What follows belongs to an exercise in optimizing a design on an open flow for small area, a short achievable clock period and few clock cycles per item; a production flow would make more cautious choices. Where RTL was checked, it was by simulation tests only, not by an equivalence proof against the original. Not every run is shown, and edits may drop behaviour that the tests do not exercise. The RTL of runs 3 to 10 was laid out without a check of its function.

--- flow/run.sh ---
#!/bin/bash
# synth_recipe.tcl (not shown) runs the flow's synth.tcl, then flattens the netlist and writes it again
# the make line also repeats each setting of config.mk as NAME=value (left out here)
make -C /OpenROAD-flow-scripts/flow DESIGN_CONFIG=/design/flow/config.mk WORK_HOME=/design/flow/orfs CLKGATE_MAP_FILE= SYNTH_SCRIPT=/design/flow/synth_recipe.tcl finish
--- flow/config.mk ---
export PLATFORM = sky130hd
export DESIGN_NAME = execute_divide
export DESIGN_NICKNAME = execute_divide
export VERILOG_FILES = /design/flow/design.v
export SDC_FILE = /design/flow/constraint.sdc
export NUM_CORES = 4
export LEC_CHECK = 0
export CAP_MARGIN = 20
export CORE_MARGIN = 2
export CORE_UTILIZATION = 40
export SETUP_SLACK_MARGIN = 2.5
export SLEW_MARGIN = 20
--- flow/constraint.sdc ---
create_clock -name core_clock -period 7.0 [get_ports {clk}]
set_input_delay 1.4000 -clock core_clock [delete_from_list [all_inputs] [get_ports {clk}]]
set_output_delay 1.4000 -clock core_clock [all_outputs]
set_load 0.01 [all_outputs]
--- flow/design.v ---
module execute_divide(input wire              clk,
                      input wire              reset,
                      input wire              enable,
                      input wire 	      unsigned_div,
                      output wire             done,
                      input wire [32-1:0] in_a,
                      input wire [32-1:0] in_b,
                      output reg [32-1:0] out,
                      output reg              ov
                      );
   reg [2:0]                                   state;
   reg [31:0]                                  R;      
   reg [31:0]                                  D;      
   reg [4:0]                                   count;  
   reg                                         b_neg;  
   reg                                         negate;
   function [4:0] lzc(input [31:0] x);
      reg [31:0] y;
      reg [3:0]  q;
      reg [7:0]  nz;
      reg [15:0] l;
      reg        found;
      integer    g;
      begin
         y = x | 32'h1;
         for (g = 0; g < 8; g = g + 1) begin
            q = y[4*g +: 4];
            nz[g] = |q;
            l[2*g +: 2] = q[3] ? 2'd0 : q[2] ? 2'd1 : q[1] ? 2'd2 : 2'd3;
         end
         lzc = 5'd31;
         found = 0;
         for (g = 7; g >= 0; g = g - 1)
           if (!found && nz[g]) begin
              lzc = {3'd7 - g[2:0], l[2*g +: 2]};
              found = 1;
           end
      end
   endfunction
   function [32:0] add33(input [31:0] x, input [31:0] y, input c);
      reg [32:0] g, p, gn, pn, p0;
      integer    i, lvl, d;
      begin
         g = {x & y, c};
         p0 = {x ^ y, 1'b0};
         p = p0;
         for (lvl = 0; lvl < 6; lvl = lvl + 1) begin
            d = 1 << lvl;
            gn = g; pn = p;
            for (i = 0; i < 33; i = i + 1)
              if (i >= d) begin
                 gn[i] = g[i] | (p[i] & g[i-d]);
                 pn[i] = p[i] & p[i-d];
              end
            g = gn; p = pn;
         end
         add33 = {g[32], p0[32:1] ^ g[31:0]};
      end
   endfunction
   wire        a_neg = !unsigned_div && in_a[31];
   wire        b_negi = !unsigned_div && in_b[31];
   wire        b_zero = (in_b == 32'h0);
   wire        s_ovf = !unsigned_div && (in_a == 32'h80000000) &&
               (in_b == 32'hffffffff);
   wire [31:0] b_form = b_negi ? in_b : ~in_b;
   wire [4:0]  lz_a = lzc(a_neg ? {~in_a[30:0], 1'b1} : in_a);
   wire [4:0]  lz_b = lzc(~b_form);
   wire        a_short = lz_a > lz_b;       
   wire        cin = !b_neg || (state == 3'd1);
   wire [32:0] sum = add33(R, D, cin);
   wire        ge = sum[32];
   wire [4:0]  shamt = out[4:0] - count;
   wire        f = !b_neg;
   wire [31:0] sh0 = shamt[0] ? {D[30:0], f} : D;
   wire [31:0] sh1 = shamt[1] ? {sh0[29:0], {2{f}}} : sh0;
   wire [31:0] sh2 = shamt[2] ? {sh1[27:0], {4{f}}} : sh1;
   wire [31:0] sh3 = shamt[3] ? {sh2[23:0], {8{f}}} : sh2;
   wire [31:0] sh4 = shamt[4] ? {sh3[15:0], {16{f}}} : sh3;
   always @(posedge clk) begin
      case (state)
        3'd0: begin
           if (enable) begin
              R 	<= a_neg ? ~in_a : in_a;
              D 	<= a_neg ? 32'h0 : b_form;
              b_neg 	<= b_negi;
              negate 	<= a_neg ^ b_negi;
              count 	<= lz_a;
              if (b_zero) begin
                 if (unsigned_div)
                   out 	<= 32'hffffffff;
                 else if (in_a[31])
                   out 	<= 32'h80000000;
                 else
                   out 	<= 32'h7fffffff;
                 ov 	<= 1;
                 state 	<= 3'd4;
              end else if (s_ovf) begin
                 out 	<= 32'h7fffffff;
                 ov 	<= 1;
                 state 	<= 3'd4;
              end else if (a_short) begin
                 out 	<= 32'h0;
                 ov 	<= 0;
                 state 	<= 3'd4;
              end else begin
                 out 	<= {27'h0, lz_b};
                 ov 	<= 0;
                 state 	<= a_neg ? 3'd1 : 3'd2;
              end
           end
        end
        3'd1: begin
           if (!enable) begin
              state 	<= 3'd0;
           end else begin
              R 	<= sum[31:0];
              D 	<= b_form;
              state 	<= 3'd2;
           end
        end
        3'd2: begin
           if (!enable) begin
              state 	<= 3'd0;
           end else if (!ge) begin
              out 	<= 32'h0;
              state 	<= 3'd4;
           end else begin
              if (negate)
                R 	<= sum[31:0];
              D 	<= sh4;
              count 	<= shamt;
              out 	<= {32{negate}};
              state 	<= 3'd3;
           end
        end
        3'd3: begin
           if (!enable) begin
              state 	<= 3'd0;
           end else begin
              if (ge)
                R 	<= sum[31:0];
              out 	<= {out[30:0], ge ^ negate};
              D 	<= {1'b1, D[31:1]};
              count 	<= count - 1;
              if (count == 0)
                state 	<= 3'd4;
           end
        end
        default: begin  
           if (!enable)
             state 	<= 3'd0;
        end
      endcase
      if (reset) begin
         state  	<= 3'd0;
      end
   end
   assign done = (state == 3'd4);
endmodule  
### Signal wires on met1, run 1

Supply wires on this layer in gray.
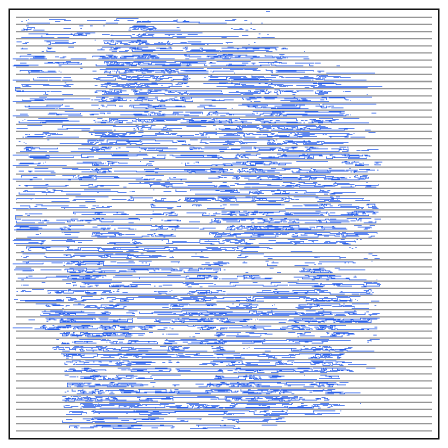
longest straight run: 52.0 um
wire length on this layer: 15,200 um
main direction: horizontal
share of all routed wire: 43%

### Clock tree branches, run 1

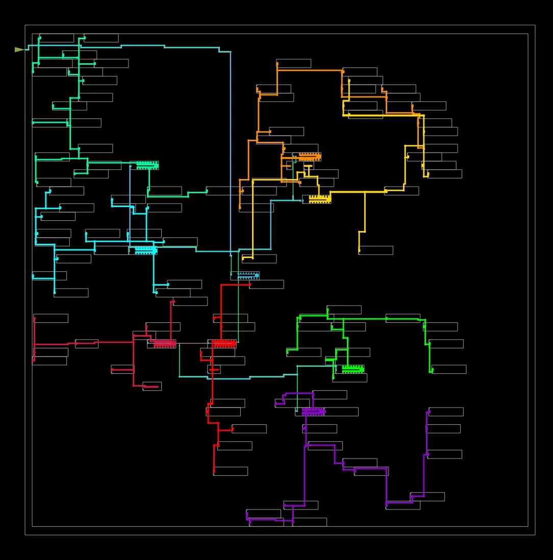
Sink Count: 107
CTS H-tree depth: 3
Root Buffer: clkbuf_16
CTS Buf Count: 9

==> results.py, run 1 <==
metrics = {
    "status": {
        "outcome": "no timing/DRC/antenna violations",
    },
    "sta": {
        "post-route-min-period_ns": 4.36,
        "tns_ns": 0,
        "setup_viol": 0,
        "period_share": 0.623,
        "rsz0062_at_grt": "false",
        "finClkSkew_ns": 0.0149,
        "fin_hold_ws_ns": 0.563,
        "relSlewSlack": 0.481,
        "fmax_mhz": 229,
        "worst_pin_slew_ns": 0.768,
        "slew_violations": 0,
        "finalHoldViolations": 0,
    },
    "cts": {
        "cts_hold_buf": 0,
        "cts_tree": "yes",
        "cts_max_path_buffers": 2,
        "clk_latency_ns": 0.37,
        "clkTransAtPathRegs_ns": 0.08,
    },
    "placement": {
        "numPortBuffers": 101,
        "placed_area_mm2": 0.0115,
        "place.detailed.hpwl_um": 25100,
        "place_congestion": 0.914,
    },
    "detailed_routing": {
        "drc": 0,
        "ant_nets": 0,
        "firstDrtPassIters": 6,
        "wl_per_cell_um": 21.7,
        "drt-initial-drc-count": 1100,
        "num_vias": 9860,
        "avgViaCountPerCell": 6.11,
        "drt-total-wl_um": 35000,
    },
    "worst_setup_path": {
        "cp.depth": 15,
        "cp-end-kind": "register",
        "slowest_stage": "clkdlybuf4s50_1",
        "crit_required_ns": 7.29,
        "ff2ff_setup_slack_ns": 2.91,
        "cpLargestDelayFamily": "compound AO/OA/AOI/OAI gates",
        "critical_path_buf_inv_count": 1,
        "crit_chain": "clkdlybuf4s50_1, nor4_2, nand2_1, o21ai_2, o2111ai_1, a21oi_1, o21ai_0, o2bb2ai_2, ha_1, nand3_1, o22ai_1, nor2_4, or3_4, o31a_1, o21ai_1",
        "cp.arrival_ns": 4.65,
        "slowest_delay_ns": 0.53,
        "worstRegToRegCells": 12,
        "critPathLaunchType": "input pin",
        "path_class": "in2reg",
        "crit_fanout": 6,
    },
    "synthesis": {
        "yosysMostFrequentCell": "nand2_1",
        "synth_warnings": 1,
        "synthTopCellsByCount": "nand2_1, a21oi_1, edfxtp_1, o21ai_0, xnor2_1",
        "synth_seq_area_share": 0.314,
        "synth_ff_type": "edfxtp_1",
        "netlist_top_cells_area": "edfxtp_1, xnor2_1, ha_1",
        "ys_ff_latch": 107,
        "syn_avg_cell_area_um2": 8.58,
        "syn_area_mm2": 0.0101,
        "async_flop_share": 0,
        "netlist_instances": 1183,
        "yosys.area.top_type": "edfxtp_1",
        "synth_cell_types": 75,
        "syn_nets": 1297,
        "synth_edf_count": 104,
        "synth_top_area_share": 0.308,
    },
    "floorplan": {
        "core_mm2": 0.0250,
        "die_h_um": 163,
        "initial_core_util": 0.405,
        "die-area_mm2": 0.0267,
        "fp.dieW_um": 163,
        "rows": 58,
        "io_pins": 102,
    },
    "finish": {
        "nets": 1394,
        "diodes": 0,
        "finalInstanceArea_mm2": 0.0124,
        "drive_gt1_frac": 0.157,
        "area_delta_synth_final_pct": 22.4,
    },
    "global_routing": {
        "grt_antenna_before_repair": 0,
        "grt_pass1_wl_um": 52400,
        "grt_pass1_vias": 9177,
        "track_usage": 0.256,
        "grt_max_degree": 60,
        "overflow": 0,
    },
    "worst_hold_path": {
        "whs_path_depth": 1,
        "hp-class": "reg2reg",
    },
    "run": {
        "maxCapViolations": 0,
    },
}
Testbench counts for the RTL of run 1, summed over its fixed seeds: cycles 31,511, items 3,200.
### Metal layers overlaid, run 1

Only two layers are drawn.
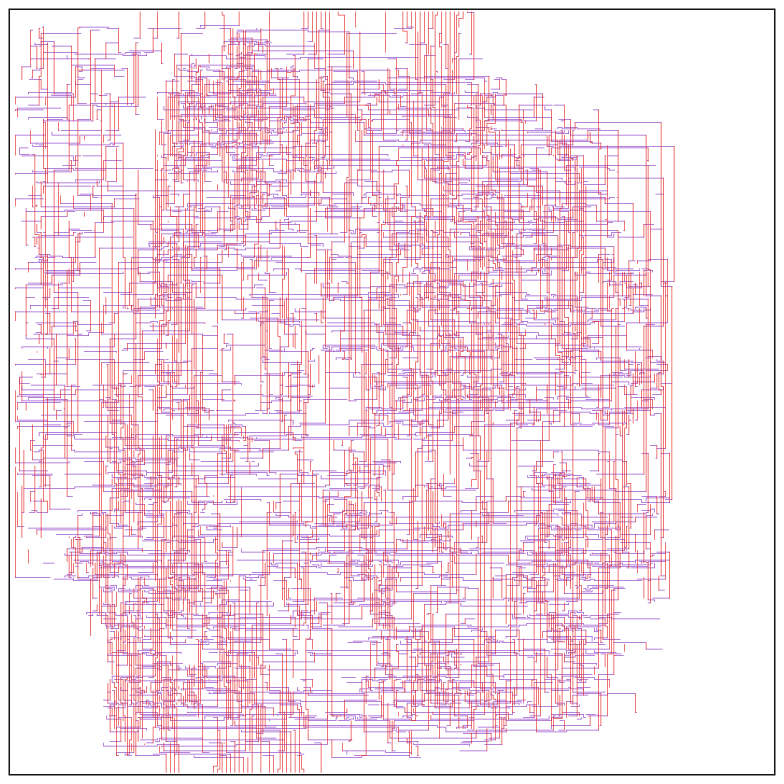
| layer | color | wire length |
|---|---|---|
| metal 1 | purple | 15,200 um |
| metal 2 | red | 16,200 um |

### Layout detail, run 1

Region (62, 94) to (102, 134) um. Cells in gray, sequential cells in the stronger gray; small squares are vias.
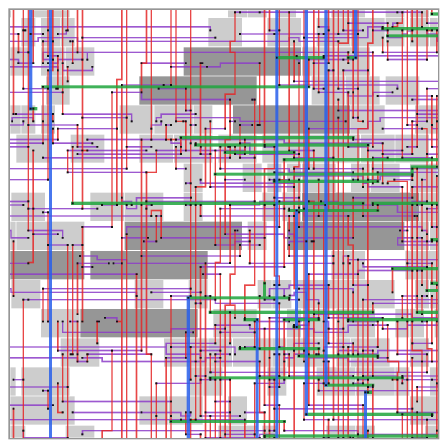
| layer | color |
|---|---|
| metal 3 | green |
| metal 2 | red |
| metal 1 | purple |
| metal 4 | blue |
sequential cells in the window: 9
netlist names of flops here include: `D` (8), `b_neg` (1)
most frequent: xnor2_1 (18), a21oi_1 (15), nand2_1 (12)
cells with their middle in the window: 102

==> run 1: what timing repair did <==
| item | in CTS | in global routing |
|---|---|---|
| endpoints found under the setup margin | 34 | 34 |
| buffers inserted | 25 | 17 |
| gates cloned | 1 | 2 |
| pin swaps | 19 | 25 |
| resized for setup | 94 | 85 |
==> run 1: layout make-up <==
cell class	count	area, um^2
clock buffer	9	225
clock inverter	7	85.1
fill	2381	12600
inverter	33	150
multi-input combinational	965	6870
sequential	107	3180
tap	330	413
timing repair buffer	162	1470
timing repair inverter	2	20.0
==> run 1: kinds of logic (layout without fill, tap and decap cells) <==
kind of cell | after synthesis | after routing | share of synthesized area
AO/OA/AOI/OAI | 428 | 429 | 0.280
AND/OR/NAND/NOR | 335 | 335 | 0.157
buffers and inverters | 112 | 213 | 0.0478
flip-flops | 107 | 107 | 0.314
XOR/XNOR | 94 | 94 | 0.0811
multiplexers | 61 | 61 | 0.0621
adder cells (fa/ha/maj) | 46 | 46 | 0.0582
==> run 1: final timing paths <==
check           start  endpoint
max          in_a[11]  state[0]
min           out[19]   out[20]
max reg2reg      D[0]    out[0]
min reg2reg   out[19]   out[20]
==> run 1: sequential cells by signal, summed over array words and instances, names as in the netlist <==
signal,cells
D,32
R,32
out,32
count,5
state,3
b_neg,1
negate,1
ov,1
==> run 1: routing by layer <==
metal  vias up  wire length (um)  GRT usage
met4         0              1340     0.0957
met3        83              2250     0.0376
met5         -                 0          0
met1      4692             15200      0.353
li1       4679                 -          -
met2       406             16200      0.405
==> run 1: stage by stage <==
stage                     worst slack [ns]  std cells   util
after floorplan                       2.51       1183      -
after global placement                1.15       1553  0.457
after detailed placement              1.01       1553  0.457
after CTS                             2.50       1595  0.484
after global routing                  2.45       1615  0.496
final                                 2.64       1615  0.496
==> run 1: cell usage in the layout (no fill, tap or decap), types with 6 or more instances in the layout <==
master and instances:
o21ai_0 96, dlymetal6s2s_1 13, nand3_1 24, mux2i_1 43, a22oi_1 17, o22ai_1 7
a221o_1 18, mux2_2 16, a21oi_1 101, nand2_1 124, nor2_1 62, o21ai_2 8
o21bai_1 8, o221ai_1 21, nand4_1 11, nor2b_1 12, a21o_1 40, nor4_1 7
a31oi_1 16, inv_1 31, nor3_1 24, ha_1 43, clkbuf_2 16, o31ai_1 9
nand2b_1 12, a211oi_1 15, edfxtp_1 104, xnor2_1 77, o21a_1 8, xor2_1 15
clkdlybuf4s50_1 54, dlygate4sd2_1 9, buf_4 55, a21o_2 6, clkbuf_16 9
==> inputs of run 2 (changes only) <==
--- a/flow/config.mk
+++ b/flow/config.mk
@@ -8,5 +8,5 @@
 export CAP_MARGIN = 20
 export CORE_MARGIN = 2
 export CORE_UTILIZATION = 40
-export SETUP_SLACK_MARGIN = 2.5
+export SETUP_SLACK_MARGIN = 4
 export SLEW_MARGIN = 20
==> run 2 against run 1 <==
  * Still clean on timing, DRC and antenna
  * Sequential cell count stayed put
  * Sequential share of layout area is 2.5 points lower
  * Critical path type unchanged
==> results.py, run 2 <==
metrics = {
    "synthesis": {
        "yosysMostFrequentCell": "nand2_1",
        "synth_edf_count": 104,
        "synth_ff_type": "edfxtp_1",
        "synth_top_area_share": 0.308,
        "syn_avg_cell_area_um2": 8.58,
        "synthTopCellsByCount": "nand2_1, a21oi_1, edfxtp_1, o21ai_0, xnor2_1",
        "ys_ff_latch": 107,
        "syn_area_mm2": 0.0101,
        "yosys.area.top_type": "edfxtp_1",
        "synth_seq_area_share": 0.314,
        "synth_cell_types": 75,
        "synth_warnings": 1,
        "netlist_top_cells_area": "edfxtp_1, xnor2_1, ha_1",
        "syn_nets": 1297,
        "netlist_instances": 1183,
        "async_flop_share": 0,
    },
    "finish": {
        "layout_commonest_cell": "nand2_1",
        "drive_gt1_frac": 0.268,
        "fin_cells": 1683,
        "area_delta_synth_final_pct": 35.5,
        "post-route-util": 0.549,
        "mostFrequentLayoutCells": "nand2_1, edfxtp_1, a21oi_1",
        "diodes": 0,
        "nets": 1462,
        "finalInstanceArea_mm2": 0.0138,
        "fill_cells": 2184,
        "reg_top3": "D: 32 flops, R: 32 flops, out: 32 flops",
    },
    "worst_hold_path": {
        "whs_path_depth": 1,
        "hp-class": "reg2reg",
        "worst_hold_path.endpoint": "out[14]",
        "min_from": "out[13]",
    },
    "detailed_routing": {
        "num_vias": 10400,
        "ant_nets": 0,
        "firstDrtPassIters": 5,
        "drt-initial-drc-count": 957,
        "drc": 0,
        "avgViaCountPerCell": 6.17,
        "wl_per_cell_um": 22.4,
        "drt-total-wl_um": 37600,
    },
    "placement": {
        "place_ws_ns": 1.15,
        "place.detailed.hpwl_um": 24900,
        "place_congestion": 0.982,
        "placed_cells": 1552,
        "placed_area_mm2": 0.0115,
        "numPortBuffers": 101,
    },
    "cts": {
        "cts_max_path_buffers": 2,
        "cts_made_buffers": 9,
        "cts_tree": "yes",
        "htreeDepth": 3,
        "clkTransAtPathRegs_ns": 0.08,
        "cts_num_sinks": 107,
        "root_buffer": "clkbuf_16",
        "cts_hold_buf": 0,
        "clk_latency_ns": 0.37,
    },
    "worst_setup_path": {
        "cp-end-kind": "register",
        "r2r-start": "D[13]",
        "cp.arrival_ns": 4.58,
        "crit_fanout": 5,
        "critPathLaunchType": "input pin",
        "r2r-end": "out[28]",
        "path_class": "in2reg",
        "ff2ff_setup_slack_ns": 3.61,
        "worstRegToRegCells": 14,
        "crit_required_ns": 7.28,
    },
    "floorplan": {
        "die-area_mm2": 0.0267,
        "initial_core_util": 0.405,
        "fp.dieW_um": 163,
        "io_pins": 102,
        "die_h_um": 163,
        "core_mm2": 0.0250,
        "rows": 58,
    },
    "global_routing": {
        "grt_max_degree": 64,
        "grt_antenna_before_repair": 0,
        "grt_pass1_wl_um": 56200,
        "grt_pass1_vias": 9670,
        "overflow": 0,
        "track_usage": 0.275,
    },
    "sta": {
        "fin_hold_ws_ns": 0.561,
        "relSlewSlack": 0.386,
        "period_share": 0.614,
        "slew_violations": 0,
        "worst_pin_slew_ns": 0.919,
        "rsz0062_at_grt": "true",
        "finalHoldViolations": 0,
        "setup_ws_ns": 2.70,
        "tns_ns": 0,
        "fmax_mhz": 233,
        "finClkSkew_ns": 0.0163,
        "post-route-min-period_ns": 4.30,
        "setup_viol": 0,
    },
    "run": {
        "maxCapViolations": 0,
    },
    "status": {
        "outcome": "no timing/DRC/antenna violations",
    },
}
run 2: metal layers:
layer | share of wire | up-vias | global-route usage
met5 | 0 | - | 0
met3 | 0.071 | 101 | 0.0455
met2 | 0.45 | 480 | 0.423
li1 | - | 4830 | -
met4 | 0.047 | 0 | 0.126
met1 | 0.43 | 4978 | 0.378
run 2: worst max-delay path by stage:
stage	endpoint	slack (ns)	depth (start not counted)	start
after floorplan	state[1]	2.55	18	unsigned_div
after global placement	state[1]	1.21	18	unsigned_div
after detailed placement	state[1]	1.15	18	unsigned_div
after CTS	state[1]	2.76	20	in_a[31]
after global routing	state[1]	2.59	18	in_a[31]
final	state[1]	2.70	18	in_a[31]
run 2: layout make-up:
| cell class | count | area [um^2] | share of cell area |
|---|---|---|---|
| Multi-Input combinational cell | 968 | 7560 | 0.550 |
| Sequential cell | 107 | 3190 | 0.232 |
| Timing Repair Buffer | 227 | 2130 | 0.155 |
| Tap cell | 330 | 413 | 0.0300 |
| Clock buffer | 9 | 225 | 0.0164 |
| Inverter | 33 | 150 | 0.0109 |
| Clock inverter | 7 | 68.8 | 0.00500 |
| Timing Repair inverter | 2 | 17.5 | 0.00127 |
run 2: logic make-up (layout without fill, tap and decap cells):
group	count (synthesis)	after routing	share of synthesized area
simple gates	335	335	0.157
mux	61	61	0.0621
buf+inv	112	278	0.0478
fa+ha+maj	46	46	0.0582
flops	107	107	0.314
xor+xnor	94	95	0.0811
compound gates	428	431	0.280
run 2: critical path, stage by stage:
cell and delay (ns):
buf_6 0.07, buf_6 0.10, nor2b_4 0.18, buf_8 0.14, and3_4 0.20, a32oi_4 0.12, nor3b_4 0.26, nand3_2 0.12
o221a_4 0.31, ha_4 0.24, nor2b_4 0.12, o21ai_2 0.11, nand2b_1 0.09, a211oi_2 0.27, nor2_4 0.09, or3_4 0.34
o221a_4 0.24, o31ai_2 0.16
run 2: repair_timing:
item | 4_1_cts | 5_1_grt
gates cloned | 10 | 0
resized for setup | 308 | 117
setup endpoints to repair | 172 | 175
pin swaps | 59 | 33
buffers inserted | 74 | 31
hold endpoints to repair | 0 | 0
### Clock tree branches, run 2

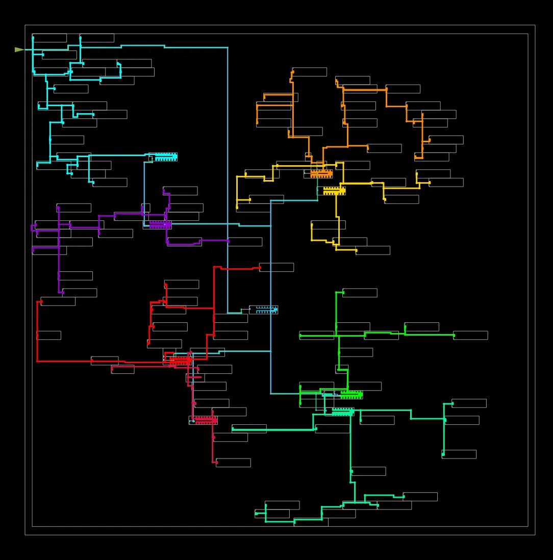
Seq cells: 107

### Nets reached from selected ports, run 2

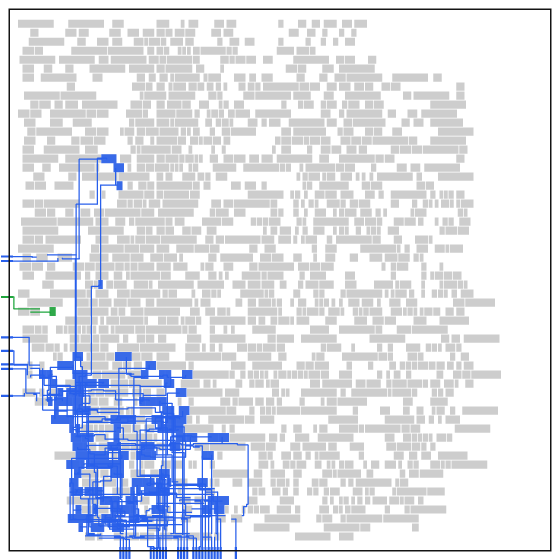
| port | color | bits | direction | edge | end cells | buffers | wire |
|---|---|---|---|---|---|---|---|
| `in_a` | blue | 32 | input | 25 bottom, 7 left | 112 | 35 | 2,630 um |
| `done` | green | 1 | output | left | 1 | 1 | 18.4 um |

### Signal wires on met1, run 2

Supply wires on this layer in gray.
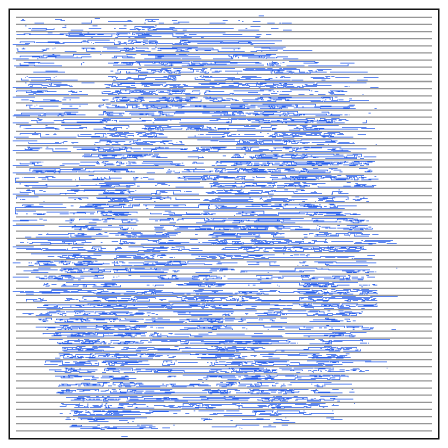
longest straight run: 58.9 um
main direction: horizontal
nets with wire on the layer: 1,397
share of all routed wire: 43%

==> inputs of run 3 (changes only) <==
--- a/flow/design.v
+++ b/flow/design.v
@@ -65,7 +65,6 @@
    wire [31:0] b_form = b_negi ? in_b : ~in_b;
    wire [4:0]  lz_a = lzc(a_neg ? {~in_a[30:0], 1'b1} : in_a);
    wire [4:0]  lz_b = lzc(~b_form);
-   wire        a_short = lz_a > lz_b;       
    wire        cin = !b_neg || (state == 3'd1);
    wire [32:0] sum = add33(R, D, cin);
    wire        ge = sum[32];
@@ -97,10 +96,6 @@
               end else if (s_ovf) begin
                  out 	<= 32'h7fffffff;
                  ov 	<= 1;
-                 state 	<= 3'd4;
-              end else if (a_short) begin
-                 out 	<= 32'h0;
-                 ov 	<= 0;
                  state 	<= 3'd4;
               end else begin
                  out 	<= {27'h0, lz_b};
--- a/flow/config.mk
+++ b/flow/config.mk
@@ -8,5 +8,5 @@
 export CAP_MARGIN = 20
 export CORE_MARGIN = 2
 export CORE_UTILIZATION = 40
-export SETUP_SLACK_MARGIN = 4
+export SETUP_SLACK_MARGIN = 2.5
 export SLEW_MARGIN = 20
==> run 3 against run 2 <==
  * Design area is 15% lower
  * Synthesized area fell by 1.1%
  * Hold slack worse by 0.00071 ns
  * Clock skew about the same
  * Via count shrank 7.6%
  * Count of clock-buffer cells in the layout unchanged
  * Largest cell class unchanged
  * Highest routed layer is now met5
==> results.py, run 3 <==
metrics = {
    "placement": {
        "place_congestion": 0.942,
        "numPortBuffers": 101,
        "place.detailed.hpwl_um": 26000,
        "place_ws_ns": 2.19,
        "placed_cells": 1533,
        "placed_area_mm2": 0.0113,
    },
    "cts": {
        "cts_made_buffers": 9,
        "cts_tree": "yes",
        "cts_setup_buffers": 0,
        "htreeDepth": 3,
        "clkTransAtPathRegs_ns": 0.09,
        "cts_num_sinks": 107,
        "cts_max_path_buffers": 2,
        "root_buffer": "clkbuf_16",
        "cts_hold_buf": 0,
        "clk_latency_ns": 0.37,
    },
    "sta": {
        "rsz0062_at_grt": "true",
        "setup_viol": 0,
        "worst_pin_slew_ns": 1.08,
        "tns_ns": 0,
        "slew_violations": 0,
        "finalHoldViolations": 0,
        "post-route-min-period_ns": 4.35,
        "setup_ws_ns": 2.65,
        "relSlewSlack": 0.276,
        "fin_hold_ws_ns": 0.560,
        "finClkSkew_ns": 0.0163,
        "fmax_mhz": 230,
        "period_share": 0.622,
    },
    "synthesis": {
        "syn_area_mm2": 0.0100,
        "synth_cell_types": 81,
        "synthTopCellsByCount": "o21ai_0, nand2_1, edfxtp_1",
        "ys_ff_latch": 107,
        "synth_edf_count": 104,
        "synth_seq_area_share": 0.317,
        "syn_nets": 1282,
        "netlist_instances": 1174,
        "synth_warnings": 1,
        "syn_avg_cell_area_um2": 8.55,
        "yosys.area.top_type": "edfxtp_1",
        "async_flop_share": 0,
        "synth_top_area_share": 0.311,
        "netlist_top_cells_area": "edfxtp_1, xnor2_1, o21ai_0",
        "synth_ff_type": "edfxtp_1",
        "yosysMostFrequentCell": "o21ai_0",
    },
    "finish": {
        "fin_cells": 1553,
        "nets": 1331,
        "post-route-util": 0.476,
        "fill_cells": 2359,
        "mostFrequentLayoutCells": "o21ai_0, nand2_1, edfxtp_1",
        "layout_commonest_cell": "o21ai_0",
        "area_delta_synth_final_pct": 16.0,
        "drive_gt1_frac": 0.0717,
        "reg_top3": "D: 32 flops, R: 32 flops, out: 32 flops",
        "finalInstanceArea_mm2": 0.0116,
    },
    "worst_setup_path": {
        "path_class": "in2reg",
        "cp.arrival_ns": 4.48,
        "ff2ff_setup_slack_ns": 2.83,
        "worstRegToRegCells": 8,
        "cp.depth": 10,
        "r2r-end": "D[30]",
        "slowest_stage": "clkdlybuf4s50_1",
        "r2r-start": "state[0]",
        "cpLargestDelayFamily": "buffers and inverters",
        "slowest_delay_ns": 0.61,
        "critical_path_buf_inv_count": 3,
        "critPathLaunchType": "input pin",
        "crit_fanout": 32,
        "crit_required_ns": 7.12,
        "crit_chain": "clkdlybuf4s50_1, nand2b_1, inv_4, buf_4, mux2i_1, o311a_1, o21a_1, nor3_1, a311oi_1, o21ai_1",
        "cp-end-kind": "register",
    },
    "global_routing": {
        "track_usage": 0.256,
        "grt_antenna_before_repair": 2,
        "grt_pass1_vias": 8625,
        "grt_pass1_wl_um": 51800,
        "overflow": 0,
        "grt_max_degree": 61,
    },
    "detailed_routing": {
        "avgViaCountPerCell": 6.18,
        "drt-initial-drc-count": 1133,
        "firstDrtPassIters": 7,
        "drt-total-wl_um": 34500,
        "num_vias": 9601,
        "ant_nets": 0,
        "drc": 0,
        "wl_per_cell_um": 22.2,
    },
    "worst_hold_path": {
        "worst_hold_path.endpoint": "out[30]",
        "min_from": "out[29]",
        "hp-class": "reg2reg",
        "whs_path_depth": 1,
    },
    "floorplan": {
        "die_h_um": 162,
        "fp.dieW_um": 162,
        "io_pins": 102,
        "die-area_mm2": 0.0264,
        "rows": 57,
        "initial_core_util": 0.410,
        "core_mm2": 0.0245,
    },
    "status": {
        "outcome": "no timing/DRC/antenna violations",
    },
    "run": {
        "maxCapViolations": 0,
    },
}
[run 3: layout make-up]
type,instances,area [um^2],share of cell area
Antenna cell,1,2.50,0.000215
Multi-Input combinational cell,963,6490,0.557
Inverter,27,104,0.00892
Sequential cell,107,3180,0.273
Clock inverter,7,83.8,0.00720
Clock buffer,9,225,0.0193
Timing Repair Buffer,115,1160,0.0993
Tap cell,324,405,0.0348
[run 3: cell families after synthesis]
logic type	Yosys count	share of synthesized area
AO/OA/AOI/OAI	419	0.268
AND/OR/NAND/NOR	345	0.170
adder cells (fa/ha/maj)	40	0.0514
multiplexers	63	0.0649
buffers and inverters	105	0.0447
flip-flops	107	0.317
XOR/XNOR	95	0.0836
[run 3: repair_timing]
| action | 4_1_cts | 5_1_grt |
|---|---|---|
| setup endpoints to repair | 0 | 32 |
| hold endpoints to repair | 0 | 0 |
| gates resized for setup | 0 | 4 |
[run 3: how the worst max path moves through the flow]
stage                       from  endpoint  slack, ns
floorplan                  D[11]      R[0]       2.90
global placement        in_a[31]  count[2]       2.29
detailed placement  unsigned_div    out[0]       2.19
CTS                 unsigned_div    out[0]       2.59
global route        unsigned_div    out[0]       2.40
finish              unsigned_div    out[0]       2.65
[run 3: routing by layer]
metal / global-route usage / share of wire
met1: 0.373 / 0.45
met2: 0.393 / 0.45
met3: 0.0364 / 0.072
met4: 0.0805 / 0.027
met5: 0 / 0.00038
### Metal layers overlaid, run 3

Only two layers are drawn.
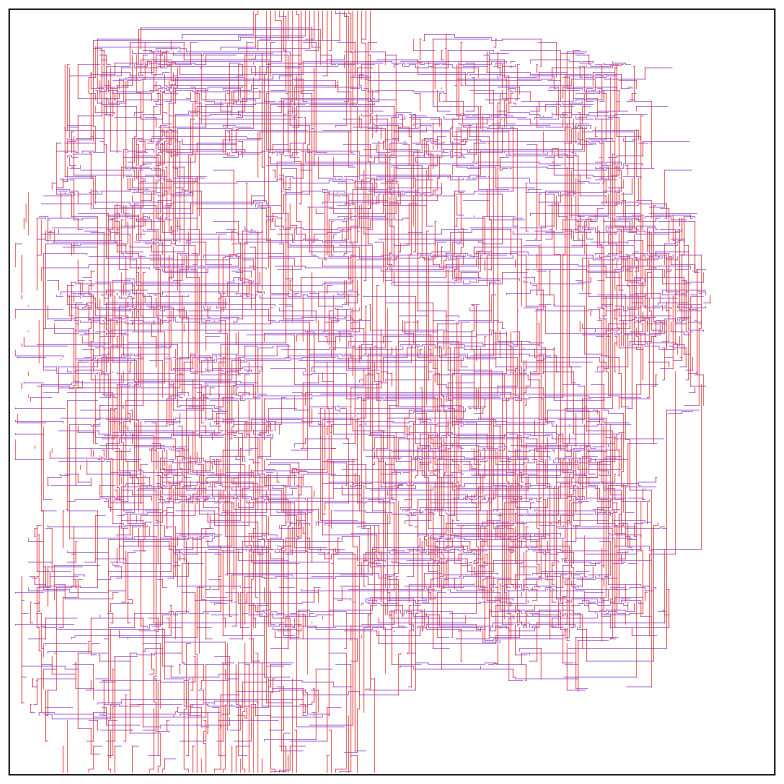
| layer | color | wire length |
|---|---|---|
| metal 1 | purple | 15,600 um |
| metal 2 | red | 15,500 um |

### Layout detail, run 3

Region (61, 94) to (101, 134) um. Cells in gray, sequential cells in the stronger gray; small squares are vias.
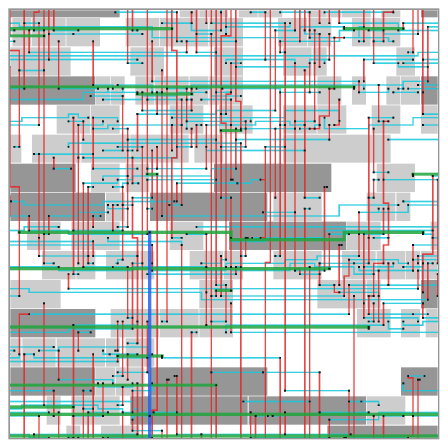
| layer | color |
|---|---|
| metal 4 | blue |
| metal 1 | cyan |
| metal 3 | green |
| metal 2 | red |
sequential cells in the window: 11
netlist names of flops here include: `R` (8), `D` (3)
cells with their middle in the window: 90
most frequent: xnor2_1 (12), edfxtp_1 (11), nand2_1 (11)

### Signal wires on met1, run 3

Supply wires on this layer in gray.
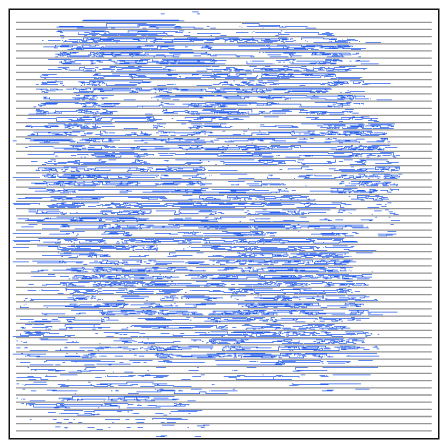
nets with wire on the layer: 1,269
main direction: horizontal

==> inputs of run 4 (changes only) <==
--- a/flow/config.mk
+++ b/flow/config.mk
@@ -8,5 +8,4 @@
 export CAP_MARGIN = 20
 export CORE_MARGIN = 2
 export CORE_UTILIZATION = 40
-export SETUP_SLACK_MARGIN = 2.5
 export SLEW_MARGIN = 20
==> run 4 against run 3 <==
  * Still clean on timing, DRC and antenna
  * Critical path depth is the same
  * Global-route usage did not move
  * Sequential cell count is the same
  * Wire length is 0.61% lower
  * Count of clock-buffer cells in the layout is the same
  * First-iteration DRC count fell by 6.8%
  * Hold slack improved by 0.0037 ns
  * Register-to-register slack worse by 0.02 ns
  * Cell count about the same
  * Via count fell by 0.39%
  * Critical path type unchanged
==> results.py, run 4 <==
metrics = {
    "status": {
        "outcome": "no timing/DRC/antenna violations",
    },
    "cts": {
        "cts_setup_buffers": 0,
        "cts_num_sinks": 107,
        "htreeDepth": 3,
        "cts_max_path_buffers": 2,
        "cts_made_buffers": 9,
        "root_buffer": "clkbuf_16",
        "cts_hold_buf": 0,
        "clk_latency_ns": 0.37,
        "clkTransAtPathRegs_ns": 0.09,
        "cts_tree": "yes",
        "cts_resized": 0,
    },
    "worst_setup_path": {
        "critPathLaunchType": "input pin",
        "crit_required_ns": 7.12,
        "ff2ff_setup_slack_ns": 2.81,
        "r2r-start": "state[0]",
        "cp.arrival_ns": 4.65,
    },
    "floorplan": {
        "io_pins": 102,
        "die_h_um": 162,
        "rows": 57,
        "die-area_mm2": 0.0264,
        "initial_core_util": 0.410,
    },
    "detailed_routing": {
        "wl_per_cell_um": 22.1,
        "ant_nets": 0,
        "avgViaCountPerCell": 6.16,
        "firstDrtPassIters": 5,
        "drc": 0,
        "drt-initial-drc-count": 1056,
    },
    "placement": {
        "place_congestion": 0.942,
        "numPortBuffers": 101,
    },
    "global_routing": {
        "grt_pass1_wl_um": 51800,
        "track_usage": 0.256,
        "grt_antenna_before_repair": 2,
        "overflow": 0,
        "grt_max_degree": 61,
    },
    "worst_hold_path": {
        "worst_hold_path.endpoint": "out[30]",
        "whs_path_depth": 1,
        "min_from": "out[29]",
    },
    "finish": {
        "area_delta_synth_final_pct": 15.8,
        "reg_top3": "D: 32 flops, R: 32 flops, out: 32 flops",
        "nets": 1330,
        "mostFrequentLayoutCells": "o21ai_0, nand2_1, edfxtp_1",
        "layout_commonest_cell": "o21ai_0",
    },
    "sta": {
        "fmax_mhz": 221,
        "tns_ns": 0,
        "slew_violations": 0,
        "finClkSkew_ns": 0.0158,
        "finalHoldViolations": 0,
        "rsz0062_at_grt": "false",
        "post-route-min-period_ns": 4.52,
        "fin_hold_ws_ns": 0.564,
    },
    "synthesis": {
        "synth_cell_types": 81,
        "netlist_instances": 1174,
        "syn_nets": 1282,
        "syn_area_mm2": 0.0100,
        "netlist_top_cells_area": "edfxtp_1, xnor2_1, o21ai_0",
        "synth_ff_type": "edfxtp_1",
        "synthTopCellsByCount": "o21ai_0, nand2_1, edfxtp_1",
        "yosysMostFrequentCell": "o21ai_0",
        "synth_top_area_share": 0.311,
        "synth_edf_count": 104,
        "synth_warnings": 1,
        "async_flop_share": 0,
        "synth_seq_area_share": 0.317,
    },
    "run": {
        "maxCapViolations": 0,
    },
}
[run 4: cell counts after synthesis]
Identical to the previous run, type by type.
[run 4: final cells by class]
class / instances / area (um^2)
fillers: 2358 / 12800
multi-input cells: 962 / 6470
flip-flops and latches: 107 / 3180
repair buffers: 115 / 1160
well taps: 324 / 405
clock buffers: 9 / 225
inverters: 27 / 101
clock inverters: 7 / 83.8
diodes: 1 / 2.50
[run 4: routing by layer]
metal | vias up | part of all wire | track usage | routed length, um
li1 | 4536 | - | - | -
met1 | 4543 | 0.45 | 0.373 | 15400
met2 | 431 | 0.45 | 0.393 | 15500
met3 | 52 | 0.073 | 0.0364 | 2490
met4 | 2 | 0.025 | 0.0805 | 843
met5 | - | 0.00038 | 0 | 13
[run 4: worst max-delay path by stage]
stage,end,start
3_5_place_dp,out[0],unsigned_div
2_1_floorplan,R[0],D[11]
3_3_place_gp,count[2],in_a[31]
6_report,out[0],unsigned_div
4_1_cts,out[0],unsigned_div
5_1_grt,out[0],unsigned_div
[run 4: worst max-delay path, cell delays in order]
cell,delay (ns)
clkdlybuf4s50_1,0.58
nand2b_1,0.42
inv_2,0.58
buf_4,0.49
mux2i_1,0.40
o311a_1,0.23
o21a_1,0.12
nor3_1,0.05
a311oi_1,0.28
o21ai_1,0.09
[run 4: cell families after synthesis]
| family | after synthesis | share of synthesized area |
|---|---|---|
| buf+inv | 105 | 0.0447 |
| xor+xnor | 95 | 0.0836 |
| fa+ha+maj | 40 | 0.0514 |
| mux | 63 | 0.0649 |
| simple gates | 345 | 0.170 |
| compound gates | 419 | 0.268 |
| flops | 107 | 0.317 |
[run 4: metrics by stage]
stage / cells / area [um^2] / setup slack, ns / utilization
2_1_floorplan: 1174 / 10000 / 2.90 / -
3_3_place_gp: 1533 / 11300 / 2.29 / 0.460
3_5_place_dp: 1533 / 11300 / 2.19 / 0.460
4_1_cts: 1549 / 11600 / 2.59 / 0.473
5_1_grt: 1552 / 11600 / 2.21 / 0.475
6_report: 1552 / 11600 / 2.48 / 0.475
### Clock tree branches, run 4

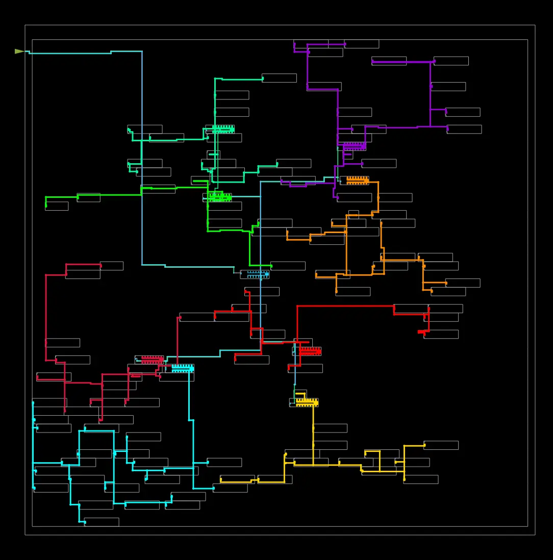

### Layout detail, run 4

Region (61, 94) to (101, 134) um. Cells in gray, sequential cells in the stronger gray; small squares are vias.
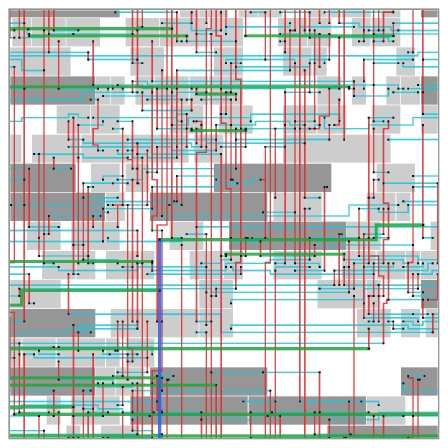
| layer | color |
|---|---|
| metal 4 | blue |
| metal 1 | cyan |
| metal 2 | red |
| metal 3 | green |
most frequent: xnor2_1 (12), edfxtp_1 (11), nand2_1 (11)
cells with their middle in the window: 90
sequential cells in the window: 11
netlist names of flops here include: `R` (8), `D` (3)

### Nets reached from selected ports, run 4

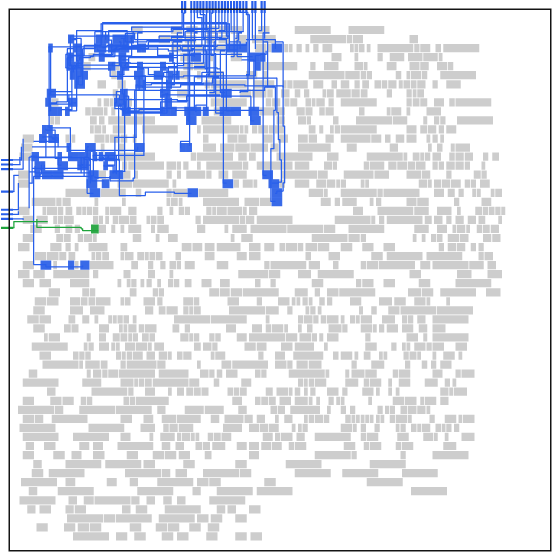
| port | color | bits | direction | edge | end cells | buffers | wire |
|---|---|---|---|---|---|---|---|
| `in_a` | blue | 32 | input | 25 top, 7 left | 111 | 32 | 2,800 um |
| `done` | green | 1 | output | left | 1 | 1 | 34.5 um |

==> inputs of run 5 (changes only) <==
==> flow/design.v (replaced) <==
module execute_divide(input wire              clk,
                      input wire              reset,
                      input wire              enable,
                      input wire 	      unsigned_div,
                      output wire             done,
                      input wire [32-1:0] in_a,
                      input wire [32-1:0] in_b,
                      output reg [32-1:0] out,
                      output reg              ov
                      );
   reg [1:0]                                   state;
   reg [31:0]                                  R;      
   reg [31:0]                                  D;      
   reg [4:0]                                   count;
   reg                                         b_neg;  
   reg                                         negate;
   wire        a_neg = !unsigned_div && in_a[31];
   wire        b_negi = !unsigned_div && in_b[31];
   wire        b_zero = (in_b == 32'h0);
   wire        s_ovf = !unsigned_div && (in_a == 32'h80000000) &&
               (in_b == 32'hffffffff);
   wire [32:0] sum = {1'b0, R} + {1'b0, D} + {32'h0, !b_neg};
   wire        ge = sum[32];
   function [4:0] lzc(input [31:0] x);
      reg [31:0] y;
      reg [4:0]  n;
      begin
         y = x | 32'h1;
         n[4] = (y[31:16] == 16'h0);  y = n[4] ? {y[15:0], 16'h0} : y;
         n[3] = (y[31:24] == 8'h0);   y = n[3] ? {y[23:0], 8'h0} : y;
         n[2] = (y[31:28] == 4'h0);   y = n[2] ? {y[27:0], 4'h0} : y;
         n[1] = (y[31:30] == 2'h0);   y = n[1] ? {y[29:0], 2'h0} : y;
         n[0] = !y[31];
         lzc = n;
      end
   endfunction
   wire [4:0]  lz_a = lzc(R);
   wire [4:0]  lz_b = lzc(~D);
   wire [4:0]  shamt = lz_b - lz_a;
   wire        f = !b_neg;
   wire [31:0] sh0 = shamt[0] ? {D[30:0], f} : D;
   wire [31:0] sh1 = shamt[1] ? {sh0[29:0], {2{f}}} : sh0;
   wire [31:0] sh2 = shamt[2] ? {sh1[27:0], {4{f}}} : sh1;
   wire [31:0] sh3 = shamt[3] ? {sh2[23:0], {8{f}}} : sh2;
   wire [31:0] sh4 = shamt[4] ? {sh3[15:0], {16{f}}} : sh3;
   always @(posedge clk) begin
      case (state)
        2'd0: begin
           if (enable) begin
              R 	<= a_neg ? -in_a : in_a;
              D 	<= b_negi ? in_b : ~in_b;
              b_neg 	<= b_negi;
              negate 	<= a_neg ^ b_negi;
              if (b_zero) begin
                 if (unsigned_div)
                   out 	<= 32'hffffffff;
                 else if (in_a[31])
                   out 	<= 32'h80000000;
                 else
                   out 	<= 32'h7fffffff;
                 ov 	<= 1;
                 state 	<= 2'd3;
              end else if (s_ovf) begin
                 out 	<= 32'h7fffffff;
                 ov 	<= 1;
                 state 	<= 2'd3;
              end else begin
                 ov 	<= 0;
                 state 	<= 2'd1;
              end
           end
        end
        2'd1: begin
           if (!enable) begin
              state 	<= 2'd0;
           end else if (!ge) begin
              out 	<= 32'h0;
              state 	<= 2'd3;
           end else begin
              if (negate)
                R 	<= sum[31:0];
              D 	<= sh4;
              count 	<= shamt;
              out 	<= {32{negate}};
              state 	<= 2'd2;
           end
        end
        2'd2: begin
           if (!enable) begin
              state 	<= 2'd0;
           end else begin
              if (ge)
                R 	<= sum[31:0];
              out 	<= {out[30:0], ge ^ negate};
              D 	<= {1'b1, D[31:1]};
              count 	<= count - 1;
              if (count == 0)
                state 	<= 2'd3;
           end
        end
        default: begin  
           if (!enable)
             state 	<= 2'd0;
        end
      endcase
      if (reset) begin
         state  	<= 2'd0;
      end
   end
   assign done = (state == 2'd3);
endmodule  
==> run 5 against run 4 <==
  * Still clean on timing, DRC and antenna
  * Register-to-register slack worse by 2.0 ns
  * Sequential share of layout area shrank 0.27 points
  * First-iteration DRC count increased by 7.0%
  * Maximum frequency is 26% lower
  * Critical endpoint is now D[24]
==> results.py, run 5 <==
metrics = {
    "sta": {
        "finalHoldViolations": 0,
        "setup_viol": 0,
        "post-route-min-period_ns": 6.15,
        "tns_ns": 0,
        "fmax_mhz": 163,
        "period_share": 0.878,
        "worst_pin_slew_ns": 1.07,
        "finClkSkew_ns": 0.0165,
        "rsz0062_at_grt": "false",
        "slew_violations": 0,
        "fin_hold_ws_ns": 0.544,
        "relSlewSlack": 0.287,
    },
    "cts": {
        "clk_latency_ns": 0.38,
        "cts_resized": 0,
        "cts_tree": "yes",
        "cts_made_buffers": 9,
        "cts_setup_buffers": 0,
        "root_buffer": "clkbuf_16",
        "clkTransAtPathRegs_ns": 0.09,
        "htreeDepth": 3,
        "cts_max_path_buffers": 2,
        "cts_hold_buf": 0,
    },
    "finish": {
        "layout_commonest_cell": "a21oi_1",
        "fill_cells": 2460,
        "mostFrequentLayoutCells": "a21oi_1, nand2_1, edfxtp_1",
        "area_delta_synth_final_pct": 16.0,
        "diodes": 0,
        "finalInstanceArea_mm2": 0.0117,
        "nets": 1292,
        "reg_top3": "D: 32 flops, R: 32 flops, out: 32 flops",
        "drive_gt1_frac": 0.0845,
    },
    "synthesis": {
        "async_flop_share": 0,
        "synth_edf_count": 104,
        "syn_nets": 1230,
        "netlist_top_cells_area": "edfxtp_1, a21oi_1, mux2i_1",
        "netlist_instances": 1116,
        "syn_avg_cell_area_um2": 9.01,
        "synth_warnings": 1,
        "synth_seq_area_share": 0.315,
        "syn_area_mm2": 0.0101,
        "yosysMostFrequentCell": "a21oi_1",
        "yosys.area.top_type": "edfxtp_1",
        "synth_ff_type": "edfxtp_1",
        "synthTopCellsByCount": "a21oi_1, nand2_1, edfxtp_1",
        "ys_ff_latch": 106,
        "synth_top_area_share": 0.311,
        "synth_cell_types": 80,
    },
    "floorplan": {
        "fp.dieW_um": 163,
        "rows": 58,
        "die-area_mm2": 0.0264,
        "die_h_um": 163,
        "initial_core_util": 0.403,
        "core_mm2": 0.0250,
        "io_pins": 102,
    },
    "global_routing": {
        "grt_pass1_vias": 8947,
        "overflow": 0,
        "grt_max_degree": 54,
        "track_usage": 0.252,
        "grt_antenna_before_repair": 0,
        "grt_pass1_wl_um": 51700,
    },
    "worst_setup_path": {
        "critPathLaunchType": "register",
        "path_class": "reg2reg",
        "crit_required_ns": 7.08,
        "crit_fanout": 25,
        "cp-end-kind": "register",
        "cp.arrival_ns": 6.23,
    },
    "placement": {
        "numPortBuffers": 101,
        "placed_area_mm2": 0.0114,
        "place_congestion": 0.971,
        "place.detailed.hpwl_um": 24800,
    },
    "detailed_routing": {
        "num_vias": 9506,
        "drt-initial-drc-count": 1130,
        "drt-total-wl_um": 33600,
        "avgViaCountPerCell": 6.28,
        "wl_per_cell_um": 22.2,
        "ant_nets": 0,
        "firstDrtPassIters": 7,
        "drc": 0,
    },
    "status": {
        "outcome": "no timing/DRC/antenna violations",
    },
    "run": {
        "maxCapViolations": 0,
    },
    "worst_hold_path": {
        "hp-class": "reg2reg",
    },
}
==> run 5: changes by cell type in the layout (fill, tap and decap cells not counted), moves of 10 or more <==
cell / before / now
o221ai_1: 1 / 26
mux4_2: 0 / 20
mux2i_1: 46 / 59
o21ai_0: 124 / 58
a222oi_1: 14 / 0
a21oi_1: 96 / 137
xor2_1: 20 / 51
nand3_1: 21 / 11
a21o_1: 45 / 14
xnor2_1: 71 / 34
a221o_1: 16 / 3
==> run 5: area by class of cell <==
class / count / area (um^2) / area share
inverter: 24 / 90.1 / 0.00772
clock inverter: 7 / 88.8 / 0.00761
sequential: 106 / 3160 / 0.271
multi-input combinational: 924 / 6590 / 0.565
timing repair buffer: 113 / 1100 / 0.0944
clock buffer: 9 / 225 / 0.0193
tap: 330 / 413 / 0.0354
==> run 5: final timing paths <==
check	startpoint	to	slack, ns	depth (start not counted)
min	state[1]	state[1]	0.54	2
max	R[29]	D[24]	0.85	17
max reg2reg	R[29]	D[24]	0.85	17
min reg2reg	state[1]	state[1]	0.54	2
==> run 5: cells by family after synthesis <==
| logic type | count (synthesis) | share of synthesized area |
|---|---|---|
| AO/OA/AOI/OAI | 342 | 0.213 |
| buffers and inverters | 86 | 0.0366 |
| adder cells (fa/ha/maj) | 46 | 0.0595 |
| flip-flops | 106 | 0.315 |
| XOR/XNOR | 90 | 0.0818 |
| AND/OR/NAND/NOR | 356 | 0.176 |
| multiplexers | 90 | 0.119 |
==> run 5: critical path: stages, from the launching register on <==
cell and delay [ns]:
edfxtp_1 0.45, or4_4 0.58, nor3_2 0.33, and2_1 0.41
inv_1 0.15, a21oi_1 0.16, a211o_1 0.20, o221a_2 0.22
a21boi_0 0.31, ha_1 0.26, inv_1 0.07, fa_1 0.87
buf_4 0.41, mux4_2 0.57, mux2i_1 0.22, mux2i_1 0.11
mux2i_1 0.33, o221ai_1 0.18
==> run 5: layer usage <==
metal,track usage,vias to the layer above,share of wire
met5,0,-,0
met3,0.0446,57,0.078
met2,0.390,403,0.46
li1,-,4383,-
met1,0.356,4663,0.44
met4,0.0865,0,0.026
==> run 5: metrics by stage <==
stage / utilization / setup WS, ns / std cells
finish: 0.467 / 0.852 / 1513
CTS: 0.467 / 0.952 / 1513
detailed placement: 0.455 / 0.998 / 1497
floorplan: - / 2.15 / 1116
global placement: 0.455 / 0.971 / 1497
global route: 0.467 / 0.447 / 1513
### Signal wires on met1, run 5

Supply wires on this layer in gray.
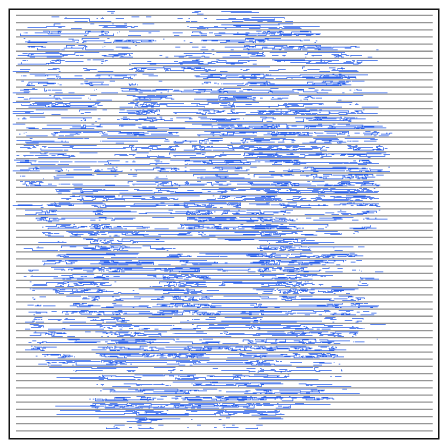
wire length on this layer: 14,800 um
longest straight run: 44.6 um
share of all routed wire: 44%
main direction: horizontal

### Layout detail, run 5

Region (61, 94) to (101, 134) um. Cells in gray, sequential cells in the stronger gray; small squares are vias.
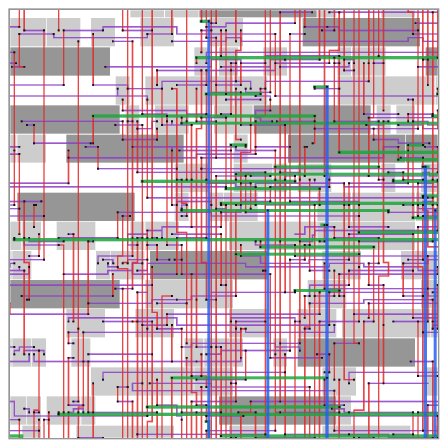
| layer | color |
|---|---|
| metal 3 | green |
| metal 4 | blue |
| metal 1 | purple |
| metal 2 | red |
sequential cells in the window: 11
netlist names of flops here include: `D` (10), `b_neg` (1)
most frequent: nand2_1 (15), o221ai_1 (12), mux2i_1 (12)
cells with their middle in the window: 75

### Clock tree branches, run 5

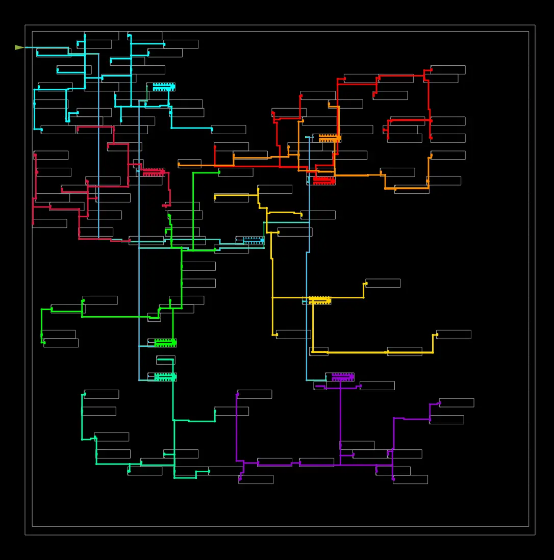
Seq cells: 106
Sink Count: 106

==> inputs of run 6 (changes only) <==
--- a/flow/config.mk
+++ b/flow/config.mk
@@ -5,7 +5,9 @@
 export SDC_FILE = /design/flow/constraint.sdc
 export NUM_CORES = 4
 export LEC_CHECK = 0
+export ABC_AREA = 1
 export CAP_MARGIN = 20
 export CORE_MARGIN = 2
 export CORE_UTILIZATION = 40
+export SETUP_SLACK_MARGIN = 4
 export SLEW_MARGIN = 20
==> run 6 against run 5 <==
  * Still clean
  * Cell count grew 39%
  * Count of clock-buffer cells in the layout unchanged
  * Via count increased by 30%
  * Core utilization rose by 12 points
  * Critical path depth increased by 9
  * Hold slack lost 0.030 ns
  * Design area increased by 32%
  * Critical path type unchanged
  * Largest cell class unchanged
==> results.py, run 6 <==
metrics = {
    "floorplan": {
        "core_mm2": 0.0261,
        "die-area_mm2": 0.0278,
        "rows": 59,
        "fp.dieW_um": 167,
        "die_h_um": 167,
        "initial_core_util": 0.407,
        "io_pins": 102,
    },
    "global_routing": {
        "grt_pass1_wl_um": 66800,
        "track_usage": 0.309,
        "grt_pass1_vias": 11400,
        "overflow": 0,
        "grt_max_degree": 73,
        "grt_antenna_before_repair": 0,
    },
    "worst_hold_path": {
        "hp-class": "reg2reg",
        "min_from": "state[0]",
        "worst_hold_path.endpoint": "state[0]",
        "whs_path_depth": 2,
    },
    "finish": {
        "fill_cells": 2351,
        "reg_top3": "D: 32 flops, R: 32 flops, out: 32 flops",
        "finalInstanceArea_mm2": 0.0153,
        "drive_gt1_frac": 0.285,
        "mostFrequentLayoutCells": "nand2_1, inv_1, a21oi_1",
        "area_delta_synth_final_pct": 44.8,
        "fin_cells": 2109,
        "layout_commonest_cell": "nand2_1",
        "post-route-util": 0.589,
        "nets": 1882,
    },
    "worst_setup_path": {
        "ff2ff_setup_slack_ns": 2.62,
        "r2r-end": "D[24]",
        "crit_fanout": 9,
        "critPathLaunchType": "register",
        "crit_required_ns": 7.12,
        "worstRegToRegCells": 26,
        "path_class": "reg2reg",
        "cp-end-kind": "register",
        "cp.arrival_ns": 4.50,
        "r2r-start": "D[26]",
    },
    "cts": {
        "htreeDepth": 3,
        "root_buffer": "clkbuf_16",
        "cts_hold_buf": 0,
        "cts_made_buffers": 9,
        "clkTransAtPathRegs_ns": 0.10,
        "cts_num_sinks": 106,
        "cts_tree": "yes",
        "clk_latency_ns": 0.38,
        "cts_max_path_buffers": 2,
    },
    "sta": {
        "worst_pin_slew_ns": 0.808,
        "period_share": 0.625,
        "setup_viol": 0,
        "relSlewSlack": 0.461,
        "post-route-min-period_ns": 4.38,
        "rsz0062_at_grt": "true",
        "tns_ns": 0,
        "setup_ws_ns": 2.62,
        "finalHoldViolations": 0,
        "finClkSkew_ns": 0.0175,
        "fmax_mhz": 228,
        "slew_violations": 0,
        "fin_hold_ws_ns": 0.514,
    },
    "synthesis": {
        "syn_avg_cell_area_um2": 6.87,
        "yosysMostFrequentCell": "nand2_1",
        "syn_nets": 1658,
        "synth_edf_count": 104,
        "yosys.area.top_type": "edfxtp_1",
        "synth_ff_type": "edfxtp_1",
        "netlist_top_cells_area": "edfxtp_1, nand2_1, o21ai_0",
        "synth_cell_types": 59,
        "ys_ff_latch": 106,
        "syn_area_mm2": 0.0106,
        "synthTopCellsByCount": "nand2_1, o21ai_0, inv_1",
        "synth_top_area_share": 0.295,
        "synth_seq_area_share": 0.298,
        "synth_warnings": 1,
        "async_flop_share": 0,
        "netlist_instances": 1544,
    },
    "detailed_routing": {
        "ant_nets": 0,
        "drc": 0,
        "avgViaCountPerCell": 5.87,
        "wl_per_cell_um": 21.7,
        "drt-initial-drc-count": 1311,
        "num_vias": 12400,
        "firstDrtPassIters": 5,
        "drt-total-wl_um": 45700,
    },
    "run": {
        "maxCapViolations": 0,
    },
    "placement": {
        "place_congestion": 0.941,
        "numPortBuffers": 101,
        "place_ws_ns": 1.79,
        "placed_area_mm2": 0.0120,
        "placed_cells": 1925,
        "place.detailed.hpwl_um": 29900,
    },
    "status": {
        "outcome": "no timing/DRC/antenna violations",
    },
}
[run 6: area by class of cell]
type | instances | area (um^2) | area share
diodes | 1 | 2.50 | 0.000163
inverters | 160 | 687 | 0.0448
clock inverters | 7 | 88.8 | 0.00579
repair buffers | 265 | 2740 | 0.178
repair inverters | 7 | 65.1 | 0.00424
clock buffers | 9 | 225 | 0.0147
well taps | 335 | 419 | 0.0273
flip-flops and latches | 106 | 3170 | 0.206
multi-input cells | 1219 | 7960 | 0.518
[run 6: per-layer routing]
layer,part of all wire,vias to the layer above,global-route usage
met5,0,-,0
met4,0.050,0,0.127
met3,0.098,140,0.0661
met2,0.45,712,0.483
met1,0.41,5806,0.417
li1,-,5726,-
[run 6: how the worst max path moves through the flow]
stage | start | end | slack [ns] | cells after the start
final | D[26] | D[24] | 2.62 | 26
after global routing | R[28] | D[24] | 2.44 | 28
after CTS | D[16] | D[28] | 2.82 | 26
after detailed placement | D[27] | D[30] | 1.79 | 25
after global placement | D[16] | D[30] | 1.81 | 25
after floorplan | D[26] | D[30] | 3.24 | 26
[run 6: what timing repair did]
action	4_1_cts	5_1_grt
gates resized for setup	254	190
pin swaps	64	86
cloned	20	3
buffers inserted	93	51
setup endpoints to repair	197	191
[run 6: worst max-delay path, stage by stage (launching register included)]
cell	delay [ns]
edfxtp_1	0.51
nand2_1	0.12
nor2_2	0.05
nand2_1	0.10
nor2_4	0.05
buf_12	0.15
a21boi_4	0.17
nand2_1	0.12
nor2_4	0.15
nand2_4	0.10
o21ai_4	0.18
clkinv_1	0.10
nand2_2	0.10
a21oi_2	0.05
nand2_1	0.07
nand2_2	0.07
ha_4	0.16
inv_2	0.07
fa_2	0.46
buf_12	0.17
inv_6	0.13
mux2i_2	0.32
mux2i_1	0.16
mux2i_1	0.22
nand2_1	0.17
nand3_2	0.11
a32oi_2	0.05
[run 6: logic make-up after synthesis]
family                     count (synthesis)  synth area share
adders and majority gates                 46            0.0564
DFF                                      106             0.298
and+or+nand+nor                          708             0.285
AOI/OAI and AO/OA                        402             0.224
xor gates and xnor gates                  28            0.0231
buffers and inverters                    226            0.0869
muxes                                     28            0.0264
### Signal wires on met1, run 6

Supply wires on this layer in gray.
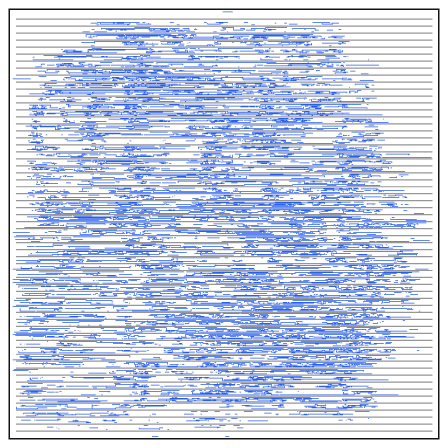
share of all routed wire: 41%
wire length on this layer: 18,500 um
longest straight run: 63.0 um
nets with wire on the layer: 1,782
main direction: horizontal

### Clock tree branches, run 6

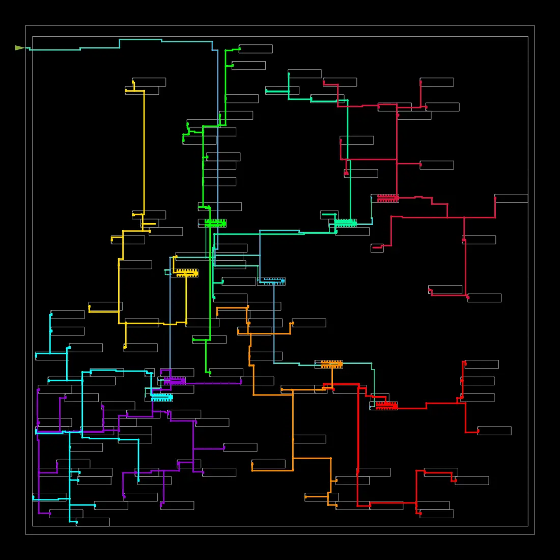

### Metal layers overlaid, run 6

Only two layers are drawn.
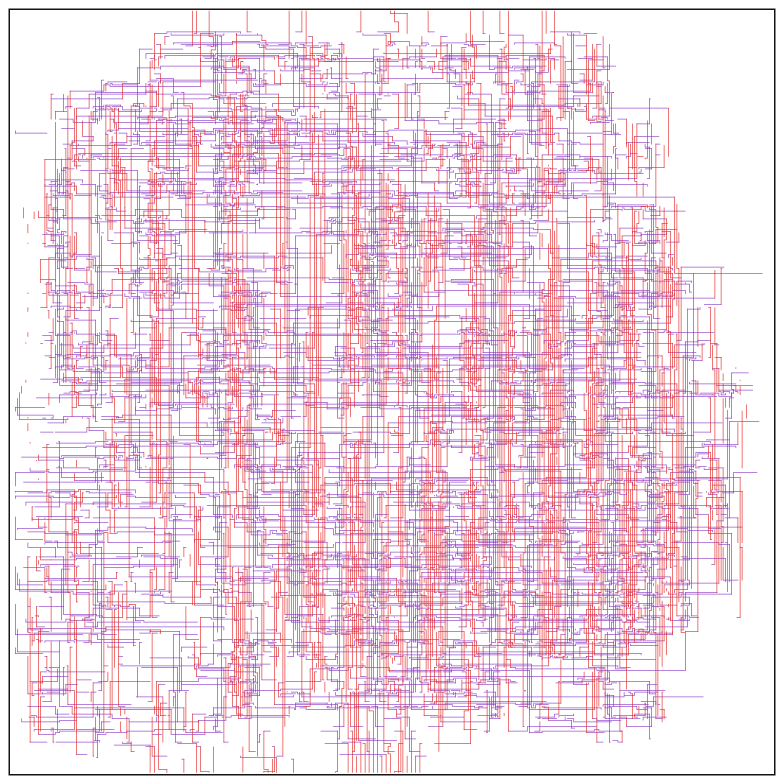
| layer | color | wire length |
|---|---|---|
| metal 1 | purple | 18,500 um |
| metal 2 | red | 20.4 mm |

==> inputs of run 7 (changes only) <==
--- a/flow/config.mk
+++ b/flow/config.mk
@@ -5,7 +5,6 @@
 export SDC_FILE = /design/flow/constraint.sdc
 export NUM_CORES = 4
 export LEC_CHECK = 0
-export ABC_AREA = 1
 export CAP_MARGIN = 20
 export CORE_MARGIN = 2
 export CORE_UTILIZATION = 40
==> run 7 against run 6 <==
  * Critical path depth down 8
  * Still clean on timing, DRC and antenna
  * Cell count is 18% lower
  * Sequential share of layout area is 0.19 points higher
  * Design area down 0.97%
  * Die area shrank 5.0%
==> results.py, run 7 <==
metrics = {
    "finish": {
        "nets": 1504,
        "mostFrequentLayoutCells": "buf_4, nand2_1, edfxtp_1",
        "reg_top3": "D: 32 flops, R: 32 flops, out: 32 flops",
        "drive_gt1_frac": 0.366,
        "layout_commonest_cell": "buf_4",
        "fin_cells": 1725,
        "diodes": 0,
        "finalInstanceArea_mm2": 0.0152,
        "post-route-util": 0.609,
    },
    "synthesis": {
        "synthTopCellsByCount": "a21oi_1, nand2_1, edfxtp_1",
        "syn_avg_cell_area_um2": 9.01,
        "synth_compound_area_frac": 0.213,
        "muxShareOfSynthArea": 0.119,
        "synth_cell_types": 80,
        "synth_top_area_share": 0.311,
        "netlist_top_cells_area": "edfxtp_1, a21oi_1, mux2i_1",
        "yosys.area.top_type": "edfxtp_1",
        "synth_edf_count": 104,
        "syn_nets": 1230,
        "synth_fa_ha_area_frac": 0.0595,
        "synth_warnings": 1,
        "async_flop_share": 0,
        "synth_ff_type": "edfxtp_1",
        "yosysMostFrequentCell": "a21oi_1",
        "synth_top_family_by_area": "compound AO/OA/AOI/OAI gates",
        "synth-xor-area-share": 0.0818,
        "netlist_instances": 1116,
        "ys_ff_latch": 106,
    },
    "cts": {
        "cts_made_buffers": 9,
        "clkTransAtPathRegs_ns": 0.09,
        "clk_latency_ns": 0.37,
        "root_buffer": "clkbuf_16",
        "cts_hold_buf": 0,
        "cts_num_sinks": 106,
        "htreeDepth": 3,
    },
    "detailed_routing": {
        "ant_nets": 0,
        "drt-total-wl_um": 40600,
        "drt-initial-drc-count": 1271,
        "firstDrtPassIters": 6,
        "wl_per_cell_um": 23.6,
        "num_vias": 10900,
        "drc": 0,
    },
    "global_routing": {
        "use_met1": 0.391,
        "track_usage": 0.291,
        "grtUsageMet2": 0.456,
        "grtUsageMet3": 0.0509,
        "grt_max_degree": 53,
        "grt_pass1_vias": 10200,
        "busiest_layer": "met2",
        "overflow": 0,
        "grt_pass1_wl_um": 59200,
    },
    "worst_hold_path": {
        "min_from": "state[1]",
        "hp-class": "reg2reg",
        "worst_hold_path.endpoint": "state[1]",
    },
    "floorplan": {
        "die-area_mm2": 0.0264,
        "rows": 58,
        "io_pins": 102,
        "initial_core_util": 0.403,
        "core_mm2": 0.0250,
        "die_h_um": 163,
        "fp.dieW_um": 163,
    },
    "sta": {
        "relSlewSlack": 0.286,
        "rsz0062_at_grt": "true",
        "setup_viol": 0,
        "worst_pin_slew_ns": 1.07,
        "slew_violations": 0,
        "fmax_mhz": 207,
        "finalHoldViolations": 0,
        "setup_ws_ns": 2.17,
        "post-route-min-period_ns": 4.83,
        "tns_ns": 0,
        "period_share": 0.690,
        "fin_hold_ws_ns": 0.525,
        "finClkSkew_ns": 0.0165,
    },
    "worst_setup_path": {
        "slowest_delay_ns": 0.64,
        "critPathLaunchType": "register",
        "r2r-start": "R[12]",
        "crit_fanout": 6,
        "path_class": "reg2reg",
        "worstRegToRegCells": 18,
        "crit_required_ns": 7.08,
        "cp.arrival_ns": 4.91,
        "r2r-end": "D[16]",
        "crit_chain": "or4_4, o211ai_1, and2_4, buf_12, a21oi_2, o21ai_2, a31oi_1, buf_4, a21boi_4, ha_4, inv_2, fa_2, buf_6, mux4_2, mux2i_2, mux2i_1, a22oi_2, o221ai_1",
        "cp-end-kind": "register",
        "slowest_stage": "fa_2",
    },
    "placement": {
        "placed_cells": 1501,
        "place.detailed.hpwl_um": 25000,
        "place_congestion": 0.966,
        "place_ws_ns": 1.36,
        "numPortBuffers": 101,
    },
    "run": {
        "maxCapViolations": 0,
    },
    "status": {
        "outcome": "no timing/DRC/antenna violations",
    },
}
[run 7: cell count changes in the layout (fill, tap and decap cells not counted), moves of 26 or more]
cell / previous run / this run
a21oi_1: 130 / 80
o21ai_0: 99 / 37
xnor2_1: 7 / 33
mux2i_1: 7 / 45
xor2_1: 18 / 51
nand2_2: 56 / 3
buf_6: 15 / 60
nand3_1: 35 / 8
a21oi_2: 13 / 48
inv_1: 133 / 16
nand2_1: 385 / 125
[run 7: how the worst max path moves through the flow]
stage,from,to,slack [ns],cells after the start
floorplan,R[31],D[26],2.75,19
global placement,D[19],D[27],1.20,16
detailed placement,D[19],D[27],1.36,16
CTS,R[30],D[18],2.45,19
global route,R[21],D[16],2.12,18
finish,R[12],D[16],2.17,18
[run 7: logic make-up after synthesis]
logic type | after synthesis
buffers and inverters | 86
flip-flops | 106
XOR/XNOR | 90
AO/OA/AOI/OAI | 342
AND/OR/NAND/NOR | 356
multiplexers | 90
adder cells (fa/ha/maj) | 46
[run 7: layout make-up]
type,instances,area (um^2)
fillers,2059,9760
multi-input cells,929,7940
repair buffers,320,3260
flip-flops and latches,106,3160
well taps,330,413
clock buffers,9,225
inverters,24,115
clock inverters,7,88.8
[run 7: repair_timing]
item	CTS	global route
resized for setup	255	131
cloned	11	4
setup buffers	139	54
pin swaps	88	69
endpoints found under the hold margin	0	0
endpoints found under the setup margin	201	201
[run 7: metal layers]
layer | vias up | wire (um) | share of wire
met2 | 645 | 18500 | 0.45
met3 | 170 | 3740 | 0.092
met1 | 5252 | 16300 | 0.40
met4 | 0 | 2170 | 0.053
met5 | - | 0 | 0
li1 | 4829 | - | -
[run 7: critical path, delay by kind of cell, from the launching register on]
kind                     cells  cell delay (ns)
AO/OA/AOI/OAI                7             1.08
adder cells (fa/ha/maj)      2             0.80
buffers and inverters        4             0.49
flip-flops                   1             0.42
multiplexers                 3             0.98
AND/OR/NAND/NOR              2             0.76
### Metal layers overlaid, run 7

Only two layers are drawn.
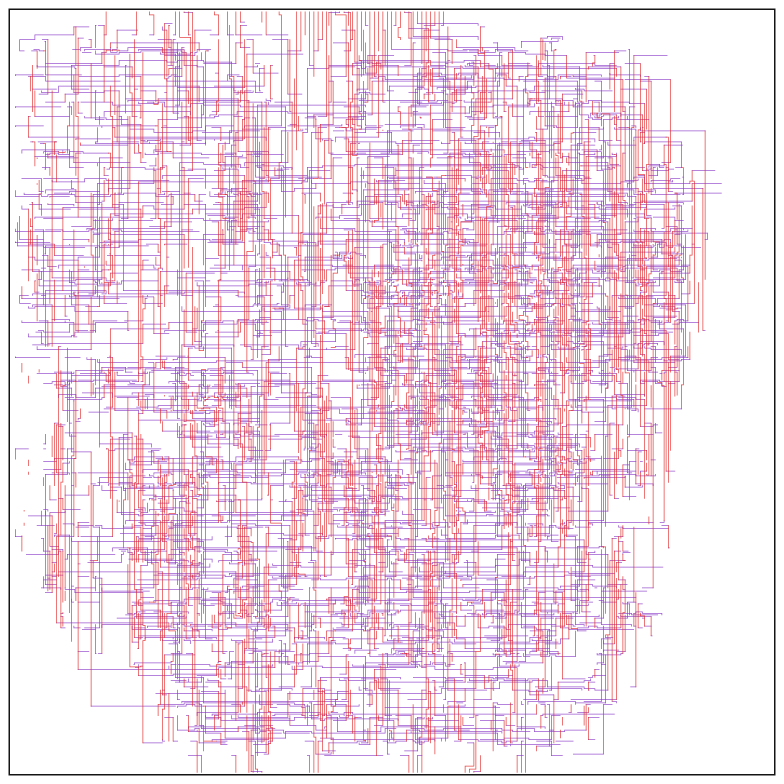
| layer | color | wire length |
|---|---|---|
| metal 1 | purple | 16,300 um |
| metal 2 | red | 18,500 um |

### Signal wires on met1, run 7

Supply wires on this layer in gray.
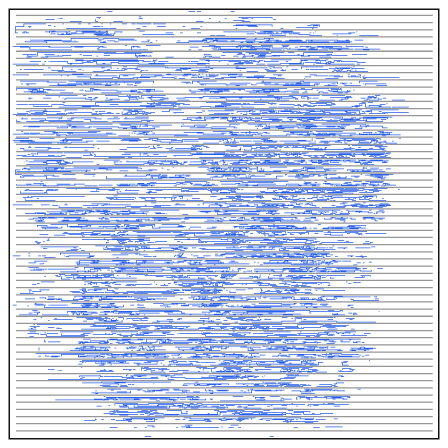
wire length on this layer: 16,300 um
longest straight run: 47.4 um
share of all routed wire: 40%
nets with wire on the layer: 1,432
main direction: horizontal

### Layout detail, run 7

Region (61, 94) to (101, 134) um. Cells in gray, sequential cells in the stronger gray; small squares are vias.
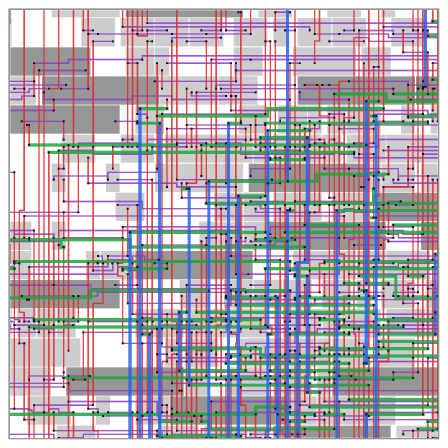
| layer | color |
|---|---|
| metal 4 | blue |
| metal 2 | red |
| metal 1 | purple |
| metal 3 | green |
netlist names of flops here include: `D` (10)
cells with their middle in the window: 103
most frequent: nand2_1 (15), buf_4 (14), edfxtp_1 (12)
sequential cells in the window: 12

==> inputs of run 8 (changes only) <==
==> flow/design.v (replaced) <==
module execute_divide(input wire              clk,
                      input wire              reset,
                      input wire              enable,
                      input wire 	      unsigned_div,
                      output wire             done,
                      input wire [32-1:0] in_a,
                      input wire [32-1:0] in_b,
                      output reg [32-1:0] out,
                      output reg              ov
                      );
   reg [1:0]                                   state;
   reg [5:0]                                   count;
   reg [31:0]                                  R;
   reg [31:0]                                  Q;
   reg [31:0]                                  N;  
   reg [31:0]                                  D;  
   reg                                         negate;
   always @(posedge clk) begin
      if (state == 0) begin
         if (enable) begin
            if (in_b == 32'h0) begin
               if (unsigned_div) begin
                  out	<= 32'hffffffff;
               end else if (in_a[31]) begin
                  out <= 32'h80000000;
               end else begin
                  out <= 32'h7fffffff;
               end
               ov 	<= 1;
               state 	<= 2;
            end else if (!unsigned_div &&
                         in_a == 32'h80000000 && in_b == 32'hffffffff) begin
               ov 	<= 1;
               out 	<= 32'h7fffffff;
               state 	<= 2;
            end else begin
               ov 	<= 0;
               state  <= 1;
               count  <= 32;
               Q 	<= 0;
               if (unsigned_div) begin
                  R 	<= {31'h0, in_a[31]};  
                  N   <= {in_a[30:0], 1'b0};
                  D   <= in_b;
               end else begin
                  negate	<= in_a[31] ^ in_b[31];
                  if (in_a[31]) begin  
                     N	<= {-in_a[30:0], 1'b0};
                     R 	<= (in_a == 32'h80000000) ?
                           32'h00000001 :
                           32'h00000000;
                  end else begin
                     N   	<= {in_a[30:0], 1'b0};
                     R 	<= 32'h0;
                  end
                  if (in_b[31]) begin  
                     D   	<= -in_b;
                  end else begin
                     D   	<= in_b;
                  end
               end
            end
         end
      end else if (state == 1) begin
         if (!enable) begin
            state 	<= 0;
         end else begin
            if (R >= D) begin
               Q 	<= {Q[30:0], 1'b1};
               R 	<= {(R-D), N[31]};
            end else begin
               Q    	<= {Q[30:0], 1'b0};
               R    	<= {R[30:0], N[31]};
            end
            N <= {N[30:0], 1'b0};
            if (count != 0) begin
               count 	<= count - 1;
            end else begin
               state 	<= 2;
               if (unsigned_div) begin
                  out <= Q;
               end else begin
                  if (negate)
                    out <= -Q;
                  else
                    out <= Q;
               end
            end
         end
      end else begin  
         if (!enable) begin
            state 	<= 0;
         end
      end
      if (reset) begin
         state  	<= 0;
      end
   end
   assign done = (state == 2);
endmodule  
--- a/flow/config.mk
+++ b/flow/config.mk
@@ -8,5 +8,4 @@
 export CAP_MARGIN = 20
 export CORE_MARGIN = 2
 export CORE_UTILIZATION = 40
-export SETUP_SLACK_MARGIN = 4
 export SLEW_MARGIN = 20
==> run 8 against run 7 <==
  * Highest routed layer unchanged
  * Worst setup slack lost 0.28 ns
  * First-iteration DRC count is 52% lower
  * Critical path depth down 8
  * Synthesized cell count decreased by 7.1%
==> results.py, run 8 <==
metrics = {
    "status": {
        "outcome": "no timing/DRC/antenna violations",
    },
    "sta": {
        "slew_violations": 0,
        "worst_pin_slew_ns": 0.903,
        "post-route-min-period_ns": 5.11,
        "period_share": 0.730,
        "tns_ns": 0,
        "finClkSkew_ns": 0.0141,
        "fmax_mhz": 196,
        "finalHoldViolations": 0,
        "setup_ws_ns": 1.89,
        "setup_viol": 0,
    },
    "detailed_routing": {
        "drt-total-wl_um": 23000,
        "ant_nets": 0,
        "drt-initial-drc-count": 612,
        "wl_per_cell_um": 15.7,
        "avgViaCountPerCell": 5.32,
        "num_vias": 7780,
    },
    "finish": {
        "post-route-util": 0.487,
        "area_delta_synth_final_pct": 19.5,
        "layout_commonest_cell": "edfxtp_1",
        "nets": 1227,
        "diodes": 0,
        "drive_gt1_frac": 0.0538,
        "regArea_mm2": 0.00505,
        "mostFrequentLayoutCells": "edfxtp_1, nand2_1, o21ai_0",
        "fin_cells": 1463,
        "multi_input_area_mm2": 0.00486,
        "finalInstanceArea_mm2": 0.0123,
    },
    "floorplan": {
        "core_mm2": 0.0252,
        "initial_core_util": 0.408,
        "io_pins": 102,
        "fp.dieW_um": 164,
        "die_h_um": 164,
        "die-area_mm2": 0.0270,
        "rows": 58,
    },
    "worst_setup_path": {
        "cp.arrival_ns": 5.20,
        "critPathLaunchType": "input pin",
        "cpLargestDelayFamily": "simple AND/OR/NAND/NOR gates",
        "slowest_delay_ns": 0.56,
        "slowest_stage": "or4_4",
        "crit_required_ns": 7.09,
        "path_common_cell": "or4_4",
        "path_class": "in2reg",
        "critical_path_buf_inv_count": 3,
        "crit_chain": "clkdlybuf4s50_1, or4_4, or3_4, or4_4, or4_4, or4_4, o21a_1, inv_1, a21oi_4, buf_6",
    },
    "synthesis": {
        "synth_ff_type": "edfxtp_1",
        "synth_top_area_share": 0.488,
        "syn_area_mm2": 0.0103,
        "yosys.area.top_type": "edfxtp_1",
        "netlist_instances": 1037,
        "syn_avg_cell_area_um2": 9.90,
        "muxShareOfSynthArea": 0.00317,
        "synth_warnings": 1,
        "yosysMostFrequentCell": "edfxtp_1",
        "synthSimpleGateAreaFrac": 0.161,
        "synth_cell_types": 57,
        "synthTopCellsByCount": "edfxtp_1, nand2_1, o21ai_0",
        "ys_ff_latch": 169,
        "netlist_top_cells_area": "edfxtp_1, o21ai_0, xnor2_1",
        "synth_compound_area_frac": 0.160,
        "synth_edf_count": 167,
        "async_flop_share": 0,
        "syn_nets": 1144,
    },
    "placement": {
        "place_ws_ns": 1.26,
        "place.detailed.hpwl_um": 16300,
        "placed_cells": 1431,
        "placed_area_mm2": 0.0116,
        "place_congestion": 0.830,
        "numPortBuffers": 101,
    },
    "cts": {
        "clk_latency_ns": 0.44,
        "cts_made_buffers": 17,
        "clkTransAtPathRegs_ns": 0.08,
        "cts_max_path_buffers": 2,
        "cts_resized": 0,
        "htreeDepth": 4,
        "cts_num_sinks": 169,
        "cts_setup_buffers": 0,
        "cts_tree": "yes",
        "root_buffer": "clkbuf_16",
        "cts_hold_buf": 0,
    },
    "global_routing": {
        "grt_max_degree": 81,
        "grt_antenna_before_repair": 0,
        "overflow": 0,
        "grt_pass1_wl_um": 37700,
        "track_usage": 0.177,
        "grt_pass1_vias": 7420,
    },
    "worst_hold_path": {
        "hp-class": "reg2reg",
    },
    "run": {
        "maxCapViolations": 0,
    },
}
[run 8: cell families after synthesis]
group                      after synthesis
AOI/OAI and AO/OA                      275
adders and majority gates               39
xor gates and xnor gates               116
DFF                                    169
and+or+nand+nor                        333
muxes                                    3
buffers and inverters                  102
[run 8: metal layers]
metal,global-route usage,up-vias,part of all wire
li1,-,3925,-
met1,0.246,3674,0.49
met2,0.283,160,0.46
met3,0.0359,21,0.042
met4,0.0439,0,0.011
met5,0,-,0
[run 8: final timing paths]
kind	startpoint	cells after the start	end
worst min register to register	N[29]	2	N[30]
worst min-delay path	N[29]	2	N[30]
worst max-delay path	in_a[19]	10	N[27]
worst max register to register	D[0]	11	R[30]
[run 8: cell type report]
cell class                 instances  area share
sequential                       169       0.412
multi-input combinational        766       0.396
timing repair buffer             111      0.0888
clock buffer                      17      0.0347
tap                              330      0.0336
clock inverter                    15      0.0184
inverter                          55      0.0168
[run 8: worst register-to-register path, cell delays in order (launching register included)]
cell and delay (ns):
edfxtp_1 0.40, ha_1 0.24, fa_1 0.41, nor2b_1 0.18, o2111ai_1 0.21, a31oi_1 0.38
a2111o_1 0.30, o21ai_0 0.14, nand2_1 0.45, buf_4 0.37, nand2b_1 0.09, o2111a_1 0.23
### Nets reached from selected ports, run 8

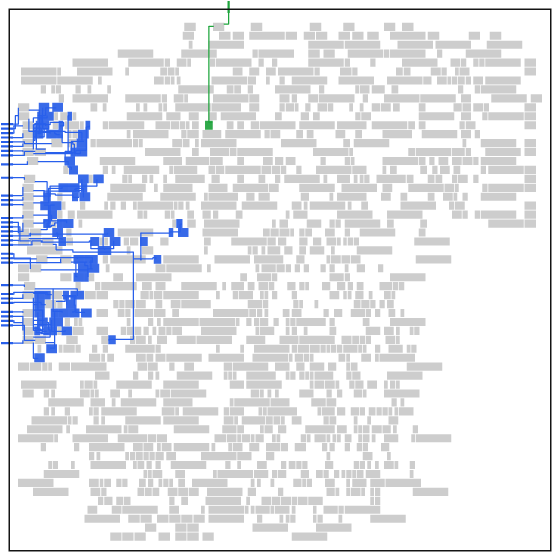
| port | color | bits | direction | edge | end cells | buffers | wire |
|---|---|---|---|---|---|---|---|
| `done` | green | 1 | output | top | 1 | 1 | 36.9 um |
| `in_a` | blue | 32 | input | left | 68 | 32 | 901 um |

### Layout detail, run 8

Region (62, 95) to (102, 135) um. Cells in gray, sequential cells in the stronger gray; small squares are vias.
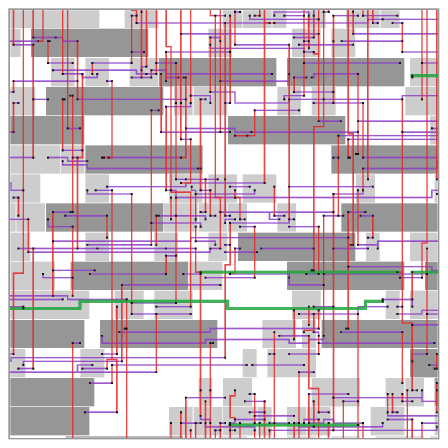
| layer | color |
|---|---|
| metal 2 | red |
| metal 3 | green |
| metal 1 | purple |
most frequent: edfxtp_1 (18), o21ai_0 (8), and2_1 (8)
cells with their middle in the window: 81
sequential cells in the window: 18
netlist names of flops here include: `Q` (10), `R` (3), `out` (2)

### Signal wires on met1, run 8

Supply wires on this layer in gray.
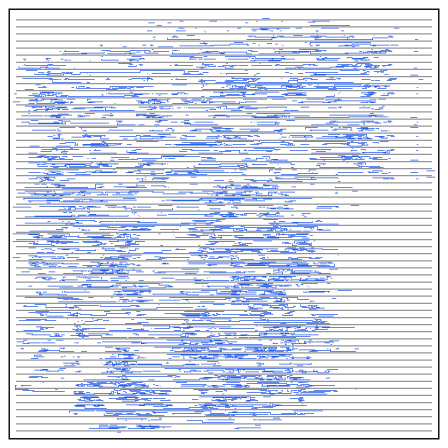
main direction: horizontal
wire length on this layer: 11,300 um
nets with wire on the layer: 1,131
share of all routed wire: 49%
longest straight run: 49.0 um

==> inputs of run 9 (changes only) <==
==> flow/design.v (replaced) <==
module execute_divide(input wire              clk,
                      input wire              reset,
                      input wire              enable,
                      input wire 	      unsigned_div,
                      output wire             done,
                      input wire [32-1:0] in_a,
                      input wire [32-1:0] in_b,
                      output reg [32-1:0] out,
                      output reg              ov
                      );
   reg                                         st_idle;
   reg                                         st_neg;
   reg                                         st_prep;
   reg                                         st_iter;
   reg                                         st_done;
   reg [32:0]                                  R;      
   reg [31:0]                                  D;      
   reg [4:0]                                   count;  
   reg                                         b_neg;  
   reg                                         negate;
   function [4:0] lzc(input [31:0] x);
      reg [31:0] y;
      reg [3:0]  q;
      reg [7:0]  nz;
      reg [15:0] l;
      reg        found;
      integer    g;
      begin
         y = x | 32'h1;
         for (g = 0; g < 8; g = g + 1) begin
            q = y[4*g +: 4];
            nz[g] = |q;
            l[2*g +: 2] = q[3] ? 2'd0 : q[2] ? 2'd1 : q[1] ? 2'd2 : 2'd3;
         end
         lzc = 5'd31;
         found = 0;
         for (g = 7; g >= 0; g = g - 1)
           if (!found && nz[g]) begin
              lzc = {3'd7 - g[2:0], l[2*g +: 2]};
              found = 1;
           end
      end
   endfunction
   function [32:0] add33(input [32:0] x, input [32:0] y, input c);
      reg [33:0] g, p, gn, pn, p0;
      integer    i, lvl, d;
      begin
         g = {x & y, c};
         p0 = {x ^ y, 1'b0};
         p = p0;
         for (lvl = 0; lvl < 6; lvl = lvl + 1) begin
            d = 1 << lvl;
            gn = g; pn = p;
            for (i = 0; i < 34; i = i + 1)
              if (i >= d) begin
                 gn[i] = g[i] | (p[i] & g[i-d]);
                 pn[i] = p[i] & p[i-d];
              end
            g = gn; p = pn;
         end
         add33 = p0[33:1] ^ g[32:0];
      end
   endfunction
   wire        a_neg = !unsigned_div && in_a[31];
   wire        b_negi = !unsigned_div && in_b[31];
   wire        b_zero = (in_b == 32'h0);
   wire        s_ovf = !unsigned_div && (in_a == 32'h80000000) &&
               (in_b == 32'hffffffff);
   wire        special = b_zero || s_ovf;
   wire [31:0] b_form = b_negi ? in_b : ~in_b;
   wire [4:0]  lz_a = lzc(in_a ^ {!unsigned_div && in_a[31], in_a[31:1]});
   wire [4:0]  lz_b = lzc(in_b ^ {!unsigned_div && in_b[31], in_b[31:1]});
   wire        r_neg = R[32];
   wire [32:0] dsub = {!st_neg, D};
   wire [32:0] sum = add33(R, r_neg ? ~dsub : dsub,
                           st_neg || (r_neg ? b_neg : !b_neg));
   wire        ge = !sum[32];
   wire [4:0]  shamt = out[4:0] - count;
   wire        f = !b_neg;
   wire [31:0] sh0 = shamt[0] ? {D[30:0], f} : D;
   wire [31:0] sh1 = shamt[1] ? {sh0[29:0], {2{f}}} : sh0;
   wire [31:0] sh2 = shamt[2] ? {sh1[27:0], {4{f}}} : sh1;
   wire [31:0] sh3 = shamt[3] ? {sh2[23:0], {8{f}}} : sh2;
   wire [31:0] sh4 = shamt[4] ? {sh3[15:0], {16{f}}} : sh3;
   always @(posedge clk) begin
      st_idle 	<= reset || !enable;
      st_neg 	<= !reset && enable && st_idle && !special && a_neg;
      st_prep 	<= !reset && enable && ((st_idle && !special && !a_neg) || st_neg);
      st_iter 	<= !reset && enable && ((st_prep && ge) || (st_iter && count != 0));
      st_done 	<= !reset && enable && ((st_idle && special) || (st_prep && !ge) ||
                                        (st_iter && count == 0) || st_done);
   end
   always @(posedge clk) begin
      if (st_idle) begin
         R 	<= {1'b0, a_neg ? ~in_a : in_a};
         D 	<= a_neg ? 32'h0 : b_form;
         b_neg 	<= b_negi;
         negate <= a_neg ^ b_negi;
         count 	<= lz_a;
         ov 	<= special;
         if (b_zero) begin
            if (unsigned_div)
              out <= 32'hffffffff;
            else if (in_a[31])
              out <= 32'h80000000;
            else
              out <= 32'h7fffffff;
         end else if (s_ovf) begin
            out <= 32'h7fffffff;
         end else begin
            out <= {27'h0, lz_b};
         end
      end
      if (st_neg) begin
         R 	<= sum;
         D 	<= b_form;
         count 	<= count - 1;
      end
      if (st_prep) begin
         if (negate)
           R 	<= sum;
         D 	<= sh4;
         count 	<= shamt;
         out 	<= {32{negate && ge}};
      end
      if (st_iter) begin
         R 	<= sum;
         D 	<= {1'b1, D[31:1]};
         count 	<= count - 1;
         out 	<= {out[30:0], ge ^ negate};
      end
   end
   assign done = st_done;
endmodule  
--- a/flow/config.mk
+++ b/flow/config.mk
@@ -8,4 +8,5 @@
 export CAP_MARGIN = 20
 export CORE_MARGIN = 2
 export CORE_UTILIZATION = 40
+export SETUP_SLACK_MARGIN = 2.5
 export SLEW_MARGIN = 20
==> run 9 against run 8 <==
  * Register-to-register slack got worse by 0.55 ns
  * Synthesized area increased by 7.0%
  * Synthesized cell count up 29%
  * Still clean on timing, DRC and antenna
  * Critical endpoint is now D[26]
  * Critical path depth is 1 higher
  * Sequential share of layout area decreased by 18 points
==> results.py, run 9 <==
metrics = {
    "synthesis": {
        "syn_avg_cell_area_um2": 8.22,
        "netlist_instances": 1336,
        "syn_area_mm2": 0.0110,
        "netlist_top_cells_area": "edfxtp_1, ha_1, dfxtp_1",
        "syn_nets": 1489,
        "yosysMostFrequentCell": "nand2_1",
        "synthTopCellsByCount": "nand2_1, o21ai_0, inv_1",
        "synth_top_area_share": 0.194,
        "synth_seq_area_share": 0.265,
        "ys_ff_latch": 110,
        "yosys.area.top_type": "edfxtp_1",
        "synth_warnings": 1,
        "synth_cell_types": 75,
        "async_flop_share": 0,
        "synth_ff_type": "edfxtp_1",
        "synth_edf_count": 71,
    },
    "detailed_routing": {
        "drt-initial-drc-count": 1152,
        "wl_met2_um": 15200,
        "wl_per_cell_um": 20.2,
        "drt-total-wl_um": 35000,
        "ant_nets": 0,
        "avgViaCountPerCell": 5.93,
        "met3_wirelength_um": 2670,
        "top_layer_used": "met4",
        "firstDrtPassIters": 6,
        "drc": 0,
        "wl_met1_um": 16300,
        "num_vias": 10300,
    },
    "worst_setup_path": {
        "r2r-start": "out[0]",
        "crit_required_ns": 7.14,
        "cp.depth": 11,
        "cp.arrival_ns": 4.33,
        "slowest_stage": "fa_2",
        "path_common_cell": "o21ai_0",
        "cp-end-kind": "register",
        "critPathLaunchType": "register",
        "crit_chain": "inv_1, ha_1, inv_1, fa_2, buf_4, mux2_2, o21ai_0, o21ai_0, o21ai_0, o22ai_1, a221o_1",
        "r2r-end": "D[26]",
        "worstRegToRegCells": 11,
        "startpoint": "out[0]",
        "cpLargestDelayFamily": "compound AO/OA/AOI/OAI gates",
        "ff2ff_setup_slack_ns": 2.81,
        "critical_path_buf_inv_count": 3,
        "crit_fanout": 34,
        "crit_path_end": "D[26]",
        "path_class": "reg2reg",
        "slowest_delay_ns": 0.78,
    },
    "global_routing": {
        "grt_max_degree": 76,
        "track_usage": 0.241,
        "overflow": 0,
        "grt_pass1_wl_um": 54300,
        "grt_pass1_vias": 9608,
        "grt_antenna_before_repair": 0,
    },
    "finish": {
        "max_flop_register": "R",
        "mostFrequentLayoutCells": "nand2_1, clkdlybuf4s50_1, o21ai_0",
        "post-route-util": 0.466,
        "nets": 1539,
        "regArea_mm2": 0.00292,
        "reg_top3": "R: 33 flops, D: 32 flops, out: 32 flops",
        "multi_input_area_mm2": 0.00744,
        "diodes": 0,
        "largest_reg_flops": 33,
        "area_delta_synth_final_pct": 14.4,
        "fill_cells": 2669,
        "drive_gt1_frac": 0.0719,
        "layout_commonest_cell": "nand2_1",
    },
    "placement": {
        "place_congestion": 0.943,
        "place.detailed.hpwl_um": 26300,
        "numPortBuffers": 101,
    },
    "cts": {
        "clkTransAtPathRegs_ns": 0.10,
        "cts_max_path_buffers": 2,
        "htreeDepth": 3,
        "cts_setup_buffers": 0,
        "root_buffer": "clkbuf_16",
        "clk_latency_ns": 0.38,
        "cts_tree": "yes",
        "cts_resized": 0,
        "cts_hold_buf": 0,
        "cts_made_buffers": 9,
    },
    "sta": {
        "fmax_mhz": 239,
        "setup_viol": 0,
        "rsz0062_at_grt": "false",
        "slew_violations": 0,
        "finalHoldViolations": 0,
        "relSlewSlack": 0.228,
        "finClkSkew_ns": 0.0160,
        "fin_hold_ws_ns": 0.512,
        "period_share": 0.599,
        "tns_ns": 0,
        "worst_pin_slew_ns": 1.15,
        "post-route-min-period_ns": 4.19,
    },
    "worst_hold_path": {
        "hp-class": "reg2reg",
        "min_from": "R[8]",
    },
    "run": {
        "maxCapViolations": 0,
    },
    "floorplan": {
        "io_pins": 102,
        "fp.dieW_um": 170,
        "rows": 60,
        "initial_core_util": 0.408,
        "core_mm2": 0.0270,
        "die-area_mm2": 0.0288,
        "die_h_um": 170,
    },
    "status": {
        "outcome": "no timing/DRC/antenna violations",
    },
}
## run 9: worst min-delay path by stage
| stage | cells after the start | slack [ns] | endpoint |
|---|---|---|---|
| global route | 2 | 0.54 | R[4] |
| global placement | 2 | 0.48 | R[23] |
| CTS | 2 | 0.51 | R[8] |
| floorplan | 2 | 0.47 | R[10] |
| finish | 2 | 0.51 | R[8] |
| detailed placement | 2 | 0.49 | R[7] |
## run 9: logic make-up after synthesis
group	share of synthesized area
xor gates and xnor gates	0.112
adders and majority gates	0.0982
muxes	0.0506
and+or+nand+nor	0.193
buffers and inverters	0.0622
DFF	0.265
AOI/OAI and AO/OA	0.218
## run 9: metrics by stage
stage	setup WS [ns]	instance area (um^2)	std cells
6_report	2.81	12600	1732
5_1_grt	2.54	12600	1732
4_1_cts	2.64	12600	1732
3_5_place_dp	2.52	12200	1716
3_3_place_gp	2.58	12200	1716
2_1_floorplan	3.15	11000	1336
## run 9: worst min-delay path, stage by stage, from the launching register on
cell and delay [ns]:
dfxtp_1 0.34, o211ai_1 0.08, o21ai_0 0.06
## run 9: final cells by class
type	count	share of cell area
flip-flops and latches	110	0.232
inverters	87	0.0260
well taps	341	0.0340
clock buffers	9	0.0179
repair buffers	118	0.0906
clock inverters	7	0.00707
multi-input cells	1060	0.592
## run 9: per-layer routing
| layer | up-vias | global-route usage |
|---|---|---|
| met5 | - | 0 |
| met4 | 0 | 0.0751 |
| met3 | 41 | 0.0352 |
| met2 | 404 | 0.369 |
| met1 | 4904 | 0.350 |
| li1 | 4918 | - |
### Metal layers overlaid, run 9

Only two layers are drawn.
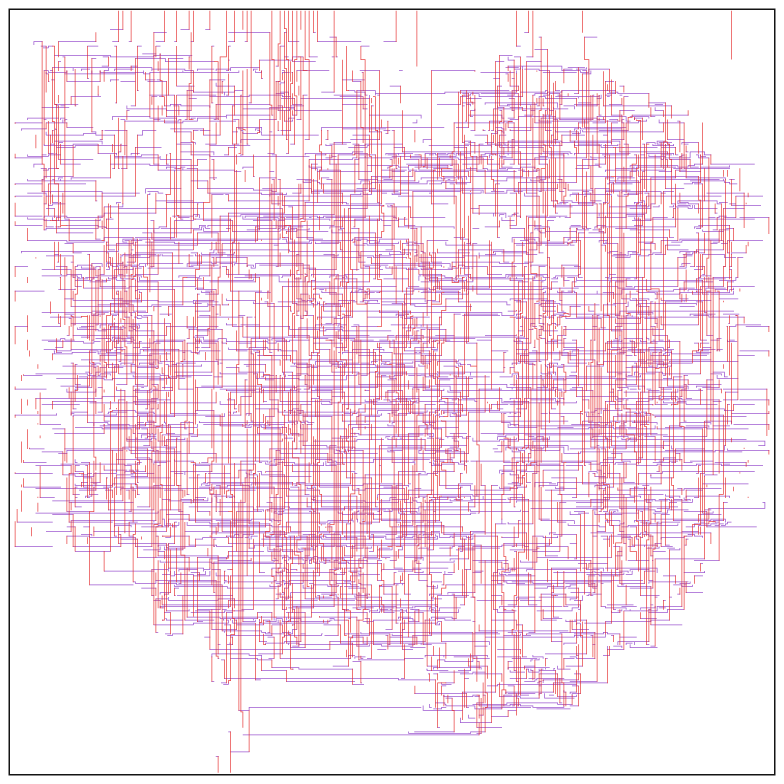
| layer | color | wire length |
|---|---|---|
| metal 1 | purple | 16,300 um |
| metal 2 | red | 15,200 um |

### Signal wires on met1, run 9

Supply wires on this layer in gray.
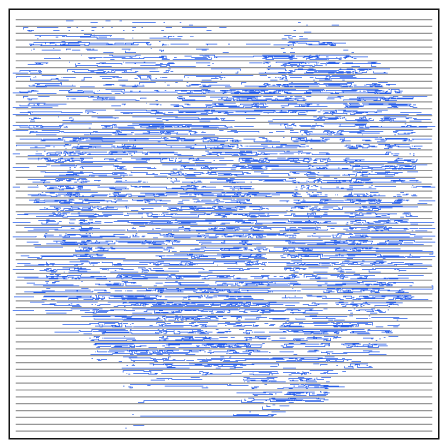
share of all routed wire: 47%
main direction: horizontal
longest straight run: 62.6 um

### Clock tree branches, run 9

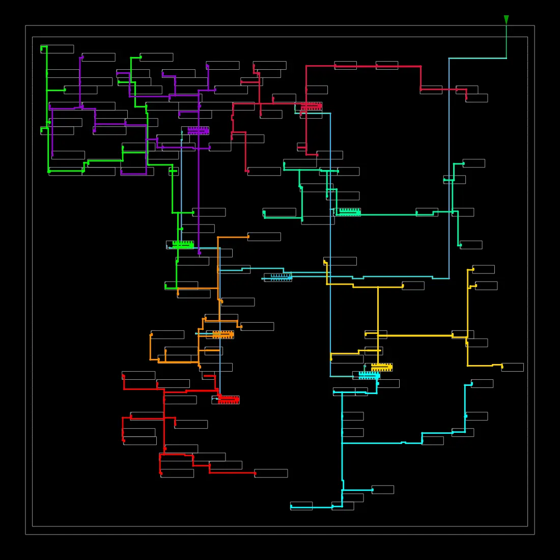
Seq cells: 110
Sink Count: 110

==> inputs of run 10 (changes only) <==
--- a/flow/config.mk
+++ b/flow/config.mk
@@ -8,5 +8,4 @@
 export CAP_MARGIN = 20
 export CORE_MARGIN = 2
 export CORE_UTILIZATION = 40
-export SETUP_SLACK_MARGIN = 2.5
 export SLEW_MARGIN = 20
==> run 10 against run 9 <==
  * Clock skew grew 0.0033 ns
  * Critical path depth is the same
  * Register-to-register slack lost 0.20 ns
  * Synthesized area is the same
  * Count of clock-buffer cells in the layout is the same
  * Worst setup slack lost 0.20 ns
  * Highest routed layer unchanged
==> results.py, run 10 <==
metrics = {
    "worst_setup_path": {
        "path_class": "reg2reg",
        "cp-end-kind": "register",
        "cp.arrival_ns": 4.51,
        "critPathLaunchType": "register",
        "crit_required_ns": 7.12,
        "crit_fanout": 34,
    },
    "finish": {
        "reg_top3": "R: 33 flops, D: 32 flops, out: 32 flops",
        "layout_commonest_cell": "nand2_1",
        "mostFrequentLayoutCells": "nand2_1, clkdlybuf4s50_1, o21ai_0",
        "drive_gt1_frac": 0.0719,
        "diodes": 0,
        "nets": 1539,
        "max_flop_register": "R",
        "area_delta_synth_final_pct": 14.4,
        "largest_reg_flops": 33,
    },
    "placement": {
        "place.detailed.hpwl_um": 26300,
        "place_ws_ns": 2.52,
        "numPortBuffers": 101,
        "place_congestion": 0.943,
    },
    "detailed_routing": {
        "drc": 0,
        "drt-initial-drc-count": 1152,
        "top_layer_used": "met4",
        "ant_nets": 0,
        "num_vias": 10300,
        "drt-total-wl_um": 35000,
        "wl_met2_um": 15200,
        "wl_per_cell_um": 20.2,
        "met3_wirelength_um": 2660,
        "firstDrtPassIters": 5,
        "wl_met1_um": 16300,
        "avgViaCountPerCell": 5.93,
    },
    "synthesis": {
        "async_flop_share": 0,
        "synth_seq_area_share": 0.265,
        "syn_nets": 1489,
        "netlist_top_cells_area": "edfxtp_1, ha_1, dfxtp_1",
        "synth_ff_type": "edfxtp_1",
        "yosys.area.top_type": "edfxtp_1",
        "yosysMostFrequentCell": "nand2_1",
        "synthTopCellsByCount": "nand2_1, o21ai_0, inv_1",
        "syn_area_mm2": 0.0110,
        "synth_compound_area_frac": 0.218,
        "synth_top_family_by_area": "compound AO/OA/AOI/OAI gates",
        "synth_cell_types": 75,
        "synth_fa_ha_area_frac": 0.0982,
        "synth_warnings": 1,
        "synth_edf_count": 71,
        "ys_ff_latch": 110,
        "synth_top_area_share": 0.194,
        "synth-xor-area-share": 0.112,
        "synthSimpleGateAreaFrac": 0.193,
        "netlist_instances": 1336,
        "muxShareOfSynthArea": 0.0506,
        "syn_avg_cell_area_um2": 8.22,
    },
    "cts": {
        "cts_resized": 0,
        "cts_made_buffers": 9,
        "root_buffer": "clkbuf_16",
        "cts_setup_buffers": 0,
        "cts_hold_buf": 0,
        "cts_num_sinks": 110,
        "cts_max_path_buffers": 2,
        "clk_latency_ns": 0.39,
        "htreeDepth": 3,
        "cts_tree": "yes",
        "clkTransAtPathRegs_ns": 0.09,
    },
    "floorplan": {
        "die_h_um": 170,
        "initial_core_util": 0.408,
        "die-area_mm2": 0.0288,
        "rows": 60,
        "core_mm2": 0.0270,
        "io_pins": 102,
        "fp.dieW_um": 170,
    },
    "global_routing": {
        "track_usage": 0.241,
        "grt_pass1_vias": 9608,
        "overflow": 0,
        "grt_max_degree": 76,
        "grt_antenna_before_repair": 0,
        "grt_pass1_wl_um": 54300,
    },
    "status": {
        "outcome": "no timing/DRC/antenna violations",
    },
    "sta": {
        "tns_ns": 0,
        "finClkSkew_ns": 0.0193,
        "worst_pin_slew_ns": 1.13,
        "period_share": 0.627,
        "fmax_mhz": 228,
        "setup_viol": 0,
        "relSlewSlack": 0.239,
        "slew_violations": 0,
        "post-route-min-period_ns": 4.39,
        "rsz0062_at_grt": "false",
        "setup_ws_ns": 2.61,
        "finalHoldViolations": 0,
    },
    "run": {
        "maxCapViolations": 0,
    },
    "worst_hold_path": {
        "hp-class": "reg2reg",
    },
}
==> run 10: kinds of logic after synthesis <==
| kind of cell | count (synthesis) |
|---|---|
| simple gates | 424 |
| compound gates | 362 |
| buf+inv | 166 |
| xor+xnor | 141 |
| flops | 110 |
| fa+ha+maj | 85 |
| mux | 48 |
==> run 10: final cells by class <==
cell class / count / area [um^2]
fillers: 2668 / 14400
multi-input cells: 1060 / 7440
flip-flops and latches: 110 / 2920
repair buffers: 118 / 1140
well taps: 341 / 427
inverters: 87 / 327
clock buffers: 9 / 225
clock inverters: 7 / 88.8
==> run 10: worst paths after layout <==
kind	start	endpoint	slack, ns	cells after the start
worst max-delay path	R[32]	out[1]	2.61	11
worst min-delay path	R[8]	R[8]	0.51	2
worst max register to register	R[32]	out[1]	2.61	11
worst min register to register	R[8]	R[8]	0.51	2
==> run 10: critical path, cell delays in order (launching register included) <==
cell and delay (ns):
dfxtp_2 0.95, xor2_1 0.19, ha_1 0.39, a21oi_1 0.24
a21oi_1 0.12, o21ai_0 0.53, nor2_1 0.15, a2111o_1 0.51
a211oi_2 0.33, or3_1 0.16, buf_4 0.41, nand3_1 0.11
==> run 10: layer usage <==
| layer | vias to the layer above | global-route usage |
|---|---|---|
| li1 | 4916 | - |
| met1 | 4900 | 0.350 |
| met2 | 409 | 0.369 |
| met3 | 43 | 0.0352 |
| met4 | 0 | 0.0751 |
| met5 | - | 0 |
==> run 10: per-stage QoR <==
step	hold WS, ns	cell area [um^2]	std cells	utilization
floorplan	0.469	11000	1336	-
global placement	0.484	12200	1716	0.454
detailed placement	0.490	12200	1716	0.454
CTS	0.514	12600	1732	0.466
global route	0.541	12600	1732	0.466
finish	0.512	12600	1732	0.466
### Layout detail, run 10

Region (65, 99) to (105, 139) um. Cells in gray, sequential cells in the stronger gray; small squares are vias.
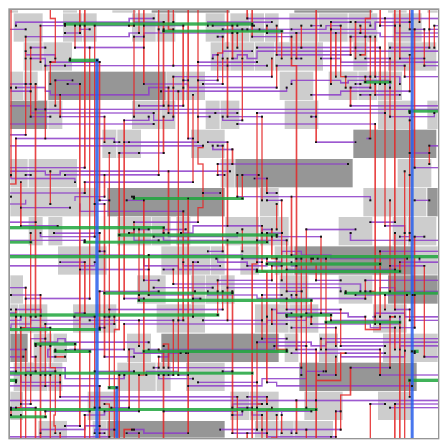
| layer | color |
|---|---|
| metal 3 | green |
| metal 2 | red |
| metal 4 | blue |
| metal 1 | purple |
most frequent: nand2_1 (10), nor2_1 (8), o21ai_0 (8)
cells with their middle in the window: 103
netlist names of flops here include: `count` (4), `D` (3)
sequential cells in the window: 8

### Clock tree branches, run 10

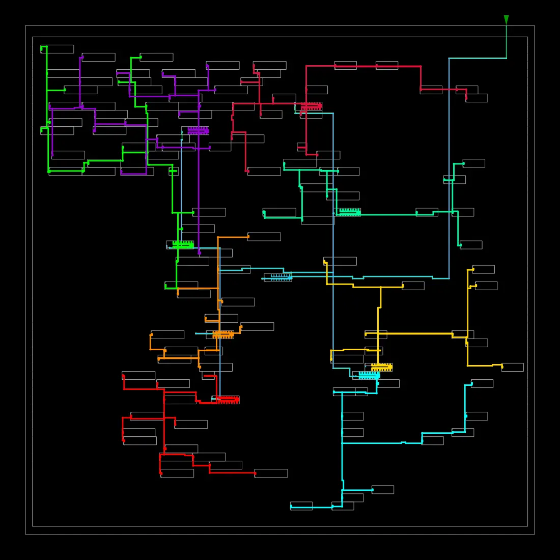

### Signal wires on met1, run 10

Supply wires on this layer in gray.
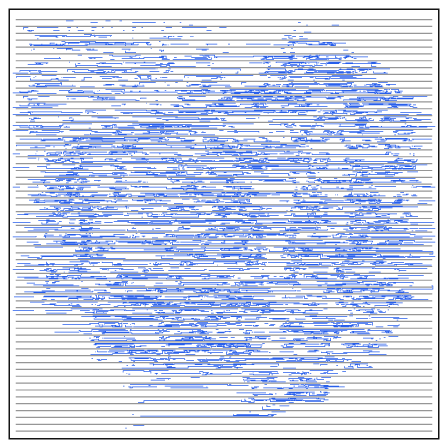
main direction: horizontal
longest straight run: 66.2 um
share of all routed wire: 47%

==> inputs of run 11 (changes only) <==
--- a/flow/design.v
+++ b/flow/design.v
@@ -15,6 +15,8 @@
    reg                                         st_done;
    reg [32:0]                                  R;      
    reg [31:0]                                  D;      
+   reg [4:0]                                   lza;    
+   reg [4:0]                                   lzb;    
    reg [4:0]                                   count;  
    reg                                         b_neg;  
    reg                                         negate;
@@ -75,7 +77,16 @@
    wire [32:0] sum = add33(R, r_neg ? ~dsub : dsub,
                            st_neg || (r_neg ? b_neg : !b_neg));
    wire        ge = !sum[32];
-   wire [4:0]  shamt = out[4:0] - count;
+   wire [4:0]  sg = lzb & ~lza;
+   wire [4:0]  sp = lzb ^ ~lza;
+   wire [4:0]  sc = {sg[3] | (sp[3] & sg[2]) | (sp[3] & sp[2] & sg[1]) |
+                     (sp[3] & sp[2] & sp[1] & sg[0]) | (sp[3] & sp[2] & sp[1] & sp[0]),
+                     sg[2] | (sp[2] & sg[1]) | (sp[2] & sp[1] & sg[0]) | (sp[2] & sp[1] & sp[0]),
+                     sg[1] | (sp[1] & sg[0]) | (sp[1] & sp[0]),
+                     sg[0] | sp[0],
+                     1'b1};
+   wire [4:0]  shamt = sp ^ sc;
+   wire        a_short = lza > lzb;
    wire        f = !b_neg;
    wire [31:0] sh0 = shamt[0] ? {D[30:0], f} : D;
    wire [31:0] sh1 = shamt[1] ? {sh0[29:0], {2{f}}} : sh0;
@@ -96,7 +107,8 @@
          D 	<= a_neg ? 32'h0 : b_form;
          b_neg 	<= b_negi;
          negate <= a_neg ^ b_negi;
-         count 	<= lz_a;
+         lza 	<= lz_a;
+         lzb 	<= lz_b;
          ov 	<= special;
          if (b_zero) begin
             if (unsigned_div)
@@ -108,13 +120,13 @@
          end else if (s_ovf) begin
             out <= 32'h7fffffff;
          end else begin
-            out <= {27'h0, lz_b};
+            out <= 32'h0;
          end
       end
       if (st_neg) begin
          R 	<= sum;
          D 	<= b_form;
-         count 	<= count - 1;
+         lza 	<= lza - 1;
       end
       if (st_prep) begin
          if (negate)
@@ -130,5 +142,5 @@
          out 	<= {out[30:0], ge ^ negate};
       end
    end
-   assign done = st_done;
+   assign done = st_done || (st_prep && a_short);
 endmodule  
==> run 11 against run 10 <==
  * Register-to-register slack better by 0.22 ns
  * Synthesized cell count up 3.2%
  * First-iteration DRC count shrank 5.4%
  * Hold slack worse by 0.0055 ns
  * Worst setup slack worse by 0.21 ns
  * Wire length is 1.1% lower
  * Critical endpoint is now done
==> results.py, run 11 <==
metrics = {
    "synthesis": {
        "netlist_top_cells_area": "edfxtp_1, ha_1, dfxtp_1",
        "synth_cell_types": 73,
        "async_flop_share": 0,
        "syn_area_mm2": 0.0115,
        "syn_nets": 1537,
        "synthTopCellsByCount": "nand2_1, nor2_1, o21ai_0",
        "synth_warnings": 1,
        "synth_ff_type": "edfxtp_1",
        "syn_avg_cell_area_um2": 8.34,
        "synth_edf_count": 81,
        "yosys.area.top_type": "edfxtp_1",
        "ys_ff_latch": 120,
        "netlist_instances": 1379,
        "synth_seq_area_share": 0.279,
        "yosysMostFrequentCell": "nand2_1",
        "synth_top_area_share": 0.211,
    },
    "worst_setup_path": {
        "startpoint": "lza[0]",
        "slowest_stage": "ha_2",
        "critPathLaunchType": "register",
        "crit_fanout": 44,
        "critical_path_buf_inv_count": 2,
        "slowest_delay_ns": 1.04,
        "crit_required_ns": 5.60,
        "r2r-start": "lza[0]",
        "path_class": "reg2out",
        "cp.arrival_ns": 3.20,
        "cp-end-kind": "output port",
        "crit_chain": "inv_1, ha_2, nand2_1, o21ai_0, o21bai_1, clkdlybuf4s50_1",
        "cpLargestDelayFamily": "adder cells",
    },
    "worst_hold_path": {
        "hp-class": "reg2reg",
        "min_from": "R[12]",
    },
    "global_routing": {
        "grt_antenna_before_repair": 0,
        "grt_max_degree": 78,
        "grt_pass1_wl_um": 54500,
        "use_met1": 0.325,
        "track_usage": 0.226,
        "grtUsageMet2": 0.353,
        "grt_pass1_vias": 9843,
        "busiest_layer": "met2",
        "overflow": 0,
        "grtUsageMet3": 0.0294,
    },
    "finish": {
        "drive_gt1_frac": 0.0702,
        "layout_commonest_cell": "nand2_1",
        "max_flop_register": "R",
        "area_delta_synth_final_pct": 17.0,
        "post-route-util": 0.473,
        "nets": 1597,
        "fill_cells": 2789,
        "reg_top3": "R: 33 flops, D: 32 flops, out: 32 flops",
        "diodes": 0,
        "largest_reg_flops": 33,
        "mostFrequentLayoutCells": "nand2_1, clkdlybuf4s50_1, o21ai_0",
    },
    "cts": {
        "root_buffer": "clkbuf_16",
        "cts_hold_buf": 0,
        "clkTransAtPathRegs_ns": 0.07,
        "clk_latency_ns": 0.43,
        "cts_resized": 0,
        "cts_max_path_buffers": 2,
        "cts_num_sinks": 120,
        "cts_setup_buffers": 0,
        "htreeDepth": 4,
        "cts_made_buffers": 17,
        "cts_tree": "yes",
    },
    "sta": {
        "period_share": 0.657,
        "fmax_mhz": 217,
        "finClkSkew_ns": 0.0103,
        "rsz0062_at_grt": "false",
        "finalHoldViolations": 0,
        "tns_ns": 0,
        "slew_violations": 0,
        "setup_viol": 0,
        "post-route-min-period_ns": 4.60,
        "worst_pin_slew_ns": 1.07,
        "relSlewSlack": 0.288,
    },
    "run": {
        "maxCapViolations": 0,
    },
    "detailed_routing": {
        "drt-total-wl_um": 34600,
        "avgViaCountPerCell": 5.75,
        "num_vias": 10600,
        "wl_per_cell_um": 18.8,
        "drt-initial-drc-count": 1090,
        "ant_nets": 0,
        "firstDrtPassIters": 5,
        "drc": 0,
    },
    "placement": {
        "place_congestion": 0.923,
        "numPortBuffers": 101,
        "place.detailed.hpwl_um": 26200,
    },
    "floorplan": {
        "core_mm2": 0.0285,
        "fp.dieW_um": 174,
        "die_h_um": 174,
        "io_pins": 102,
        "rows": 62,
        "die-area_mm2": 0.0301,
        "initial_core_util": 0.404,
    },
    "status": {
        "outcome": "no timing/DRC/antenna violations",
    },
}
Testbench counts for the RTL of run 11, summed over its fixed seeds: cycles 31,700, items 3,200.
[run 11: cell type report]
class | count | area [um^2] | share of cell area
clock inverter | 15 | 173 | 0.0128
inverter | 91 | 342 | 0.0254
timing repair buffer | 122 | 1180 | 0.0877
multi-input combinational | 1087 | 7640 | 0.568
sequential | 120 | 3220 | 0.239
clock buffer | 17 | 425 | 0.0316
tap | 384 | 480 | 0.0357
[run 11: final timing paths]
kind	end	slack [ns]	depth (start not counted)
setup / recovery	done	2.40	6
hold reg to reg	R[12]	0.51	2
hold / removal	R[12]	0.51	2
setup reg to reg	D[16]	2.83	11
[run 11: metal layers]
metal  wire length, um  vias up
li1                  -     5126
met1             16200     5007
met2             15500      379
met3              2120       41
met4               729        0
met5                 0        -
[run 11: cell families (layout without fill, tap and decap cells)]
kind of cell / Yosys count / count (layout) / synth area share
DFF: 120 / 120 / 0.279
and+or+nand+nor: 427 / 427 / 0.173
muxes: 82 / 82 / 0.0858
AOI/OAI and AO/OA: 356 / 356 / 0.201
adders and majority gates: 90 / 90 / 0.0986
buffers and inverters: 172 / 245 / 0.0598
xor gates and xnor gates: 132 / 132 / 0.102
[run 11: worst register-to-register path, cell delays in order (launching register included)]
cell      delay (ns)
edfxtp_1        0.43
inv_1           0.09
ha_2            1.04
o21a_1          0.30
o21a_1          0.42
o21a_1          0.22
nor2_1          0.06
buf_4           0.22
nor3_1          0.47
a31oi_1         0.23
a21oi_1         0.29
o21ai_0         0.12
[run 11: metrics by stage]
| stage | instance area, um^2 | hold WS [ns] | cells | worst slack [ns] |
|---|---|---|---|---|
| 2_1_floorplan | 11500 | 0.469 | 1379 | 3.36 |
| 3_3_place_gp | 12800 | 0.486 | 1803 | 2.70 |
| 3_5_place_dp | 12800 | 0.499 | 1803 | 2.57 |
| 4_1_cts | 13400 | 0.513 | 1835 | 2.40 |
| 5_1_grt | 13500 | 0.529 | 1836 | 2.23 |
| 6_report | 13500 | 0.506 | 1836 | 2.40 |
### Layout detail, run 11

Region (67, 101) to (107, 141) um. Cells in gray, sequential cells in the stronger gray; small squares are vias.
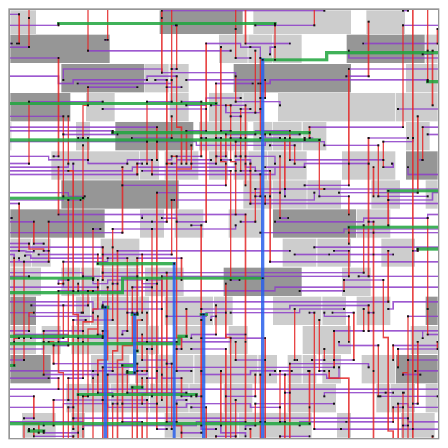
| layer | color |
|---|---|
| metal 2 | red |
| metal 1 | purple |
| metal 3 | green |
| metal 4 | blue |
netlist names of flops here include: `D` (3), `R` (2)
most frequent: xor2_1 (10), mux2i_1 (9), o21ai_0 (8)
cells with their middle in the window: 100
sequential cells in the window: 12

### Signal wires on met1, run 11

Supply wires on this layer in gray.
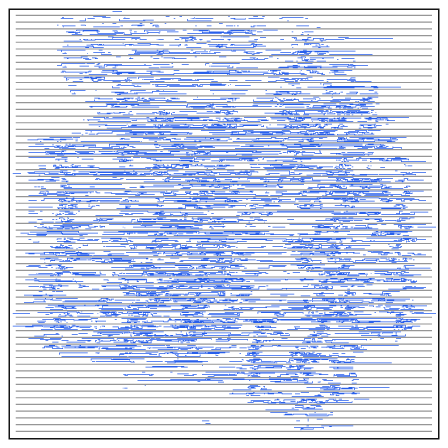
share of all routed wire: 47%
longest straight run: 46.0 um
main direction: horizontal

### Metal layers overlaid, run 11

Only two layers are drawn.
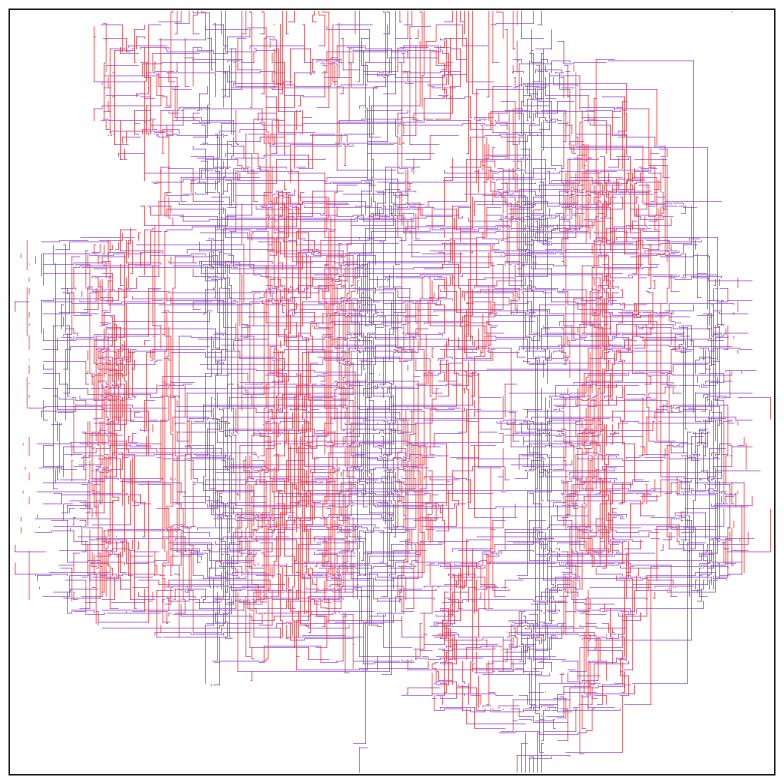
| layer | color | wire length |
|---|---|---|
| metal 1 | purple | 16,200 um |
| metal 2 | red | 15,500 um |

==> inputs of run 12 (changes only) <==
--- a/flow/config.mk
+++ b/flow/config.mk
@@ -8,4 +8,5 @@
 export CAP_MARGIN = 20
 export CORE_MARGIN = 2
 export CORE_UTILIZATION = 40
+export SETUP_SLACK_MARGIN = 4.2
 export SLEW_MARGIN = 20
==> run 12 against run 11 <==
  * Global-route usage increased by 4.6 points
  * Synthesized area unchanged
  * Synthesized cell count unchanged
  * Register-to-register slack improved by 0.87 ns
  * Cell count increased by 11%
  * Sequential share of layout area decreased by 5.6 points
  * Highest routed layer unchanged
  * Still clean
  * Non-clock buffer count increased by 194
  * Worst setup slack improved by 1.0 ns
==> results.py, run 12 <==
metrics = {
    "status": {
        "outcome": "no timing/DRC/antenna violations",
    },
    "cts": {
        "root_buffer": "clkbuf_16",
        "cts_max_path_buffers": 2,
        "cts_tree": "yes",
        "clk_latency_ns": 0.44,
    },
    "global_routing": {
        "grt_pass1_vias": 11600,
        "grt_max_degree": 80,
        "track_usage": 0.272,
        "grt_pass1_wl_um": 64700,
        "grt_antenna_before_repair": 0,
        "overflow": 0,
    },
    "worst_setup_path": {
        "startpoint": "lzb[1]",
        "crit_path_end": "done",
        "critPathLaunchType": "register",
        "cp-end-kind": "output port",
        "r2r-end": "D[20]",
        "cp.depth": 8,
        "critical_path_buf_inv_count": 1,
        "ff2ff_setup_slack_ns": 3.70,
        "r2r-start": "lzb[1]",
        "crit_chain": "ha_4, nor2b_4, o21a_1, o21ai_2, nand2b_1, a21oi_2, o21bai_2, buf_2",
        "path_class": "reg2out",
    },
    "finish": {
        "layout_commonest_cell": "buf_4",
        "fill_cells": 2238,
        "largest_reg_flops": 33,
        "nets": 1794,
        "max_flop_register": "R",
        "post-route-util": 0.619,
        "multi_input_area_mm2": 0.00981,
        "drive_gt1_frac": 0.406,
        "diodes": 0,
        "fin_cells": 2033,
        "reg_top3": "R: 33 flops, D: 32 flops, out: 32 flops",
        "regArea_mm2": 0.00322,
    },
    "placement": {
        "place.detailed.hpwl_um": 26600,
        "place_congestion": 0.923,
    },
    "sta": {
        "tns_ns": 0,
        "setup_viol": 0,
        "period_share": 0.512,
        "worst_pin_slew_ns": 0.943,
        "fmax_mhz": 279,
        "rsz0062_at_grt": "true",
        "finalHoldViolations": 0,
    },
    "floorplan": {
        "fp.dieW_um": 174,
        "die-area_mm2": 0.0301,
        "core_mm2": 0.0285,
        "io_pins": 102,
        "rows": 62,
    },
    "synthesis": {
        "synth_ff_type": "edfxtp_1",
        "synth_edf_count": 81,
        "syn_nets": 1537,
        "synthTopCellsByCount": "nand2_1, nor2_1, o21ai_0",
        "syn_area_mm2": 0.0115,
        "synth_top_area_share": 0.211,
        "netlist_top_cells_area": "edfxtp_1, ha_1, dfxtp_1",
        "yosysMostFrequentCell": "nand2_1",
        "yosys.area.top_type": "edfxtp_1",
    },
    "detailed_routing": {
        "drt-initial-drc-count": 1169,
        "ant_nets": 0,
        "num_vias": 12300,
        "drc": 0,
    },
}
[run 12: cell counts after synthesis]
Identical to the previous run, type by type.
[run 12: per-layer routing]
metal	part of all wire	track usage	vias up	routed length, um
met3	0.079	0.0441	166	3480
met2	0.47	0.443	659	20900
met1	0.40	0.362	5913	17800
li1	-	-	5543	-
met4	0.045	0.108	0	1980
met5	0	0	-	0
[run 12: repair_timing]
action / in CTS / in global routing
pin swaps: 100 / 129
hold buffers: 0 / 0
setup endpoints to repair: 118 / 92
setup buffers: 123 / 62
cloned: 14 / 1
gates resized for setup: 507 / 243
[run 12: worst min path at each step]
stage	from	to	slack, ns	cells past startpoint
final	R[4]	R[4]	0.51	2
after global routing	R[12]	R[12]	0.54	2
after CTS	R[4]	R[4]	0.51	2
after detailed placement	R[4]	R[4]	0.49	2
after global placement	R[22]	R[22]	0.49	2
after floorplan	R[6]	R[6]	0.47	2
[run 12: cell families (layout without fill, tap and decap cells)]
logic type | Yosys count | in the layout | synth area share
AOI/OAI and AO/OA | 356 | 356 | 0.201
xor gates and xnor gates | 132 | 132 | 0.102
adders and majority gates | 90 | 90 | 0.0986
buffers and inverters | 172 | 439 | 0.0598
DFF | 120 | 120 | 0.279
muxes | 82 | 82 | 0.0858
and+or+nand+nor | 427 | 430 | 0.173
[run 12: through the flow]
step | area (um^2) | setup WS, ns
6_report | 17600 | 3.42
5_1_grt | 17600 | 3.37
4_1_cts | 16300 | 3.50
3_5_place_dp | 13300 | 2.54
3_3_place_gp | 13300 | 2.55
2_1_floorplan | 12000 | 3.75
[run 12: layout make-up]
type                            count  area share
Inverter                           91      0.0232
Clock buffer                       17      0.0241
Timing Repair Buffer              316       0.176
Tap cell                          384      0.0272
Multi-Input combinational cell   1090       0.557
Clock inverter                     15     0.00993
Sequential cell                   120       0.183
[run 12: worst register-to-register path, stage by stage, from the launching register on]
cell	delay, ns
edfxtp_1	0.50
ha_4	0.27
buf_4	0.14
buf_8	0.14
o21a_4	0.14
o21a_4	0.25
buf_12	0.14
nor2_4	0.22
buf_6	0.17
mux2_4	0.35
o211ai_1	0.25
o21ai_1	0.15
a221o_1	0.35
### Signal wires on met1, run 12

Supply wires on this layer in gray.
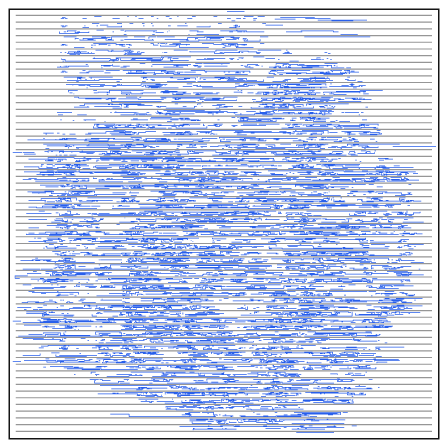
main direction: horizontal
longest straight run: 52.0 um

### Metal layers overlaid, run 12

Only two layers are drawn.
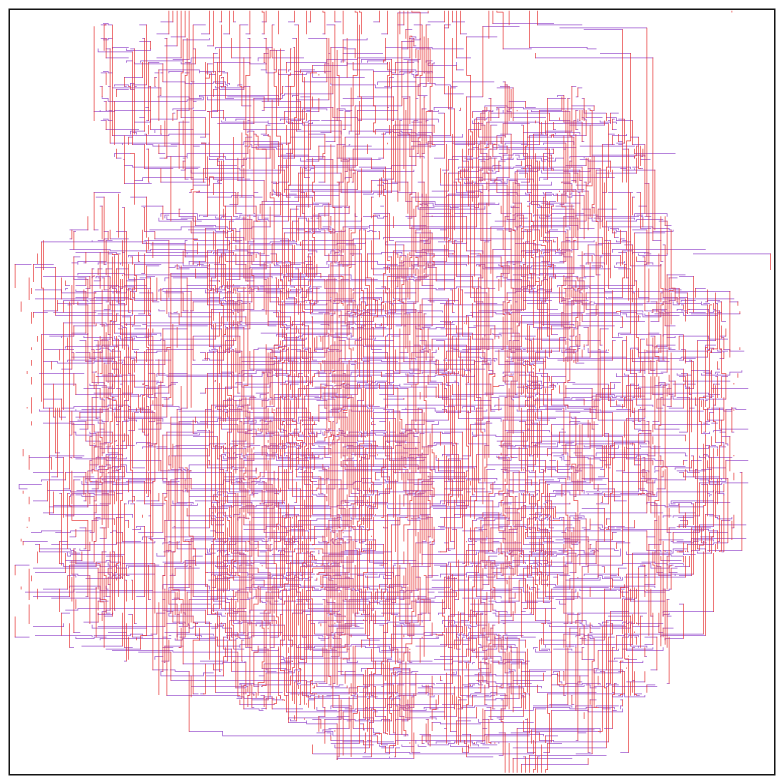
| layer | color | wire length |
|---|---|---|
| metal 1 | purple | 17,800 um |
| metal 2 | red | 20.9 mm |

### Clock tree branches, run 12

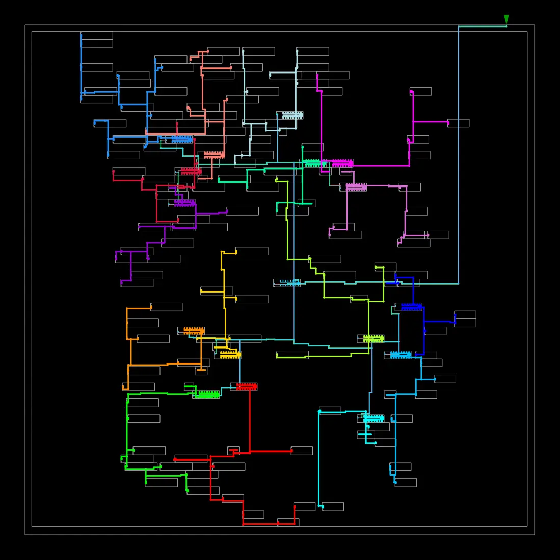
CTS Buf Count: 17
Seq cells: 120

==> what the ideal ports hide <==
No port has a modelled driver above. Below, the same layouts with a new extraction and two added sets of constraints. Step 1 sets driving cells, clkbuf_16 on the clock port and buf_2 on the other inputs (assumed; they add their load-dependent delay and slew). Step 2 also shifts input and output timing later by t, the mid clock arrival at the registers, as if the neighbouring blocks saw the same clock. a / b / c = ideal / step 1 / step 2; a / b = the first two.
run | shift t [ns] | setup WS [ns] | worst register clock-pin slew, ns | cell pins on the clock port's net
run 1 | 0.405 | 2.637 / 2.658 / 2.252 | 0.09 / 0.09 | 1
run 2 | 0.415 | 2.700 / 2.715 / 2.300 | 0.09 / 0.09 | 1
run 3 | 0.410 | 2.645 / 2.673 / 2.263 | 0.09 / 0.09 | 1
run 4 | 0.411 | 2.476 / 2.504 / 2.092 | 0.09 / 0.09 | 1
run 5 | 0.419 | 0.852 / 0.852 / 0.852 | 0.10 / 0.10 | 1
run 6 | 0.424 | 2.622 / 2.622 / 2.622 | 0.10 / 0.10 | 1
run 7 | 0.414 | 2.168 / 2.168 / 2.168 | 0.09 / 0.09 | 1
run 8 | 0.481 | 1.890 / 1.915 / 1.434 | 0.08 / 0.08 | 1
run 9 | 0.429 | 2.809 / 2.809 / 2.445 | 0.10 / 0.10 | 1
run 10 | 0.429 | 2.610 / 2.610 / 2.460 | 0.10 / 0.10 | 1
run 11 | 0.475 | 2.398 / 2.348 / 2.544 | 0.07 / 0.07 | 1
run 12 | 0.488 | 3.419 / 3.366 / 3.434 | 0.08 / 0.08 | 1
After both steps setup and hold are still met in every run listed. The setup slack of run 8, which loses most, moves by +0.025 ns with the drivers and by -0.456 ns with both steps.
